From an optimization exercise on the open Yosys and OpenROAD flow, aimed at small area; shortcuts taken in it are not production practice. Only simulation tests tie the RTL to the original design; equivalence was not proved. The series may have gaps, and a smaller design here may also do less where the tests do not look.

Run 1, supply network:
Pins as bars on the die edge.
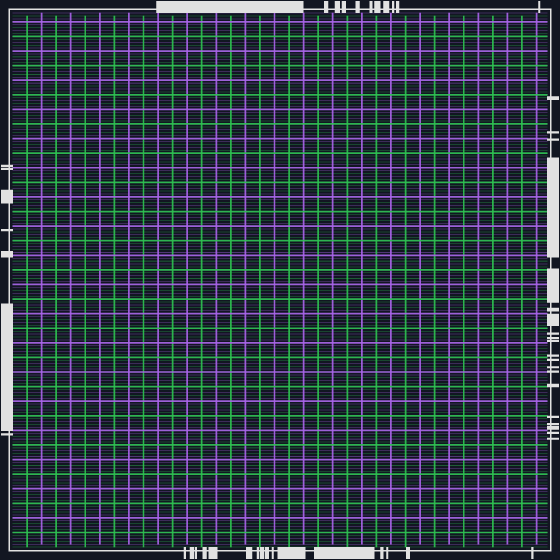
Run 1, placement by cell class:
Scale bar: 200 um.
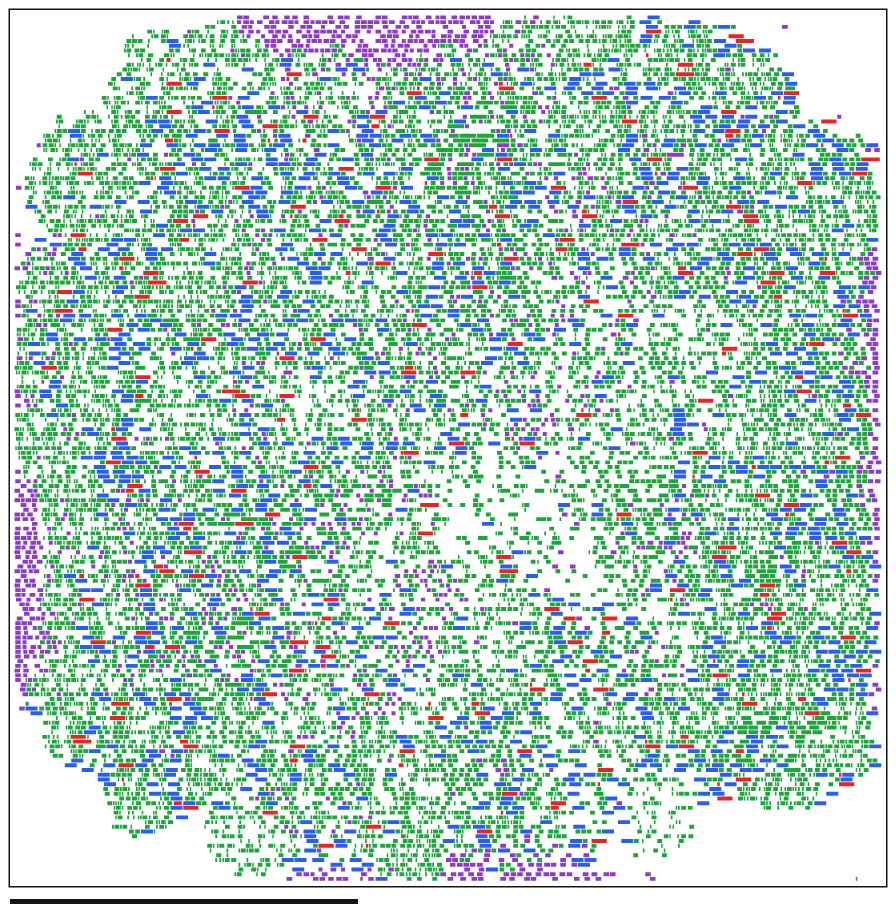
Run 1, clock network drawn from the DEF:
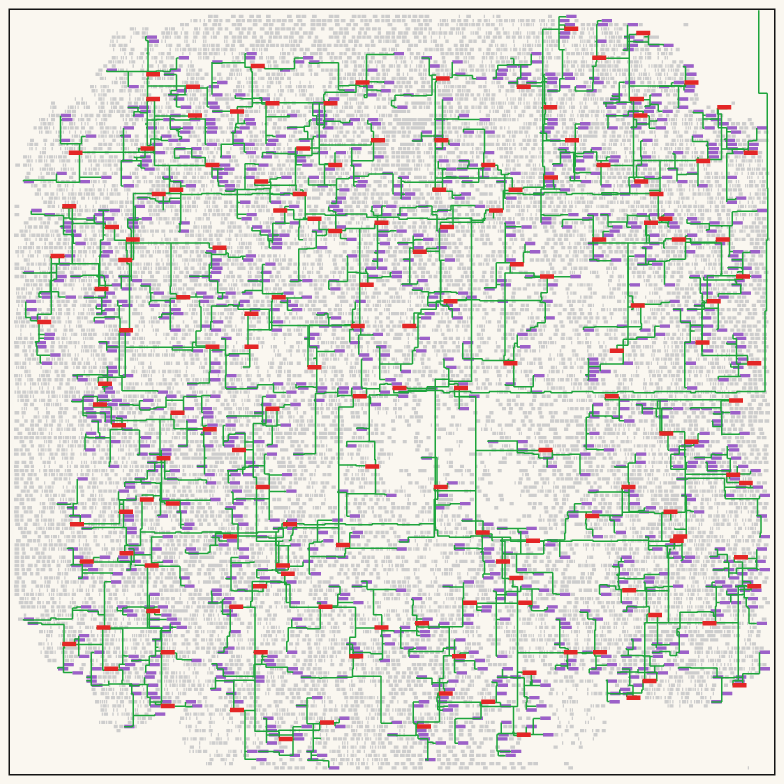
Run 1, wiring by layer:
Scale bar: 200 um. Two of the layers only.
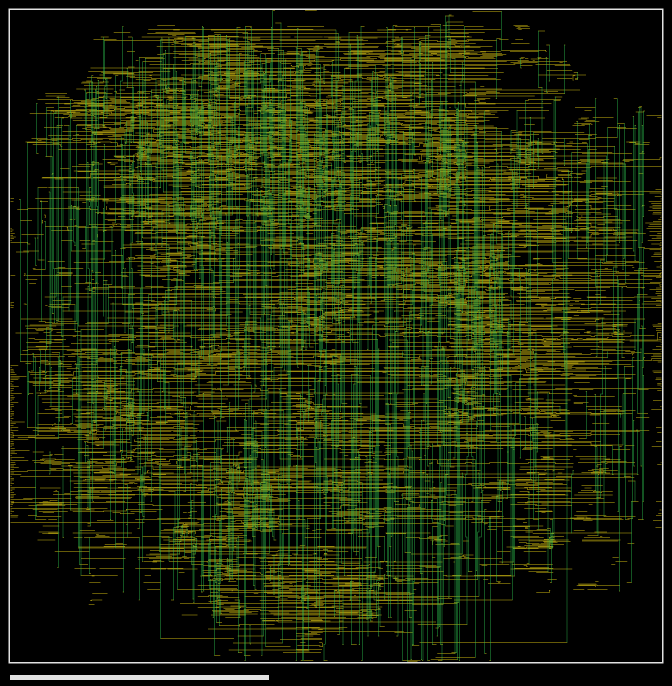
--- run.sh ---
#!/bin/bash
# synth_recipe.tcl (not shown) runs the flow's synth.tcl, then flattens the netlist and writes it again
# the make line also repeats each setting of config.mk as NAME=value (left out here)
make -C /OpenROAD-flow-scripts/flow DESIGN_CONFIG=/design/flow/config.mk WORK_HOME=/design/flow/orfs CLKGATE_MAP_FILE= SYNTH_SCRIPT=/design/flow/synth_recipe.tcl finish
--- config.mk ---
export PLATFORM = sky130hd
export DESIGN_NAME = mul_128_module
export DESIGN_NICKNAME = mul_128_module
export VERILOG_FILES = /design/flow/design.v
export SDC_FILE = /design/flow/constraint.sdc
export NUM_CORES = 4
export LEC_CHECK = 0
export CAP_MARGIN = 20
export CORE_MARGIN = 2
export CORE_UTILIZATION = 45
export SLEW_MARGIN = 20
--- design.v ---
	`timescale 1ns / 1ps
	module mul_8_module(
    		input  wire clk,
    		input  wire [7:0] mul_A,
    		input  wire [7:0] mul_B,
    		output reg  [15:0] mul_out,
			input wire In_Busy,
			output reg Out_Busy
    );
		wire [7:0] A, B;
      wire [15:0] d0 , d1 , d2 , d3 , d4 , d5 , d6 , d7 ;
		assign A=mul_A;
		assign B=mul_B;
    assign d0[7:0] = A[7:0];
    assign d0[15:8]=8'b0;
    assign d1 = B[0]?d0:8'b0;
    assign d2 = B[1]?d1^d0<<1:d1;
    assign d3 = B[2]?d2^d0<<2:d2;
    assign d4 = B[3]?d3^d0<<3:d3;
    assign d5 = B[4]?d4^d0<<4:d4;
    assign d6 = B[5]?d5^d0<<5:d5;
    assign d7 = B[6]?d6^d0<<6:d6;
	always @(posedge clk) begin
		mul_out<=B[7]?d7^d0<<7:d7;
		if(!In_Busy)
			Out_Busy<=1'h0;
		else
			Out_Busy<=1'h1;
	end
	endmodule
module mul_16_module(
		 input       clk,
		 input[15:0] A,
		 input[15:0] B,
		 output[31:0] mul_16,
		 input wire In_Busy,
		 output wire Out_Busy
		 );
		wire[15:0] d0,d1,d2,d7;
		wire Out_Busy1,Out_Busy2,Out_Busy3;
		assign Out_Busy=Out_Busy1;
		mul_8_module mul1(
			.clk(clk),
			.mul_A(A[7:0]),
			.mul_B(B[7:0]),
			.mul_out(d0),
			.In_Busy(In_Busy),
			.Out_Busy(Out_Busy1)
			);
		mul_8_module mul2(
			.clk(clk),
			.mul_A(A[7:0]^A[15:8]),
			.mul_B(B[7:0]^B[15:8]),
			.mul_out(d1),
			.In_Busy(In_Busy),
			.Out_Busy(Out_Busy2)
			);
		mul_8_module mul3(
			.clk(clk),
			.mul_A(A[15:8]),
			.mul_B(B[15:8]),
			.mul_out(d2),
			.In_Busy(In_Busy),
			.Out_Busy(Out_Busy3)
			);
			assign d7 = d1^d2^d0;
			assign mul_16[31:0] = {d2[15:8],((d2[7:0])^(d7[15:8])),((d0[15:8])^(d7[7:0])),d0[7:0]};
	endmodule
	module mul_32_module(
	    input wire         clk,
		 input  wire [31:0] A,
		 input  wire [31:0] B,
		 output wire [63:0] mul_32,
		 input wire In_Busy,
		 output wire Out_Busy
		 );
		wire[31:0] d0,d1,d2,d7;
		wire Out_Busy1,Out_Busy2,Out_Busy3;
		assign Out_Busy=Out_Busy1;
		mul_16_module mul1(
				.clk(clk),
				.A(A[15:0]),
				.B(B[15:0]),
				.mul_16(d0),
				.In_Busy(In_Busy),
				.Out_Busy(Out_Busy1)
				);
		mul_16_module mul2(
				.clk(clk),
				.A(A[15:0]^A[31:16]),
				.B(B[15:0]^B[31:16]),
				.mul_16(d1),
				.In_Busy(In_Busy),
				.Out_Busy(Out_Busy2)
				);
		mul_16_module mul3(
			.clk(clk),
			.A(A[31:16]),
			.B(B[31:16]),
			.mul_16(d2),
			.In_Busy(In_Busy),
			.Out_Busy(Out_Busy3)
			);
			assign d7 = d1^d2^d0;
			assign mul_32[63:0] = {d2[31:16],((d2[15:0])^(d7[31:16])),((d0[31:16])^(d7[15:0])),d0[15:0]};
	endmodule
	module mul_64_module(
	    input  wire        clk,
		 input  wire [63:0] A,
		 input  wire [63:0] B,
		 output wire [127:0] mul_64,
		 input wire In_Busy,
		 output wire Out_Busy
		 );
		wire[63:0] d0,d1,d2,d7;
		wire Out_Busy1,Out_Busy2,Out_Busy3;
		assign Out_Busy=Out_Busy1;
		mul_32_module mul1(
			 .clk(clk),
			.A(A[31:0]),
			.B(B[31:0]),
			.mul_32(d0),
			.In_Busy(In_Busy),
			.Out_Busy(Out_Busy1)
			);
		mul_32_module mul2(
			.clk(clk),
			.A(A[31:0]^A[63:32]),
			.B(B[31:0]^B[63:32]),
			.mul_32(d1),
			.In_Busy(In_Busy),
			.Out_Busy(Out_Busy2)
			);
		mul_32_module mul3(
			.clk(clk),
			.A(A[63:32]),
			.B(B[63:32]),
			.mul_32(d2),
			.In_Busy(In_Busy),
			.Out_Busy(Out_Busy3)
			);
			assign d7 = d1^d2^d0;
			assign mul_64[127:0] = {d2[63:32],((d2[31:0])^(d7[63:32])),((d0[63:32])^(d7[31:0])),d0[31:0]};
	endmodule
	module mul_128_module(
		 input               clk,
		 input  wire [127:0] A,
		 input  wire [127:0] B,
		 output wire [255:0] mul_128,
		 input  wire         In_Busy,
		 output wire         Out_Busy
		 );
		wire[127:0] d0,d1,d2,d7;
		wire Out_Busy1,Out_Busy2,Out_Busy3;
		assign Out_Busy=Out_Busy1;
		mul_64_module mul_641(
			.clk(clk),
			.A(A[63:0]),
			.B(B[63:0]),
			.mul_64(d0),
			.In_Busy(In_Busy),
			.Out_Busy(Out_Busy1)
			);
		mul_64_module mul_642(
			.clk(clk),
			.A(A[63:0]^A[127:64]),
			.B(B[63:0]^B[127:64]),
			.mul_64(d1),
			.In_Busy(In_Busy),
			.Out_Busy(Out_Busy2)
			);
		mul_64_module mul_643(
			.clk(clk),
			.A(A[127:64]),
			.B(B[127:64]),
			.mul_64(d2),
			.In_Busy(In_Busy),
			.Out_Busy(Out_Busy3)
			);
	assign d7 = d1^d2^d0;
		assign mul_128[255:0] = {d2[127:64],((d2[63:0])^(d7[127:64])),((d0[127:64])^(d7[63:0])),d0[63:0]};
	endmodule
--- constraint.sdc ---
create_clock -name core_clock -period 8.0 [get_ports {clk}]
set_input_delay 1.6000 -clock core_clock [delete_from_list [all_inputs] [get_ports {clk}]]
set_output_delay 1.6000 -clock core_clock [all_outputs]
set_load 0.01 [all_outputs]
==> flow_metrics.tcl, run 1 <==
set metrics [dict create \
    grt_overflow 0 \
    synth_area_leader_cell "xnor2_1" \
    synth_area_um2 112200 \
    relSlewSlack 0.05433 \
    min_period_ns 7.751 \
    seqCellArea_um2 24340 \
    grt_max_degree 17 \
    synth_area_per_cell_um2 7.883 \
    first_global_vias 95180 \
    drt-total-wl_um 652100 \
    cp.required_ns 6.40 \
    critPathMaxStageDelay_ns 0.99 \
    antenna_found_initial 48 \
    hold_class "primary input to flip-flop" \
    routed_via_density 5.651 \
    setup_viol 0 \
    yosys_warnings 1 \
    timing.final.ws_setup_ns 0.2495 \
    cts_setup_buffers 0 \
    post_drt_wl_per_cell_um 34.73 \
    synth_top_area_frac 0.4632 \
    pre_cts_ws_ns 1.729 \
    cts_root_buffer "clkbuf_16" \
    synth_nets 14490 \
    die_h_um 503.4 \
    drt_iter0_drc 17920 \
    row_count 183 \
    drive_above_1_share 0.09798 \
    rsz0062_at_grt "false" \
    layout.nets 15550 \
    worstSetupEndpointType "primary output" \
    crit_chain "xor2_1 -> xnor2_1 -> xnor2_1 -> xor2_1 -> xnor2_1 -> xor2_1 -> xnor2_1 -> xor2_1 -> clkdlybuf4s50_1" \
    path_class "flip-flop to primary output" \
    cts_resized 0 \
    synthCells 14240 \
    cts_made_buffers 156 \
    status "timing/DRC/antenna clean" \
    ys_top_cells_by_area "xnor2_1 46%, dfxtp_1 22%, nor2_1 14%" \
    synth_seq_cells 1216 \
    clock_path_buffers 3 \
    ant_nets 0 \
    dieArea_um2 253400 \
    grt_pass1_wl_um 855500 \
    port_buffers 513 \
    tightestPinTransition_ns 1.408 \
    multi_input_area_um2 86550 \
    drc 0 \
    critPathArrivalTime_ns 6.15 \
    final_hold_viol_count 0 \
    cpMaxStageDelayCell "xnor2_1" \
    cts_tree "yes" \
    hold_buffers 0 \
    vias 106100 \
    syn2layout_area_growth_pct 18.00 \
    final_common_cell "xnor2_1" \
    setup_tns_ns 0 \
    nFillCells 24040 \
    final_cell_mix "5,842 x xnor2_1, 4,159 x nor2_1, 1,216 x dfxtp_1, 1,127 x xor2_1, 992 x nand2_1" \
    fmax_mhz 129.0 \
    fin_crit_sh 0.9688 \
    globalplace.congestion 1.159 \
    ys_seq_area_frac 0.2169 \
    cts.sinks 1216 \
    crit_end "mul_128[116]" \
    cap_violations 0 \
    synth_cell_type_count 16 \
    startpoint_type "flip-flop" \
    fp.dieW_um 503.4 \
    finalMaxSlewViolations 0 \
    cts_max_level 4 \
    crit_fanout 2 \
    start_util 0.4521 \
    track_usage 0.4966 \
    ios 515 \
    cp-startpoint "mul_641.mul1.mul3.mul1.mul_out[12]$_DFF_P_" \
    first_pass_iters 7 \
    core_um2 248200 \
    hpwl_um 512200 \
    cts.clk_slew.worst_paths_ns 0.06 \
]
About 'supply network':
VDD: shown in purple. VSS: shown in green.
515 signal pins sit on the boundary. 184 met1 rails follow the rows. 36 straps on met5.

About 'placement by cell class':
registers: shown in blue, cells 1,216. remaining buffers and delay cells: shown in purple, cells 1,416. clock drivers and dummy loads: shown in red, cells 283. remaining logic cells: shown in green, cells 12,497.

About 'clock network drawn from the DEF':
clock-net drivers: shown in red, count 156. flip-flops: shown in purple, count 1,216. clock wires: shown in green, length 20.2 mm.
There are 157 routed clock nets.

About 'wiring by layer':
M3: shown in yellow, wire length 104 mm. M4: shown in green, wire length 71.2 mm.

[run 1: kinds of logic (layout without fill, tap and decap cells)]
group / Yosys count / after routing / synth area share
buffers and inverters: 525 / 1702 / 0.02192
other: 1 / 36 / 0.00003342
and+or+nand+nor: 5184 / 5184 / 0.1741
DFF: 1216 / 1216 / 0.2169
xor gates and xnor gates: 7309 / 7309 / 0.5870
[run 1: how the worst min path moves through the flow]
stage | from | endpoint | slack, ns | cells past startpoint
after floorplan | In_Busy | mul_641.mul1.mul1.mul1.Out_Busy$_DFF_P_ | 1.63 | 0
after global placement | In_Busy | mul_641.mul1.mul1.mul1.Out_Busy$_DFF_P_ | 2.05 | 1
after detailed placement | In_Busy | mul_641.mul1.mul1.mul1.Out_Busy$_DFF_P_ | 2.06 | 1
after CTS | In_Busy | mul_641.mul1.mul1.mul1.Out_Busy$_DFF_P_ | 1.17 | 1
after global routing | In_Busy | mul_641.mul1.mul1.mul1.Out_Busy$_DFF_P_ | 1.17 | 1
final | In_Busy | mul_641.mul1.mul1.mul1.Out_Busy$_DFF_P_ | 1.17 | 1
[run 1: layout make-up]
class,count,area share
clock inverter,77,0.006869
timing repair buffer,1416,0.09018
antenna,35,0.0006614
clock buffer,206,0.03326
inverter,3,0.00008504
multi-input combinational,12490,0.6536
tap,3330,0.03147
sequential,1216,0.1838
[run 1: layer usage]
metal,GRT usage,vias up,share of wire
met1,0.5894,49920,0.35
met4,0.4245,28,0.11
met2,0.6659,9111,0.38
met3,0.2315,2465,0.16
met5,0.01751,-,0.00087
li1,-,44580,-
[run 1: critical path: cells and delay by family (launching register included)]
kind      cells  cell delay [ns]
xor+xnor      8             4.28
buf+inv       1             0.65
flops         1             0.33
[run 1: cell usage after synthesis]
library cell  number
clkbuf_2           1
inv_1              3
xnor2_1         5935
dfxtp_1         1216
nor2_2             1
buf_1             33
nand2_1          992
clkbuf_1         356
buf_2              3
xnor2_4            4
xor2_1          1133
conb_1             1
nor2_1          4159
and2_1            32
buf_4            129
xnor2_2          237
[run 1: through the flow]
step                hold slack [ns]  utilization  instance area [um2]  std cells
floorplan                     1.628            -               112200      14240
global placement              2.052       0.5100               126600      18450
detailed placement            2.058       0.5106               126700      18460
CTS                           1.174       0.5320               132100      18740
global route                  1.166       0.5333               132400      18760
finish                        1.168       0.5335               132400      18780
## Run 2: what changed since run 1
==> design.v (replaced) <==
module clmul_school #(parameter N = 4) (
  input  wire [N-1:0]   a,
  input  wire [N-1:0]   b,
  output reg  [2*N-2:0] p
);
  integer i, j;
  always @* begin
    p = {(2*N-1){1'b0}};
    for (i = 0; i < N; i = i + 1)
      for (j = 0; j < N; j = j + 1)
        p[i+j] = p[i+j] ^ (a[i] & b[j]);
  end
endmodule
module clmul_kara #(parameter N = 128, parameter LEAF = 4) (
  input  wire [N-1:0]   a,
  input  wire [N-1:0]   b,
  output wire [2*N-2:0] p
);
  generate
    if (N <= LEAF) begin : g_leaf
      clmul_school #(.N(N)) u_s (.a(a), .b(b), .p(p));
    end else begin : g_kara
      localparam M = N / 2;
      wire [2*M-2:0] l, h, d;
      clmul_kara #(.N(M), .LEAF(LEAF)) u_l (.a(a[M-1:0]), .b(b[M-1:0]), .p(l));
      clmul_kara #(.N(M), .LEAF(LEAF)) u_h (.a(a[N-1:M]), .b(b[N-1:M]), .p(h));
      clmul_kara #(.N(M), .LEAF(LEAF)) u_d (.a(a[M-1:0] ^ a[N-1:M]),
                                            .b(b[M-1:0] ^ b[N-1:M]), .p(d));
      wire [M-1:0] s    = {1'b0, l[2*M-2:M]} ^ h[M-1:0];
      wire [M-1:0] blk1 = s ^ (l[M-1:0] ^ d[M-1:0]);
      wire [M-1:0] blk2 = s ^ {1'b0, h[2*M-2:M] ^ d[2*M-2:M]};
      assign p = {h[2*M-2:M], blk2, blk1, l[M-1:0]};
    end
  endgenerate
endmodule
module mul_128_module (
  input  wire         clk,
  input  wire [127:0] A,
  input  wire [127:0] B,
  output wire [255:0] mul_128,
  input  wire         In_Busy,
  output reg          Out_Busy
);
  wire [254:0] prod;
  reg  [254:0] prod_q;
  clmul_kara #(.N(128), .LEAF(4)) u_mul (.a(A), .b(B), .p(prod));
  always @(posedge clk) begin
    prod_q   <= prod;
    Out_Busy <= In_Busy;
  end
  assign mul_128 = {1'b0, prod_q};
endmodule
==> flow/run.sh (new file) <==
#!/bin/bash
set -euo pipefail
here=$(pwd)
export DONT_BUFFER_PORTS=1
export PRE_GLOBAL_PLACE_TCL=$here/flow/pre_gpl.tcl
export FLOW_ABC_SCRIPT=$here/flow/abc_xor.script
sed "s#SYNTH_SCRIPT=[^ ]*#SYNTH_SCRIPT=$here/flow/synth.tcl#" standard.sh > own_standard.sh
grep -q "SYNTH_SCRIPT=$here/flow/synth.tcl" own_standard.sh
bash own_standard.sh > standard.log 2>&1
==> flow/abc_xor.script (new file) <==
strash
&get -n
&st
&dch -f
&nf -R 1000
&put
&get -n
&st
&dch
&nf -R 1000
&put
topo
==> flow/pre_gpl.tcl (new file) <==
# Before global placement: drop the buffers ABC added, bring ABC's upsized
# gates back to their smallest size (repair_design and repair_timing size
# them up again where needed), then buffer the ports with plain buffers.
remove_buffers
foreach inst [get_cells *] {
  set ref [get_property $inst ref_name]
  if {[regexp {^(sky130_fd_sc_hd__(?:xor2|xnor2|nand2|nor2|and2|or2|mux2|mux2i|inv))_[2-9]$} $ref -> base]} {
    replace_cell $inst [get_lib_cells ${base}_1]
  }
}
buffer_ports -inputs -buffer_cell sky130_fd_sc_hd__buf_4
buffer_ports -outputs -buffer_cell sky130_fd_sc_hd__buf_1
==> flow/synth.tcl (new file) <==
proc synth {args} { yosys synth -nofsm -noshare {*}$args }
proc abc {args} {
  set i [lsearch -exact $args -script]
  if {$i >= 0} { lset args [expr {$i + 1}] $::env(FLOW_ABC_SCRIPT) }
  yosys abc {*}$args
}
source $::env(SCRIPTS_DIR)/synth.tcl
# left out here: clear keep_hierarchy, flatten, clean up, hide names made inside functions, write 1_2_yosys.v
==> standard.sh (new file) <==
#!/bin/bash
# synth_recipe.tcl (not shown) runs the flow's synth.tcl, then flattens the netlist and writes it again
# the make line also repeats each setting of config.mk as NAME=value (left out here)
make -C /OpenROAD-flow-scripts/flow DESIGN_CONFIG=/design/flow/config.mk WORK_HOME=/design/flow/orfs CLKGATE_MAP_FILE= SYNTH_SCRIPT=/design/flow/synth_recipe.tcl "${@:-finish}"
--- a/config.mk
+++ b/config.mk
@@ -8,4 +8,6 @@
 export CAP_MARGIN = 20
 export CORE_MARGIN = 2
-export CORE_UTILIZATION = 45
+export CORE_UTILIZATION = 50
+export GPL_TIMING_DRIVEN = 0
+export SETUP_SLACK_MARGIN = 0.7
 export SLEW_MARGIN = 20
removed: run.sh
Run 2, clock network drawn from the DEF:
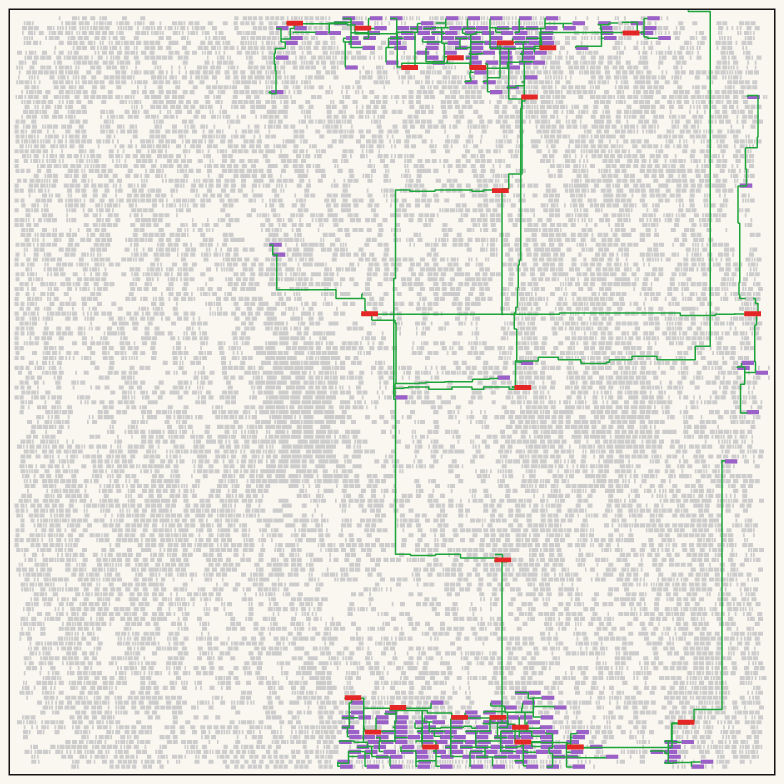

Run 2, supply network:
Pins as bars on the die edge.
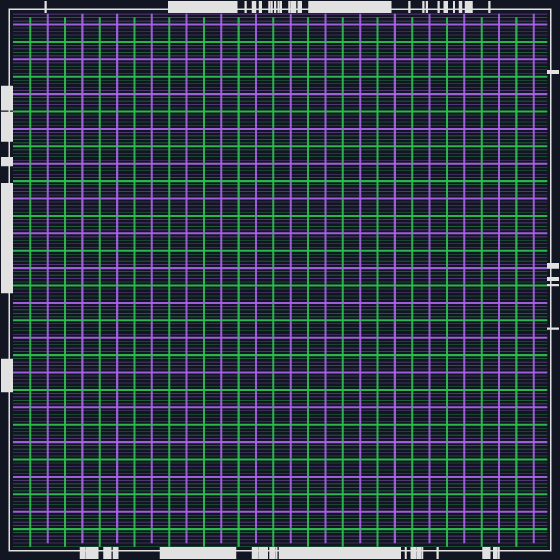
VSS: shown in green. VDD: shown in purple.
30 straps on met4. The core has 153 rows. 515 signal pins sit on the boundary. 30 straps on met5.

==> run 2 against run 1 <==
  * The layout now fails its checks (max-capacitance violations, negative setup slack)
  * Die area is 30% lower
  * Sequential cell count is 960 lower
  * Wire length is 20% lower
  * Non-clock buffer count is 747 lower
  * Synthesized cell count is 17% lower
  * Global-route usage is 6.1 points higher
  * Synthesized area is 22% lower
  * Critical path depth is 5 higher
  * Worst hold slack worse by 0.13 ns
  * Worst setup slack worse by 0.41 ns
  * Critical path type is now primary input to flip-flop
  * Critical endpoint is now prod_q[127]$_DFF_P_
==> flow_metrics.tcl, run 2 <==
set metrics [dict create \
    final_hold_viol_count 0 \
    ys_seq_area_frac 0.05864 \
    grt_overflow 0 \
    final_common_cell "xnor2_1" \
    pre_cts_ws_ns -1.018 \
    dieArea_um2 178200 \
    synthCells 11850 \
    critPathMaxStageDelay_ns 0.95 \
    die_h_um 422.1 \
    hpwl_um 421600 \
    drt-total-wl_um 519800 \
    cts_root_buffer "clkbuf_16" \
    grt_pass1_wl_um 693000 \
    drive_above_1_share 0.06193 \
    worstSetupEndpointType "flip-flop" \
    synth_seq_cells 256 \
    hold_ws_ns 1.035 \
    crit_top_cell "xnor2_1" \
    layout.nets 12800 \
    relSlewSlack 0.0001837 \
    routed_via_density 6.058 \
    min_period_ns 8.164 \
    first_pass_iters 11 \
    synth_nets 12110 \
    ios 515 \
    setup_viol 1 \
    track_usage 0.5578 \
    antenna_found_initial 12 \
    largest_reg_flops 255 \
    netlist_top_cells_count "6,507 x xnor2_1, 3,309 x nor2_1, 1,158 x xor2_1" \
    core_um2 173800 \
    async_flop_share 0 \
    port_buffers 513 \
    hold_class "primary input to flip-flop" \
    synth_edf_count 0 \
    vias 90340 \
    crit_chain "buf_4 -> xnor2_2 -> buf_6 -> nor2_1 -> xnor2_1 -> xnor2_1 -> xnor2_1 -> xnor2_2 -> xor2_1 -> xnor2_1 -> xnor2_1 -> xor2_1 -> xnor2_1 -> xnor2_1" \
    yosys_warnings 2 \
    globalplace.congestion 1.180 \
    syn2layout_area_growth_pct 12.60 \
    cpMaxStageDelayCell "xnor2_1" \
    critPathArrivalTime_ns 8.60 \
    synth_area_per_cell_um2 7.376 \
    clock_path_buffers 3 \
    cp.required_ns 8.44 \
    rsz0062_at_grt "true" \
    cap_violations 1 \
    ys_top_cells_by_area "xnor2_1 65%, nor2_1 14%, xor2_1 12%" \
    cts.clk_slew.worst_paths_ns 0.07 \
    yosysMostFrequentCell "xnor2_1" \
    row_count 153 \
    fmax_mhz 122.5 \
    cts.sinks 256 \
    first_global_vias 84180 \
    fin_crit_sh 1.020 \
    synth_ff_type "dfxtp_1" \
    cts_made_buffers 24 \
    fp.dieW_um 422.1 \
    status "finished with violations" \
    synth_area_um2 87400 \
    crit_fanout 9 \
    start_util 0.5028 \
    path_class "primary input to flip-flop" \
    timing.final.ws_setup_ns -0.1639 \
    synth_top_area_frac 0.6521 \
    final_cell_mix "6,203 x xnor2_1, 3,309 x nor2_1, 1,141 x xor2_1, 529 x nand2_1, 302 x xnor2_2" \
    setup_tns_ns -0.1639 \
    cts_max_level 1 \
    synth_cell_type_count 15 \
    drt_iter0_drc 15390 \
    violations "max-capacitance violations, negative setup slack" \
    drc 0 \
    startpoint_type "primary input" \
    grt_max_degree 19 \
    reg.largest.list "prod_q: 255 flops, Out_Busy: 1 flops" \
    finalMaxSlewViolations 0 \
    ant_nets 0 \
    top_register "prod_q" \
    post_drt_wl_per_cell_um 34.86 \
    cts_tree "yes" \
    synth_area_leader_cell "xnor2_1" \
    tightestPinTransition_ns 1.489 \
]
==> run 2: cell count changes in the layout (fill, tap and decap cells not counted), sizes merged, moves of 11 or more <==
cell           previous run  this run
dfxtp                  1216       256
nor2                   4160      3309
clkdlybuf4s50           509         0
nand2                   992       529
xnor2                  6176      6507
buf                     907       669
clkbuf                  206        27
and2                     32         0
xor2                   1133      1158
nor2b                     0        23
or2                       0        15
clkinv                   43        30
xnor3                     0        12
bufinv                   15         4
==> run 2: logic make-up (layout without fill, tap and decap cells) <==
kind of cell           Yosys count  in the layout  share of synthesized area
XOR/XNOR                      7679           7679                     0.7717
AND/OR/NAND/NOR               3886           3886                     0.1683
flip-flops                     256            256                    0.05864
buffers and inverters           26            738                   0.001160
AO/OA/AOI/OAI                    2              2                  0.0001574
other                            1             26                 0.00004291
==> run 2: area by class of cell <==
class | instances | area (um2)
Timing Repair Buffer | 669 | 4716
Clock inverter | 17 | 245.2
Fill cell | 16690 | 75410
Sequential cell | 256 | 5125
Antenna cell | 25 | 62.56
Tap cell | 2325 | 2909
Clock buffer | 27 | 653.1
Multi-Input combinational cell | 11570 | 84610
Inverter | 25 | 93.84
==> run 2: path summary, 6_finish.rpt <==
| path | startpoint | endpoint | slack [ns] | cells after the start |
|---|---|---|---|---|
| hold / removal | In_Busy | Out_Busy$_DFF_P_ | 1.04 | 1 |
| setup / recovery | B[61] | prod_q[127]$_DFF_P_ | -0.16 | 14 |
==> run 2: metal layers <==
layer | GRT usage | wire length [um] | vias up
met5 | 0.05000 | 1572 | -
met4 | 0.5173 | 63090 | 28
met3 | 0.2625 | 83030 | 2608
met2 | 0.7498 | 195000 | 7933
met1 | 0.6404 | 177200 | 42580
li1 | - | - | 37190
==> run 2: worst max-delay path, delay by kind of cell <==
family | cells | cell delay (ns)
buffers and inverters | 2 | 0.50
and+or+nand+nor | 1 | 0.08
xor gates and xnor gates | 11 | 6.35
==> run 2: repair_timing <==
action | 4_1_cts | 5_1_grt
setup endpoints to repair | 3 | 4
hold buffers | 0 | 0
buffers inserted | 0 | 0
gates resized for setup | 30 | 7
==> run 2: metrics by stage <==
stage                 util  instance area [um2]  std cells
CTS                 0.5623                97740      14880
global placement    0.5361                93190      14690
finish              0.5662                98410      14910
floorplan                -                87400      11850
detailed placement  0.5558                96610      14840
global route        0.5659                98370      14890
## Run 3: what changed since run 2
--- a/flow/run.sh
+++ b/flow/run.sh
@@ -4,4 +4,5 @@
 export DONT_BUFFER_PORTS=1
 export PRE_GLOBAL_PLACE_TCL=$here/flow/pre_gpl.tcl
+export LAYER_PARASITICS_FILE=$here/flow/rc.tcl
 export FLOW_ABC_SCRIPT=$here/flow/abc_xor.script
 sed "s#SYNTH_SCRIPT=[^ ]*#SYNTH_SCRIPT=$here/flow/synth.tcl#" standard.sh > own_standard.sh
--- a/flow/pre_gpl.tcl
+++ b/flow/pre_gpl.tcl
@@ -9,4 +9,4 @@
   }
 }
-buffer_ports -inputs -buffer_cell sky130_fd_sc_hd__buf_4
+buffer_ports -inputs -buffer_cell sky130_fd_sc_hd__buf_2
 buffer_ports -outputs -buffer_cell sky130_fd_sc_hd__buf_1
==> flow/rc.tcl (new file) <==
# sky130hd's setRC.tcl with wire capacitance x1.2 and resistance x1.1:
# the extracted parasitics of this design's routed nets run above the
# global-route estimate, so timing repair aims at the real loads.
set_layer_rc -layer li1 -capacitance 1.79880e-04 -resistance 7.89360e-02
set_layer_rc -layer met1 -capacitance 2.06850e-04 -resistance 9.82190e-04
set_layer_rc -layer met2 -capacitance 1.63480e-04 -resistance 9.82190e-04
set_layer_rc -layer met3 -capacitance 2.57954e-04 -resistance 1.72370e-04
set_layer_rc -layer met4 -capacitance 1.77754e-04 -resistance 1.72370e-04
set_layer_rc -layer met5 -capacitance 1.84904e-04 -resistance 1.95910e-05

set_layer_rc -via mcon -resistance 9.249146E-3
set_layer_rc -via via -resistance 4.5E-3
set_layer_rc -via via2 -resistance 3.368786E-3
set_layer_rc -via via3 -resistance 0.376635E-3
set_layer_rc -via via4 -resistance 0.00580E-3

set_wire_rc -signal -layer met1
set_wire_rc -clock -layer met3

--- a/config.mk
+++ b/config.mk
@@ -10,4 +10,4 @@
 export CORE_UTILIZATION = 50
 export GPL_TIMING_DRIVEN = 0
-export SETUP_SLACK_MARGIN = 0.7
+export SETUP_SLACK_MARGIN = 0.15
 export SLEW_MARGIN = 20
Run 3, clock network drawn from the DEF:
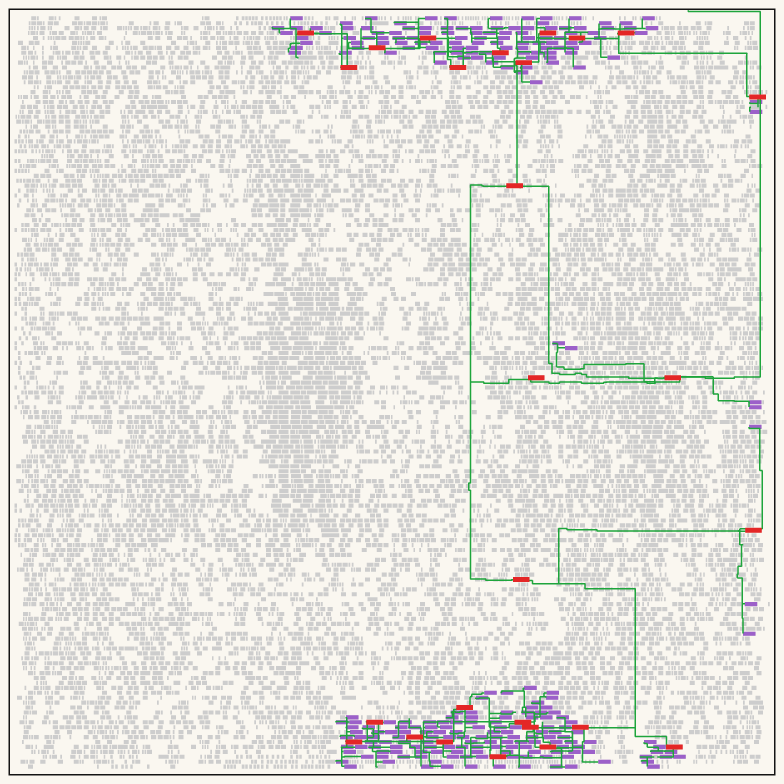

Run 3, routing congestion map:
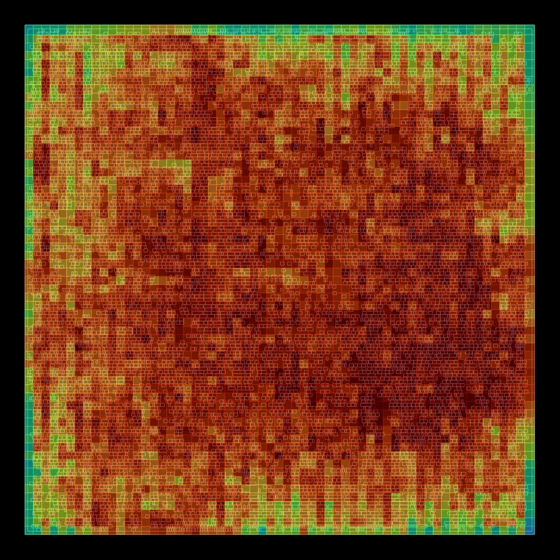
GR Util met2: 0.7550
final core utilization: 0.5761
gr usage total: 0.5583

==> run 3 against run 2 <==
  * The run now finishes clean
  * Synthesized area stayed put
  * Wire length decreased by 0.75%
  * First-iteration DRC count fell by 11%
  * Sequential share of layout area shrank 0.089 points
  * Count of clock-buffer cells in the layout up 11
  * Critical path depth is 1 higher
  * Core utilization grew 0.99 points
  * Maximum frequency is 4.0% higher
  * Non-clock buffer count increased by 74
  * Via count fell by 0.31%
  * Critical endpoint unchanged
  * Largest cell class unchanged
  * Highest routed layer unchanged
==> flow_metrics.tcl, run 3 <==
set metrics [dict create \
    reg.largest.list "prod_q: 255 flops, Out_Busy: 1 flops" \
    cts_root_buffer "clkbuf_16" \
    vias 90060 \
    grt_max_degree 16 \
    hpwl_um 415100 \
    relSlewSlack 0.09017 \
    hold_end "Out_Busy$_DFF_P_" \
    core_um2 173800 \
    globalplace.congestion 1.195 \
    multi_input_area_um2 85860 \
    synth_nets 12110 \
    start_util 0.5028 \
    layout.nets 12880 \
    grt_pass1_wl_um 693800 \
    drt_iter0_drc 13750 \
    cts_max_level 1 \
    first_global_vias 84600 \
    antenna_found_initial 33 \
    cpMaxStageDelayCell "xnor2_2" \
    critPathArrivalTime_ns 8.29 \
    synth_ff_type "dfxtp_1" \
    final_cell_mix "6,065 x xnor2_1, 3,308 x nor2_1, 1,127 x xor2_1, 529 x nand2_1, 436 x xnor2_2" \
    hold_class "primary input to flip-flop" \
    synth_cell_type_count 15 \
    hold_ws_ns 1.061 \
    rsz0062_at_grt "true" \
    clock_path_buffers 3 \
    seqCellArea_um2 5125 \
    min_period_ns 7.853 \
    first_pass_iters 11 \
    synth_top_area_frac 0.6521 \
    synthSimpleGateAreaFrac 0.1683 \
    worstSetupEndpointType "flip-flop" \
    cts.clk_slew.worst_paths_ns 0.06 \
    dieArea_um2 178200 \
    final_hold_viol_count 0 \
    synth_edf_count 0 \
    status "timing/DRC/antenna clean" \
    ys_top_cells_by_area "xnor2_1 65%, nor2_1 14%, xor2_1 12%" \
    yosys_warnings 2 \
    min_from "In_Busy" \
    port_buffers 513 \
    syn2layout_area_growth_pct 14.57 \
    fp.dieW_um 422.1 \
    synth_top_family_by_area "XOR/XNOR gates" \
    synth_area_leader_cell "xnor2_1" \
    synth_xor_area_frac 0.7717 \
    finalMaxSlewViolations 0 \
    top_register "prod_q" \
    final_common_cell "xnor2_1" \
    worstHoldPathCells 1 \
    cts_tree "yes" \
    synth_area_um2 87400 \
    yosys.area_share.adder 0 \
    largest_reg_flops 255 \
    cap_violations 0 \
    routed_via_density 6.007 \
    pre_cts_ws_ns -0.1109 \
    ant_nets 0 \
    fin_crit_sh 0.9816 \
    setup_viol 0 \
    tightestPinTransition_ns 1.358 \
    crit_top_cell "xnor2_1" \
    row_count 153 \
    async_flop_share 0 \
    fmax_mhz 127.3 \
    ys_seq_area_frac 0.05864 \
    path_class "primary input to flip-flop" \
    synth_area_per_cell_um2 7.376 \
    crit_fanout 9 \
    synth.area.mux_share 0 \
    ios 515 \
    synth_compound_area_frac 0.0001575 \
    drc 0 \
    timing.final.ws_setup_ns 0.1469 \
    startpoint_type "primary input" \
    nFillCells 16560 \
    cts_made_buffers 27 \
    yosysMostFrequentCell "xnor2_1" \
    synth_seq_cells 256 \
    drt-total-wl_um 515900 \
    setup_tns_ns 0 \
    crit_chain "buf_2 -> xnor2_2 -> xor2_2 -> nor2_1 -> xnor2_1 -> xnor2_2 -> xnor2_1 -> xnor2_2 -> xnor2_1 -> xnor2_1 -> xnor2_2 -> xnor2_1 -> xnor2_1 -> xnor3_1 -> xnor2_1" \
    cts_setup_buffers 0 \
    netlist_top_cells_count "6,507 x xnor2_1, 3,309 x nor2_1, 1,158 x xor2_1" \
    grt_overflow 0 \
    critPathMaxStageDelay_ns 0.87 \
    cp.required_ns 8.44 \
    die_h_um 422.1 \
    synthCells 11850 \
    post_drt_wl_per_cell_um 34.41 \
    cts.sinks 256 \
    drive_above_1_share 0.07958 \
]
-- run 3: cell counts after synthesis --
Identical to the previous run, type by type.
-- run 3: worst max-delay path: cells and delay by family --
kind,cells,cell delay (ns)
xor gates and xnor gates,13,6.23
buffers and inverters,1,0.28
and+or+nand+nor,1,0.12
-- run 3: per-layer routing --
layer,wire length [um],GRT usage
met5,1878,0.06909
met4,64930,0.5252
met3,81130,0.2871
met2,194800,0.7550
met1,173200,0.6181
-- run 3: per-stage QoR --
stage               area (um2)  cells
finish                  100100  14990
global placement         92550  14690
CTS                      98930  14940
detailed placement       97920  14890
floorplan                87400  11850
global route            100100  14980
-- run 3: kinds of logic (layout without fill, tap and decap cells) --
group	Yosys count	count (layout)
compound gates	2	2
xor+xnor	7679	7679
buf+inv	26	817
flops	256	256
other cells	1	29
simple gates	3886	3886
-- run 3: final cells by class --
type / instances / share of cell area
Antenna cell: 28 / 0.0006997
Clock buffer: 38 / 0.007860
Clock inverter: 11 / 0.001962
Inverter: 25 / 0.0009372
Multi-Input combinational cell: 11570 / 0.8575
Sequential cell: 256 / 0.05118
Tap cell: 2325 / 0.02905
Timing Repair Buffer: 743 / 0.05081
-- run 3: how the worst max path moves through the flow --
stage                     endpoint  startpoint  cells past startpoint  slack, ns
6_report       prod_q[127]$_DFF_P_       B[65]                     15       0.15
3_3_place_gp   prod_q[158]$_DFF_P_       B[34]                     15      -3.51
3_5_place_dp   prod_q[127]$_DFF_P_       B[26]                     14      -0.11
4_1_cts        prod_q[127]$_DFF_P_       A[37]                     15       0.13
5_1_grt        prod_q[127]$_DFF_P_       A[66]                     15       0.03
2_1_floorplan  prod_q[127]$_DFF_P_        A[2]                     14       2.89
-- run 3: what timing repair did --
item	CTS	global route
pin swaps	0	0
hold buffers	0	0
endpoints found under the setup margin	2	5
resized for setup	4	14
## Run 4: what changed since run 3
--- a/flow/pre_gpl.tcl
+++ b/flow/pre_gpl.tcl
@@ -9,4 +9,4 @@
   }
 }
-buffer_ports -inputs -buffer_cell sky130_fd_sc_hd__buf_2
+buffer_ports -inputs -buffer_cell sky130_fd_sc_hd__buf_4
 buffer_ports -outputs -buffer_cell sky130_fd_sc_hd__buf_1
==> flow/rc.tcl (replaced) <==
# sky130hd's setRC.tcl with wire capacitance x1.3 and resistance x1.2:
# the extracted parasitics of this design's routed nets run about 20-30%
# above the global-route estimate, so timing repair aims at the real loads.
set_layer_rc -layer li1 -capacitance 1.94870e-04 -resistance 8.61120e-02
set_layer_rc -layer met1 -capacitance 2.24088e-04 -resistance 1.07148e-03
set_layer_rc -layer met2 -capacitance 1.77103e-04 -resistance 1.07148e-03
set_layer_rc -layer met3 -capacitance 2.79451e-04 -resistance 1.88040e-04
set_layer_rc -layer met4 -capacitance 1.92566e-04 -resistance 1.88040e-04
set_layer_rc -layer met5 -capacitance 2.00313e-04 -resistance 2.13720e-05

set_layer_rc -via mcon -resistance 9.249146E-3
set_layer_rc -via via -resistance 4.5E-3
set_layer_rc -via via2 -resistance 3.368786E-3
set_layer_rc -via via3 -resistance 0.376635E-3
set_layer_rc -via via4 -resistance 0.00580E-3

set_wire_rc -signal -layer met1
set_wire_rc -clock -layer met3

Run 4, clock network drawn from the DEF:
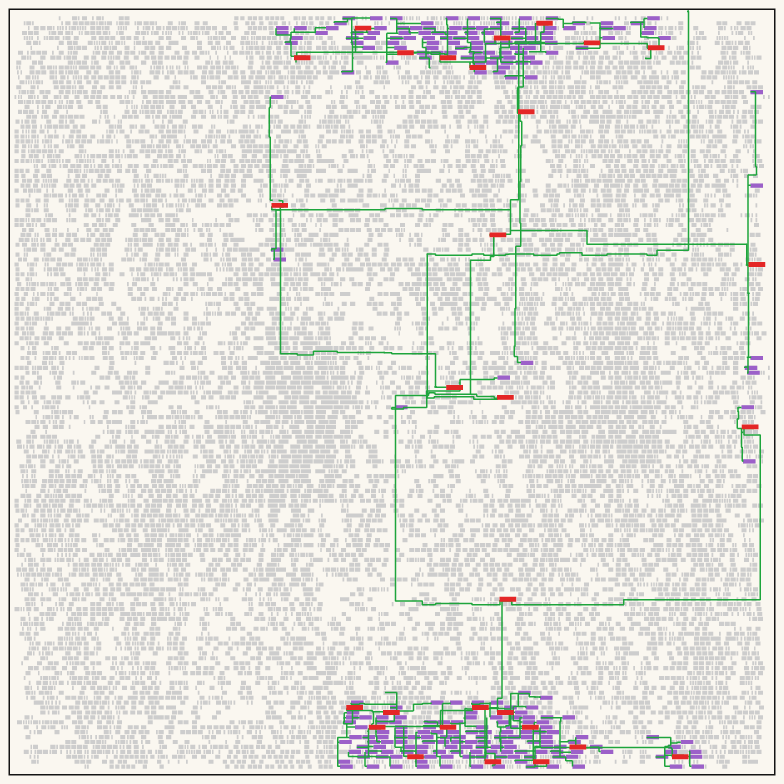
flip-flops: shown in purple, count 256. clock-net drivers: shown in red, count 29. clock wires: shown in green, length 4,520 um.
There are 30 routed clock nets.

Run 4, wiring by layer:
Scale bar: 100 um. Two of the layers only.
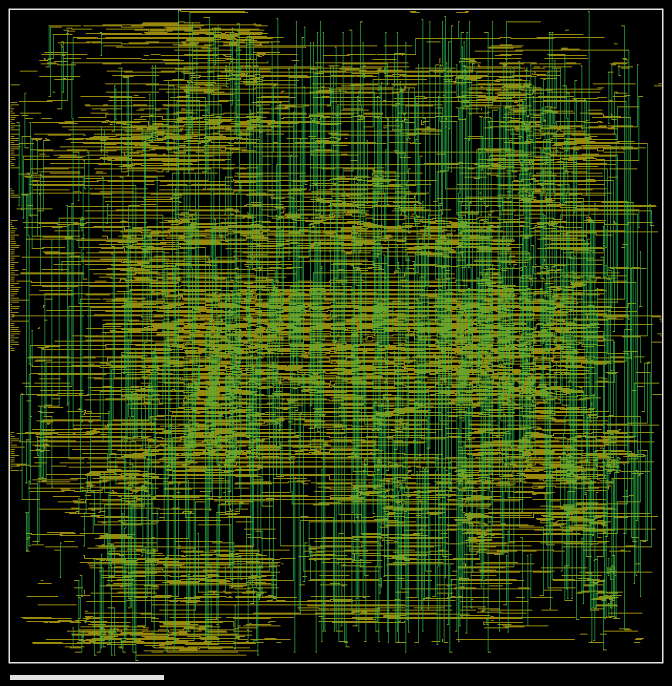
DR WL/cell: 34.64 um
DR vias: 90,660
total wire length: 519,900 um

==> run 4 against run 3 <==
  * Die area stayed put
  * Highest routed layer unchanged
  * Cell count hardly changed
  * Core utilization rose by 0.67 points
  * First-iteration DRC count up 5.6%
  * Via count grew 0.66%
  * Global-route usage increased by 0.13 points
  * Final area up 1.2%
==> flow_metrics.tcl, run 4 <==
set metrics [dict create \
    ios 515 \
    largest_reg_flops 255 \
    status "timing/DRC/antenna clean" \
    hold_class "primary input to flip-flop" \
    grt_overflow 0 \
    cts_max_level 1 \
    first_global_vias 85190 \
    start_util 0.5028 \
    synth_area_per_cell_um2 7.376 \
    drc 0 \
    cts.sinks 256 \
    worstSetupEndpointType "flip-flop" \
    die_h_um 422.1 \
    fin_crit_sh 0.9521 \
    port_buffers 513 \
    dieArea_um2 178200 \
    yosysMostFrequentCell "xnor2_1" \
    finalMaxSlewViolations 0 \
    cp.required_ns 8.48 \
    async_flop_share 0 \
    worstHoldPathCells 1 \
    synth_ff_type "dfxtp_1" \
    ys_seq_area_frac 0.05864 \
    drive_above_1_share 0.08387 \
    layout.nets 12900 \
    synth_area_um2 87400 \
    drt_iter0_drc 14520 \
    grt_pass1_wl_um 695800 \
    final_cell_mix "6,027 x xnor2_1, 3,309 x nor2_1, 1,131 x xor2_1, 529 x nand2_1, 472 x xnor2_2" \
    hold_ws_ns 0.9846 \
    cts.clk_slew.worst_paths_ns 0.06 \
    row_count 153 \
    path_class "primary input to flip-flop" \
    top_register "prod_q" \
    final_hold_viol_count 0 \
    cts_tree "yes" \
    critPathArrivalTime_ns 8.09 \
    ys_top_cells_by_area "xnor2_1 65%, nor2_1 14%, xor2_1 12%" \
    synth_edf_count 0 \
    hold_end "Out_Busy$_DFF_P_" \
    synth_area_leader_cell "xnor2_1" \
    relSlewSlack 0.1978 \
    synth_cell_type_count 15 \
    hold_buffers 0 \
    reg.largest.list "prod_q: 255 flops, Out_Busy: 1 flops" \
    setup_viol 0 \
    final_common_cell "xnor2_1" \
    first_pass_iters 13 \
    cts_made_buffers 29 \
    cts_root_buffer "clkbuf_16" \
    clock_path_buffers 3 \
    fin_util 0.5828 \
    min_from "In_Busy" \
    grt_max_degree 16 \
    nFillCells 16400 \
    antenna_found_initial 14 \
    core_um2 173800 \
    hpwl_um 424200 \
    netlist_top_cells_count "6,507 x xnor2_1, 3,309 x nor2_1, 1,158 x xor2_1" \
    min_period_ns 7.617 \
    cp-startpoint "A[29]" \
    synthCells 11850 \
    routed_via_density 6.041 \
    fmax_mhz 131.3 \
    synth_top_area_frac 0.6521 \
    track_usage 0.5595 \
    rsz0062_at_grt "true" \
    yosys_warnings 2 \
    syn2layout_area_growth_pct 15.90 \
    globalplace.congestion 1.180 \
    synth_nets 12110 \
    startpoint_type "primary input" \
    cap_violations 0 \
    ant_nets 0 \
    crit_fanout 9 \
    synth_seq_cells 256 \
    tightestPinTransition_ns 1.197 \
    fp.dieW_um 422.1 \
]
run 4: cell counts after synthesis:
Identical to the previous run, type by type.
run 4: worst max-delay path, stage by stage:
cell and delay [ns]:
buf_4 0.34, xnor2_2 0.34, xnor2_1 0.99, nor2_1 0.16, xnor2_1 0.19, xnor2_1 0.81, xnor2_1 0.18, xnor2_1 0.19
xnor2_1 0.68, xnor2_1 0.44, xnor2_1 0.26, xnor2_2 0.65, xnor3_1 0.56, xnor2_1 0.68
run 4: metrics by stage:
stage / area [um2] / worst slack [ns] / std cells / setup TNS, ns
final: 101300 / 0.3834 / 15010 / 0
after global routing: 101300 / 0.01230 / 14990 / 0
after CTS: 100300 / 0.1550 / 14980 / 0
after detailed placement: 99160 / -0.09324 / 14920 / -0.09324
after global placement: 93190 / -3.256 / 14690 / -132.71
after floorplan: 87400 / 2.893 / 11850 / 0
run 4: what timing repair did:
action,in CTS,in global routing
gates resized for setup,17,5
endpoints found under the setup margin,1,3
setup buffers,0,0
run 4: routing by layer:
metal  routed length, um  GRT usage  share of wire  up-vias
li1                    -          -              -    37370
met1              175400     0.6367           0.34    42600
met2              193400     0.7527           0.37     7916
met3               84220     0.2679           0.16     2753
met4               65710     0.5245           0.13       26
met5                1158    0.05618         0.0022        -
run 4: worst max-delay path by stage:
stage / end / slack, ns
6_report: prod_q[127]$_DFF_P_ / 0.38
5_1_grt: prod_q[127]$_DFF_P_ / 0.01
4_1_cts: prod_q[127]$_DFF_P_ / 0.15
3_5_place_dp: prod_q[127]$_DFF_P_ / -0.09
3_3_place_gp: prod_q[127]$_DFF_P_ / -3.26
2_1_floorplan: prod_q[127]$_DFF_P_ / 2.89
run 4: kinds of logic (layout without fill, tap and decap cells):
family	count (synthesis)	count (layout)	share of synthesized area
flops	256	256	0.05864
buf+inv	26	839	0.001160
compound gates	2	2	0.0001574
simple gates	3886	3886	0.1683
xor+xnor	7679	7679	0.7717
other cells	1	21	0.00004291
run 4: layout make-up:
cell class / count / area, um2 / area share
Clock inverter: 16 / 216.5 / 0.002137
Sequential cell: 256 / 5125 / 0.05059
Multi-Input combinational cell: 11570 / 86180 / 0.8508
Clock buffer: 37 / 805.8 / 0.007954
Inverter: 25 / 93.84 / 0.0009264
Tap cell: 2325 / 2909 / 0.02872
Timing Repair Buffer: 761 / 5914 / 0.05839
Antenna cell: 20 / 50.05 / 0.0004941
## Run 5: what changed since run 4
--- a/config.mk
+++ b/config.mk
@@ -6,8 +6,8 @@
 export NUM_CORES = 4
 export LEC_CHECK = 0
-export CAP_MARGIN = 20
+export CAP_MARGIN = 8
 export CORE_MARGIN = 2
 export CORE_UTILIZATION = 50
 export GPL_TIMING_DRIVEN = 0
 export SETUP_SLACK_MARGIN = 0.15
-export SLEW_MARGIN = 20
+export SLEW_MARGIN = 8
Run 5, placement by cell class:
Scale bar: 100 um.
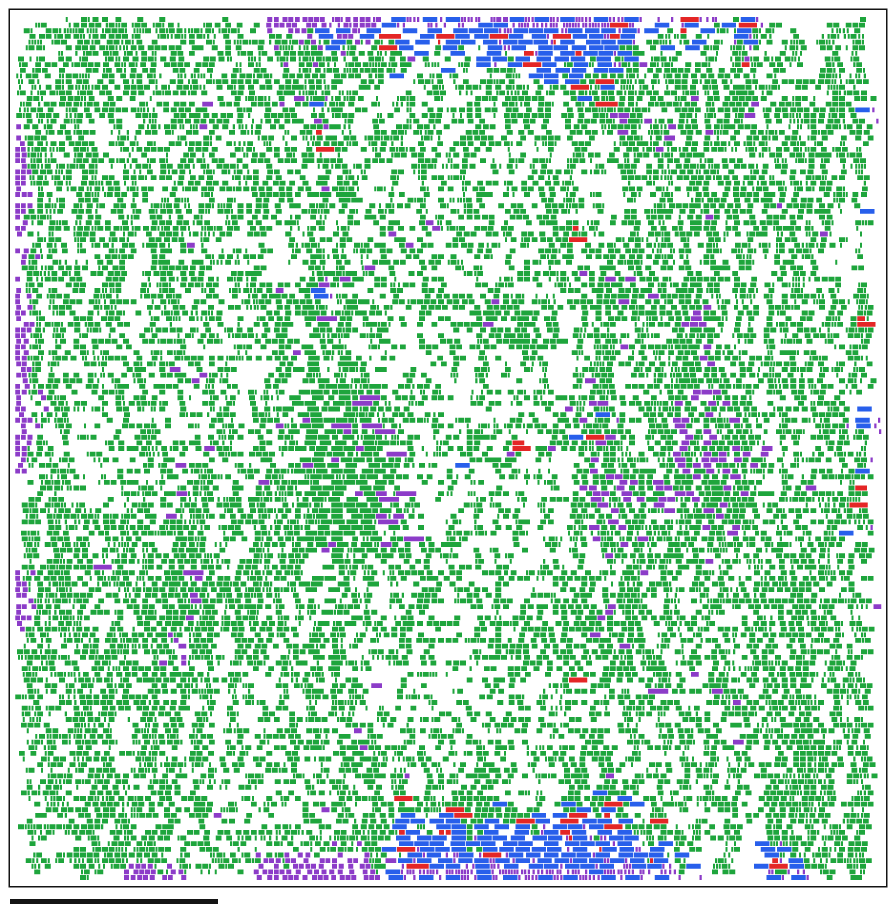
clock drivers and dummy loads: shown in red, cells 53. remaining buffers and delay cells: shown in purple, cells 715. remaining logic cells: shown in green, cells 11,593. registers: shown in blue, cells 256.

Run 5, clock network drawn from the DEF:
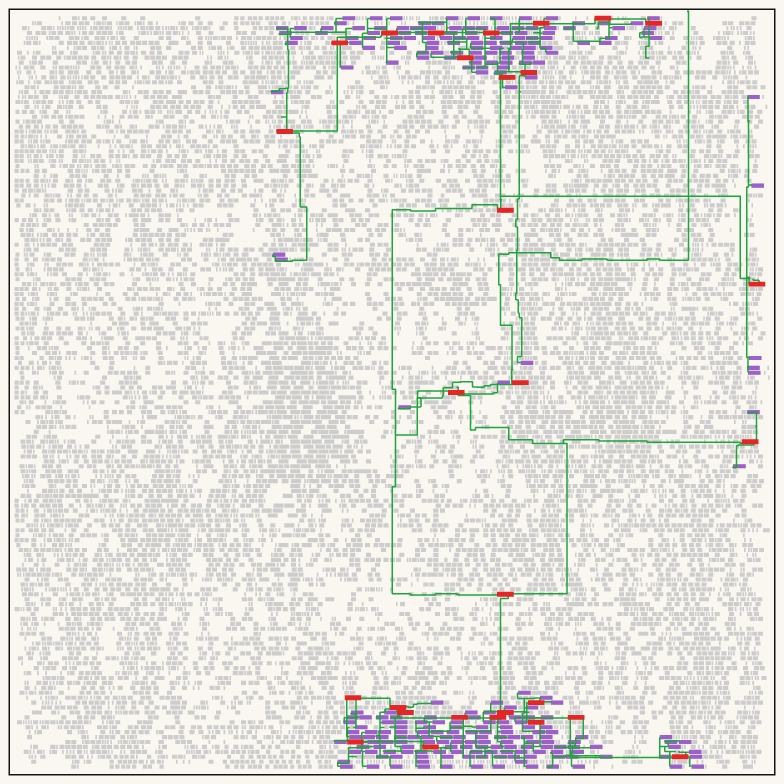

==> run 5 against run 4 <==
  * Non-clock buffer count fell by 46
  * Worst hold slack better by 0.045 ns
  * Global-route usage shrank 0.28 points
  * Core utilization decreased by 0.83 points
  * Wire length decreased by 0.24%
  * Largest cell class unchanged
==> flow_metrics.tcl, run 5 <==
set metrics [dict create \
    synth_seq_cells 256 \
    final_hold_viol_count 0 \
    path_class "primary input to flip-flop" \
    first_global_vias 84460 \
    cts.sinks 256 \
    syn2layout_area_growth_pct 14.26 \
    reg.largest.list "prod_q: 255 flops, Out_Busy: 1 flops" \
    critPathArrivalTime_ns 7.89 \
    largest_reg_flops 255 \
    yosysMostFrequentCell "xnor2_1" \
    globalplace.congestion 1.180 \
    rsz0062_at_grt "false" \
    netlist_top_cells_count "6,507 x xnor2_1, 3,309 x nor2_1, 1,158 x xor2_1" \
    synth_edf_count 0 \
    tightestPinTransition_ns 1.334 \
    drt_iter0_drc 14340 \
    post_drt_wl_per_cell_um 34.66 \
    cpLargestDelayFamily "XOR/XNOR gates" \
    grt_overflow 0 \
    fp.dieW_um 422.1 \
    worstSetupEndpointType "flip-flop" \
    synth_area_leader_cell "xnor2_1" \
    synth_area_per_cell_um2 7.376 \
    hold_ws_ns 1.030 \
    setup_tns_ns 0 \
    relSlewSlack 0.1042 \
    path_buf_inv 2 \
    yosys_warnings 2 \
    nFillCells 16520 \
    synthCells 11850 \
    hold_end "Out_Busy$_DFF_P_" \
    cts_tree "yes" \
    routed_via_density 6.027 \
    cts_max_level 1 \
    synth_cell_type_count 15 \
    crit_fanout 9 \
    row_count 153 \
    drc 0 \
    critPathMaxStageDelay_ns 0.78 \
    cp.required_ns 8.56 \
    first_pass_iters 9 \
    drt-total-wl_um 518700 \
    fin_crit_sh 0.9164 \
    top_register "prod_q" \
    grt_pass1_wl_um 691900 \
    vias 90190 \
    cts_setup_buffers 0 \
    final_cell_mix "6,152 x xnor2_1, 3,309 x nor2_1, 1,137 x xor2_1, 529 x nand2_1, 350 x xnor2_2" \
    ys_top_cells_by_area "xnor2_1 65%, nor2_1 14%, xor2_1 12%" \
    hpwl_um 422500 \
    hold_class "primary input to flip-flop" \
    dieArea_um2 178200 \
    synth_nets 12110 \
    setup_viol 0 \
    crit_top_cell "xnor2_1" \
    worstHoldPathCells 1 \
    track_usage 0.5567 \
    drive_above_1_share 0.07014 \
    startpoint_type "primary input" \
    synth_area_um2 87400 \
    cap_violations 0 \
    status "timing/DRC/antenna clean" \
    synth_top_area_frac 0.6521 \
    crit_chain "buf_4 -> xor2_2 -> buf_6 -> xor2_1 -> nor2_1 -> xnor2_1 -> xnor2_1 -> xnor2_1 -> xnor2_1 -> xnor2_1 -> xnor2_1 -> xnor3_1 -> xor2_1 -> xnor2_1 -> xnor2_2" \
    ant_nets 0 \
    cts.clk_slew.worst_paths_ns 0.06 \
    die_h_um 422.1 \
    cts_made_buffers 29 \
    cts_root_buffer "clkbuf_16" \
    min_period_ns 7.331 \
    async_flop_share 0 \
    min_from "In_Busy" \
]
==> run 5: cell counts after synthesis <==
Identical to the previous run, type by type.
==> run 5: area by class of cell <==
cell class	instances	area (um2)	area share
clock inverters	18	231.5	0.002318
well taps	2325	2909	0.02913
diodes	22	55.05	0.0005513
inverters	25	93.84	0.0009397
clock buffers	35	778.2	0.007793
flip-flops and latches	256	5125	0.05132
multi-input cells	11570	85080	0.8519
repair buffers	715	5593	0.05601
==> run 5: cell families (layout without fill, tap and decap cells) <==
logic type,count (synthesis),in the layout,synth area share
XOR/XNOR,7679,7679,0.7717
AND/OR/NAND/NOR,3886,3886,0.1683
flip-flops,256,256,0.05864
buffers and inverters,26,793,0.001160
AO/OA/AOI/OAI,2,2,0.0001574
other,1,23,0.00004291
==> run 5: what timing repair did <==
action                                  4_1_cts  5_1_grt
resized for setup                            44       12
pin swaps                                     0        1
endpoints found under the setup margin        4        5
hold buffers                                  0        0
==> run 5: how the worst max path moves through the flow <==
stage / start / cells after the start / end / slack (ns)
5_1_grt: A[49] / 16 / prod_q[126]$_DFF_P_ / 0.15
6_report: A[34] / 15 / prod_q[127]$_DFF_P_ / 0.67
4_1_cts: A[57] / 15 / prod_q[127]$_DFF_P_ / 0.13
3_5_place_dp: A[18] / 15 / prod_q[127]$_DFF_P_ / -0.98
2_1_floorplan: A[2] / 14 / prod_q[127]$_DFF_P_ / 2.89
3_3_place_gp: A[5] / 15 / prod_q[127]$_DFF_P_ / -3.26
==> run 5: metrics by stage <==
stage / instance area, um2 / instances / worst slack [ns] / utilization
after global placement: 93190 / 14690 / -3.256 / 0.5361
after detailed placement: 97640 / 14870 / -0.9846 / 0.5617
after global routing: 99830 / 14950 / 0.1529 / 0.5743
after floorplan: 87400 / 11850 / 2.893 / -
after CTS: 98980 / 14920 / 0.1307 / 0.5694
final: 99860 / 14960 / 0.6689 / 0.5745
==> run 5: routing by layer <==
layer  share of wire  global-route usage  up-vias
met2            0.38              0.7504     7844
met5          0.0021             0.05027        -
met1            0.34              0.6318    42410
met4            0.12              0.5248       28
li1                -                   -    37290
met3            0.16              0.2663     2614
## Run 6: what changed since run 5
--- a/flow/pre_gpl.tcl
+++ b/flow/pre_gpl.tcl
@@ -9,4 +9,4 @@
   }
 }
-buffer_ports -inputs -buffer_cell sky130_fd_sc_hd__buf_4
+buffer_ports -inputs -buffer_cell sky130_fd_sc_hd__buf_2
 buffer_ports -outputs -buffer_cell sky130_fd_sc_hd__buf_1
--- a/config.mk
+++ b/config.mk
@@ -9,4 +9,5 @@
 export CORE_MARGIN = 2
 export CORE_UTILIZATION = 50
+export CTS_BUF_LIST = sky130_fd_sc_hd__clkbuf_8
 export GPL_TIMING_DRIVEN = 0
 export SETUP_SLACK_MARGIN = 0.15
Run 6, placement by cell class:
Scale bar: 100 um.
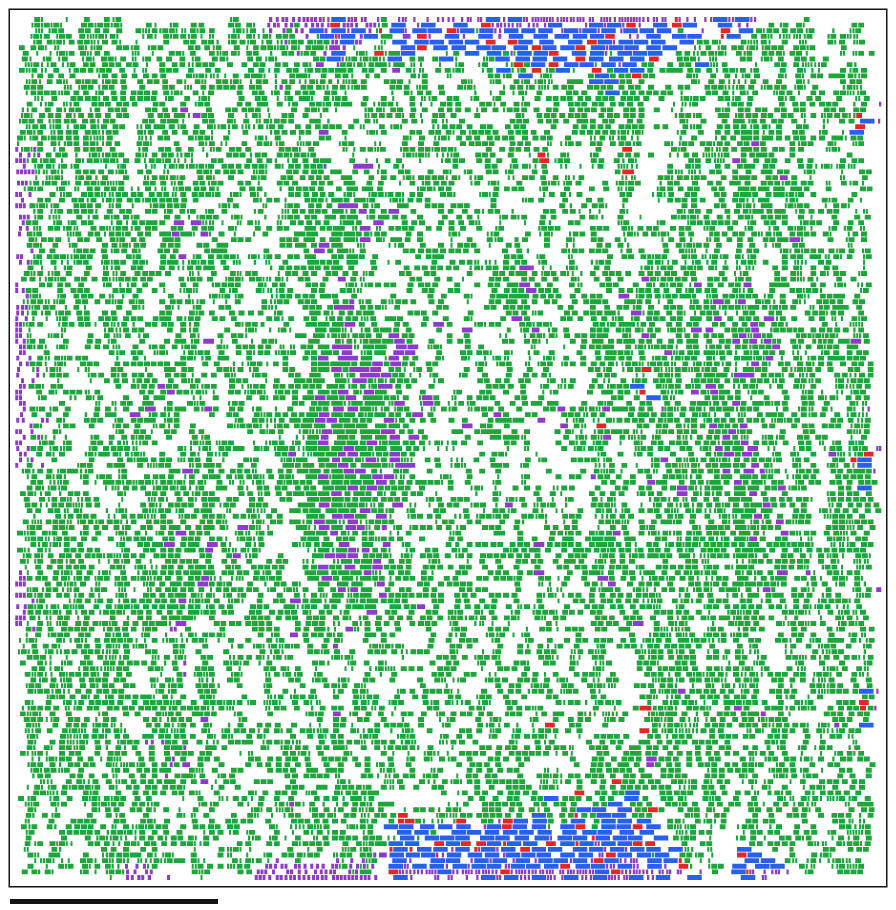
remaining buffers and delay cells: shown in purple, cells 748. remaining logic cells: shown in green, cells 11,593. registers: shown in blue, cells 256. clock drivers and dummy loads: shown in red, cells 79.

Run 6, routing congestion map:
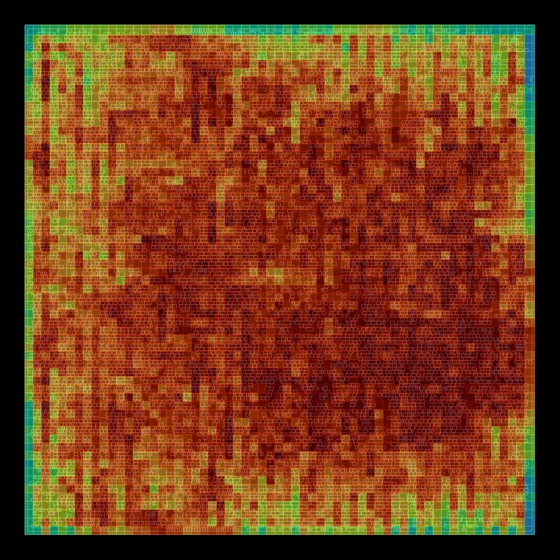
DR WL/cell: 34.24 um
M3 GR Usage: 0.2895
GR Util met2: 0.7581

==> run 6 against run 5 <==
  * Count of clock-buffer cells in the layout increased by 22
  * Critical endpoint is now prod_q[111]$_DFF_P_
  * Still clean on timing, DRC and antenna
  * Non-clock buffer count is 33 higher
  * Largest cell class unchanged
==> flow_metrics.tcl, run 6 <==
set metrics [dict create \
    cts.sinks 256 \
    setup_viol 0 \
    synth_ff_type "dfxtp_1" \
    worstSetupEndpointType "flip-flop" \
    yosys_warnings 2 \
    path_class "primary input to flip-flop" \
    top_register "prod_q" \
    synthCells 11850 \
    seqCellArea_um2 5125 \
    dieArea_um2 178200 \
    grt_pass1_wl_um 695300 \
    ant_nets 0 \
    grt_overflow 0 \
    globalplace.congestion 1.195 \
    instances_no_fill 15030 \
    drt_iter0_drc 13890 \
    layout.nets 12900 \
    routed_via_density 5.989 \
    core_um2 173800 \
    fmax_mhz 134.7 \
    crit_fanout 9 \
    drive_above_1_share 0.07589 \
    syn2layout_area_growth_pct 14.23 \
    final_hold_viol_count 0 \
    reg.largest.list "prod_q: 255 flops, Out_Busy: 1 flops" \
    clock_path_buffers 3 \
    cts_tree "yes" \
    min_period_ns 7.426 \
    grt_busiest_layer "met2" \
    cp.required_ns 8.49 \
    synth_edf_count 0 \
    cap_violations 0 \
    post-place-cells 14890 \
    first_pass_iters 10 \
    largest_reg_flops 255 \
    vias 90030 \
    use_met1 0.6171 \
    final_cell_mix "6,140 x xnor2_1, 3,309 x nor2_1, 1,131 x xor2_1, 529 x nand2_1, 364 x xnor2_2" \
    track_usage 0.5579 \
    drt-total-wl_um 514700 \
    row_count 153 \
    synth_area_per_cell_um2 7.376 \
    fp.dieW_um 422.1 \
    cts_made_buffers 43 \
    cts_root_buffer "clkbuf_8" \
    port_buffers 513 \
    yosysMostFrequentCell "xnor2_1" \
    synth_nets 12110 \
    drc 0 \
    synth_area_leader_cell "xnor2_1" \
    hold_class "primary input to flip-flop" \
    ios 515 \
    final_common_cell "xnor2_1" \
    nFillCells 16720 \
    fin_crit_sh 0.9283 \
    cts_max_level 2 \
    netlist_top_cells_count "6,507 x xnor2_1, 3,309 x nor2_1, 1,158 x xor2_1" \
    cts.clk_slew.worst_paths_ns 0.06 \
    hpwl_um 414900 \
    synth_seq_cells 256 \
    setup_tns_ns 0 \
    start_util 0.5028 \
    critPathArrivalTime_ns 7.92 \
    die_h_um 422.1 \
    grt_max_degree 14 \
    rsz0062_at_grt "false" \
    finalMaxSlewViolations 0 \
    relSlewSlack 0.1263 \
    async_flop_share 0 \
    tightestPinTransition_ns 1.301 \
    hold_buffers 0 \
    ys_seq_area_frac 0.05864 \
    multi_input_area_um2 85220 \
    startpoint_type "primary input" \
    synth_cell_type_count 15 \
    status "timing/DRC/antenna clean" \
    antenna_found_initial 25 \
    ys_top_cells_by_area "xnor2_1 65%, nor2_1 14%, xor2_1 12%" \
    synth_area_um2 87400 \
    synth_top_area_frac 0.6521 \
    first_global_vias 84700 \
]
-- run 6: cell counts after synthesis --
Identical to the previous run, type by type.
-- run 6: cell families (layout without fill, tap and decap cells) --
kind of cell           count (synthesis)  after routing  synth area share
other                                  1             32        0.00004291
AND/OR/NAND/NOR                     3886           3886            0.1683
flip-flops                           256            256           0.05864
buffers and inverters                 26            852          0.001160
XOR/XNOR                            7679           7679            0.7717
AO/OA/AOI/OAI                          2              2         0.0001574
-- run 6: routing by layer --
| layer | routed length, um | up-vias |
|---|---|---|
| met5 | 1019 | - |
| met4 | 63710 | 28 |
| met3 | 79840 | 2673 |
| met2 | 196200 | 7630 |
| met1 | 173900 | 42300 |
| li1 | - | 37400 |
-- run 6: stage by stage --
stage,hold WS [ns],setup WS (ns),instance area [um2],util
global placement,1.703,-4.076,92550,0.5324
detailed placement,1.704,-0.4493,97640,0.5617
global route,0.8771,0.1375,99790,0.5741
CTS,0.8893,0.02285,98650,0.5675
finish,0.9620,0.5735,99830,0.5744
floorplan,1.628,2.893,87400,-
-- run 6: path summary, 6_finish.rpt --
check	start	endpoint	slack (ns)	cells past startpoint
setup / recovery	A[65]	prod_q[111]$_DFF_P_	0.57	13
hold / removal	In_Busy	Out_Busy$_DFF_P_	0.96	1
-- run 6: critical path, stage by stage --
cell and delay [ns]:
buf_2 0.50, nand2_1 0.16, xnor2_1 0.19, xnor2_2 0.92
xnor2_1 0.27, xnor2_1 0.97, xnor2_1 0.19, xnor2_1 0.85
xnor2_1 0.24, xor2_1 0.21, xnor2_1 0.63, xnor2_1 0.23
xor2_1 0.90
-- run 6: area by class of cell --
| type | instances | share of cell area |
|---|---|---|
| antenna | 31 | 0.0007770 |
| tap | 2325 | 0.02914 |
| clock buffer | 57 | 0.007858 |
| clock inverter | 22 | 0.001542 |
| inverter | 25 | 0.0009400 |
| sequential | 256 | 0.05133 |
| multi-input combinational | 11570 | 0.8536 |
| timing repair buffer | 748 | 0.05477 |
-- run 6: what timing repair did --
item	CTS	global route
setup buffers	0	0
gates resized for setup	10	28
setup endpoints to repair	6	15
cloned	0	0
pin swaps	0	2
## Run 7: what changed since run 6
--- a/flow/pre_gpl.tcl
+++ b/flow/pre_gpl.tcl
@@ -9,4 +9,4 @@
   }
 }
-buffer_ports -inputs -buffer_cell sky130_fd_sc_hd__buf_2
+buffer_ports -inputs -buffer_cell sky130_fd_sc_hd__buf_4
 buffer_ports -outputs -buffer_cell sky130_fd_sc_hd__buf_1
--- a/config.mk
+++ b/config.mk
@@ -6,9 +6,8 @@
 export NUM_CORES = 4
 export LEC_CHECK = 0
-export CAP_MARGIN = 8
+export CAP_MARGIN = 3
 export CORE_MARGIN = 2
 export CORE_UTILIZATION = 50
-export CTS_BUF_LIST = sky130_fd_sc_hd__clkbuf_8
 export GPL_TIMING_DRIVEN = 0
-export SETUP_SLACK_MARGIN = 0.15
-export SLEW_MARGIN = 8
+export SETUP_SLACK_MARGIN = 0.0
+export SLEW_MARGIN = 3
Run 7, routing congestion map:
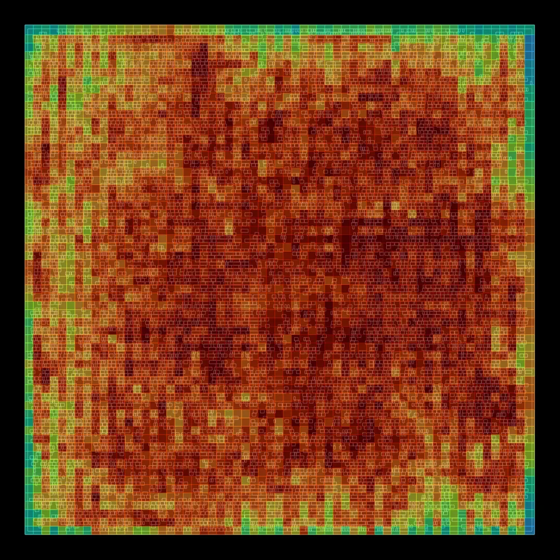
busiest grt layer: met2
gr usage total: 0.5559
DR WL/cell: 34.67 um
met1 usage: 0.6298
final core utilization: 0.5733

Run 7, wiring by layer:
Scale bar: 100 um. Two of the layers only.
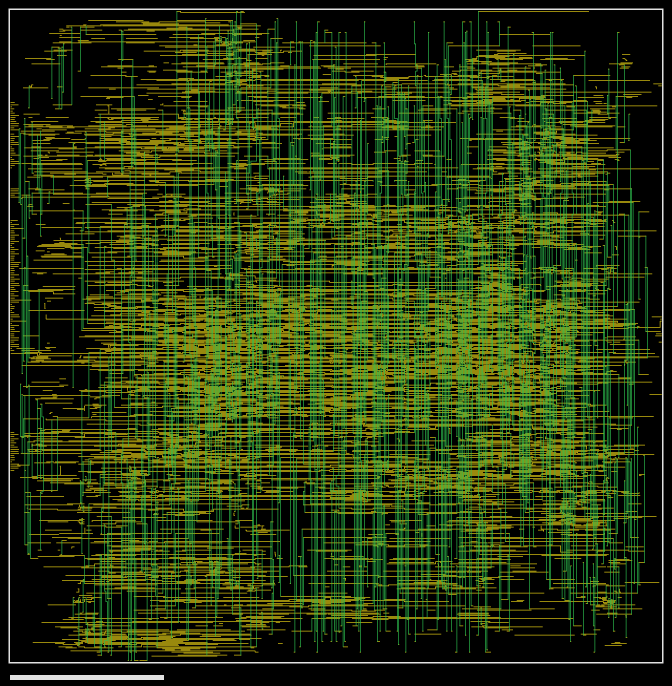
M4: shown in green, wire length 62.6 mm. M3: shown in yellow, wire length 80.9 mm.

==> run 7 against run 6 <==
  * Synthesized cell count stayed put
  * Global-route usage shrank 0.21 points
==> flow_metrics.tcl, run 7 <==
set metrics [dict create \
    hpwl_um 421700 \
    cts.clk_slew.worst_paths_ns 0.06 \
    globalplace.congestion 1.180 \
    finalMaxSlewViolations 0 \
    synth_edf_count 0 \
    cts_max_level 1 \
    yosysMostFrequentCell "xnor2_1" \
    grtUsageMet3 0.2652 \
    final_hold_viol_count 0 \
    die_h_um 422.1 \
    hold_buffers 0 \
    ant_nets 0 \
    start_util 0.5028 \
    synth_seq_cells 256 \
    synth_top_area_frac 0.6521 \
    cts.sinks 256 \
    critPathArrivalTime_ns 8.26 \
    row_count 153 \
    largest_reg_flops 255 \
    cts_setup_buffers 0 \
    final_common_cell "xnor2_1" \
    hold_class "primary input to flip-flop" \
    cp.required_ns 8.53 \
    routed_via_density 6.013 \
    drt_iter0_drc 14470 \
    fin_crit_sh 0.9655 \
    grt_overflow 0 \
    async_flop_share 0 \
    netlist_top_cells_count "6,507 x xnor2_1, 3,309 x nor2_1, 1,158 x xor2_1" \
    final_cell_mix "6,199 x xnor2_1, 3,309 x nor2_1, 1,143 x xor2_1, 529 x nand2_1, 306 x xnor2_2" \
    synthCells 11850 \
    worstSetupEndpointType "flip-flop" \
    fp.dieW_um 422.1 \
    clock_path_buffers 3 \
    reg.largest.list "prod_q: 255 flops, Out_Busy: 1 flops" \
    cts_tree "yes" \
    cap_violations 0 \
    crit_top_cell "xnor2_1" \
    setup_viol 0 \
    synth_area_leader_cell "xnor2_1" \
    ios 515 \
    grt_max_degree 15 \
    yosys_warnings 2 \
    layout.nets 12840 \
    drt-total-wl_um 518600 \
    dieArea_um2 178200 \
    path_class "primary input to flip-flop" \
    synth_area_per_cell_um2 7.376 \
    critPathMaxStageDelay_ns 0.87 \
    rsz0062_at_grt "true" \
    synth_ff_type "dfxtp_1" \
    relSlewSlack 0.04571 \
    tightestPinTransition_ns 1.421 \
    drc 0 \
    ys_top_cells_by_area "xnor2_1 65%, nor2_1 14%, xor2_1 12%" \
    antenna_found_initial 20 \
    cts_root_buffer "clkbuf_16" \
    synth_area_um2 87400 \
    syn2layout_area_growth_pct 14.02 \
    min_period_ns 7.724 \
    core_um2 173800 \
    fmax_mhz 129.5 \
    grt_pass1_wl_um 691100 \
    crit_chain "buf_4 -> xnor2_2 -> xnor2_1 -> nor2_1 -> xnor2_1 -> xnor2_2 -> xnor2_1 -> xnor2_2 -> xnor2_1 -> xnor2_1 -> xnor2_1 -> xnor2_1 -> xnor2_2 -> xnor3_1 -> xnor2_1" \
    synth_cell_type_count 15 \
    first_global_vias 84560 \
    cpMaxStageDelayCell "xnor2_1" \
    use_met2 0.7553 \
    startpoint_type "primary input" \
    crit_fanout 9 \
    drive_above_1_share 0.06491 \
    status "timing/DRC/antenna clean" \
    synth_nets 12110 \
    nFillCells 16630 \
    vias 89940 \
    first_pass_iters 12 \
    ys_seq_area_frac 0.05864 \
    top_register "prod_q" \
    port_buffers 513 \
    cts_made_buffers 29 \
]
## run 7: cell count changes in the layout (fill, tap and decap cells not counted), sizes merged
cell / change
buf: -44
clkbuf: -20
clkinv: -10
inv: -3
bufinv: +2
clkinvlp: +2
## run 7: layer usage
layer | wire (um) | up-vias
met5 | 928 | -
met4 | 62580 | 33
met3 | 80950 | 2589
met2 | 196700 | 7667
met1 | 177500 | 42380
li1 | - | 37270
## run 7: critical path, delay by kind of cell
family,cells,cell delay [ns]
AND/OR/NAND/NOR,1,0.13
XOR/XNOR,13,6.14
buffers and inverters,1,0.35
## run 7: worst paths after layout
| path | start | to | cells past startpoint |
|---|---|---|---|
| worst min-delay path | In_Busy | Out_Busy$_DFF_P_ | 1 |
| worst max-delay path | B[16] | prod_q[127]$_DFF_P_ | 15 |
## run 7: area by class of cell
class	count	area (um2)	area share
multi-input cells	11570	84620	0.8492
repair buffers	700	5791	0.05811
flip-flops and latches	256	5125	0.05143
well taps	2325	2909	0.02919
clock buffers	41	860.8	0.008638
clock inverters	13	173.9	0.001745
inverters	25	93.84	0.0009417
diodes	31	77.57	0.0007784
## run 7: what timing repair did
action,4_1_cts,5_1_grt
hold endpoints to repair,0,0
gates resized for setup,32,22
endpoints found under the setup margin,4,5
## run 7: cells by family after synthesis
| group | Yosys count | share of synthesized area |
|---|---|---|
| xor+xnor | 7679 | 0.7717 |
| flops | 256 | 0.05864 |
| other cells | 1 | 0.00004291 |
| compound gates | 2 | 0.0001574 |
| buf+inv | 26 | 0.001160 |
| simple gates | 3886 | 0.1683 |
## run 7: through the flow
stage / TNS (ns) / setup slack, ns / hold slack (ns) / cell area (um2) / std cells
floorplan: 0 / 2.893 / 1.628 / 87400 / 11850
global placement: -132.71 / -3.256 / 1.704 / 93190 / 14690
detailed placement: -1.102 / -1.102 / 1.706 / 97510 / 14860
CTS: -0.05234 / -0.05234 / 0.9996 / 98780 / 14910
global route: -0.1432 / -0.1432 / 0.9716 / 99620 / 14940
finish: 0 / 0.2757 / 1.031 / 99650 / 14960

==> layout pictures side by side <==
Routing congestion map.
panel A
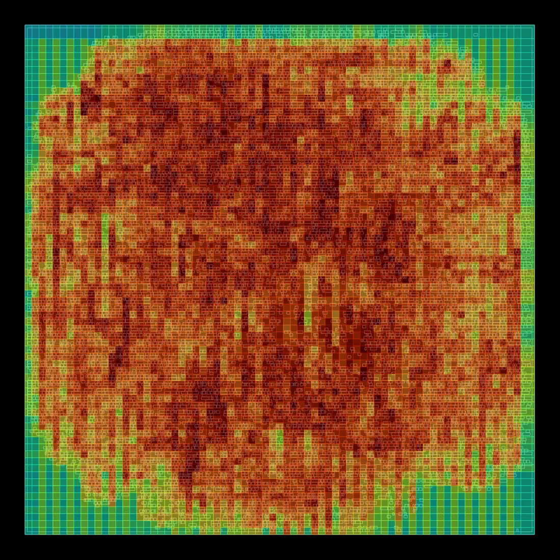
panel B
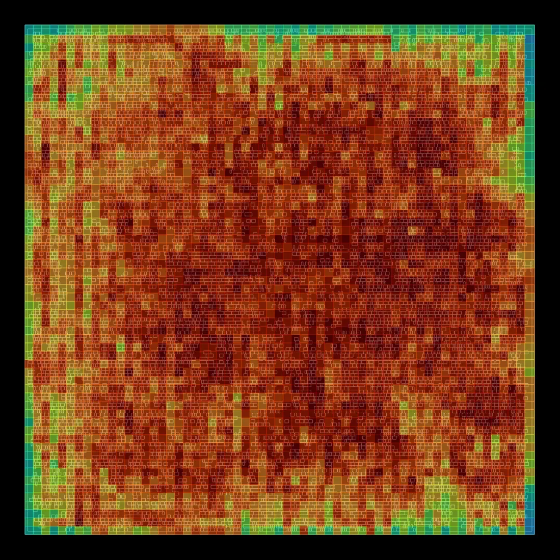
- panel B = run 2
- panel A = run 1

-- port drivers added, routing unchanged --
How much do the figures lean on ideal ports? The routed layouts below were timed once more, with nothing changed but the port constraints. Step 1: set_driving_cell puts a clkbuf_16 on clk and a buf_2 on each other input, an assumption about the parent block. Step 2 times the ports against the registers' clock, not the clock port: input delays grow and output delays shrink by t, the midpoint of the rising clock arrivals with the driver on. Three values: no drivers, after step 1, after step 2; two values: the first two.
| run | t, ns | setup slack, ns | worst hold slack (ns) | worst setup path after step 2 | worst slew at a driven data input, ns |
|---|---|---|---|---|---|
| run 1 | 0.968 | 0.249 / 0.157 / 1.125 | 1.168 / 1.102 / 2.070 | register to output | 0.17 |
| run 2 | 0.734 | -0.164 / -0.098 / -0.832 | 1.035 / 0.972 / 1.706 | input to register | 0.14 |
| run 3 | 0.725 | 0.147 / 0.217 / -0.508 | 1.061 / 0.995 / 1.720 | input to register | 0.13 |
| run 4 | 0.797 | 0.383 / 0.461 / -0.336 | 0.985 / 0.908 / 1.705 | input to register | 0.14 |
| run 5 | 0.782 | 0.669 / 0.730 / -0.052 | 1.030 / 0.985 / 1.767 | input to register | 0.13 |
| run 6 | 0.810 | 0.574 / 0.618 / -0.192 | 0.962 / 0.907 / 1.717 | input to register | 0.14 |
| run 7 | 0.774 | 0.276 / 0.302 / -0.472 | 1.031 / 0.978 / 1.752 | input to register | 0.13 |
With both steps, setup timing fails in 5 of these runs, where it was met with ideal ports. The setup slack of run 6, which loses most, moves by +0.044 ns with the drivers and by -0.766 ns with both steps.
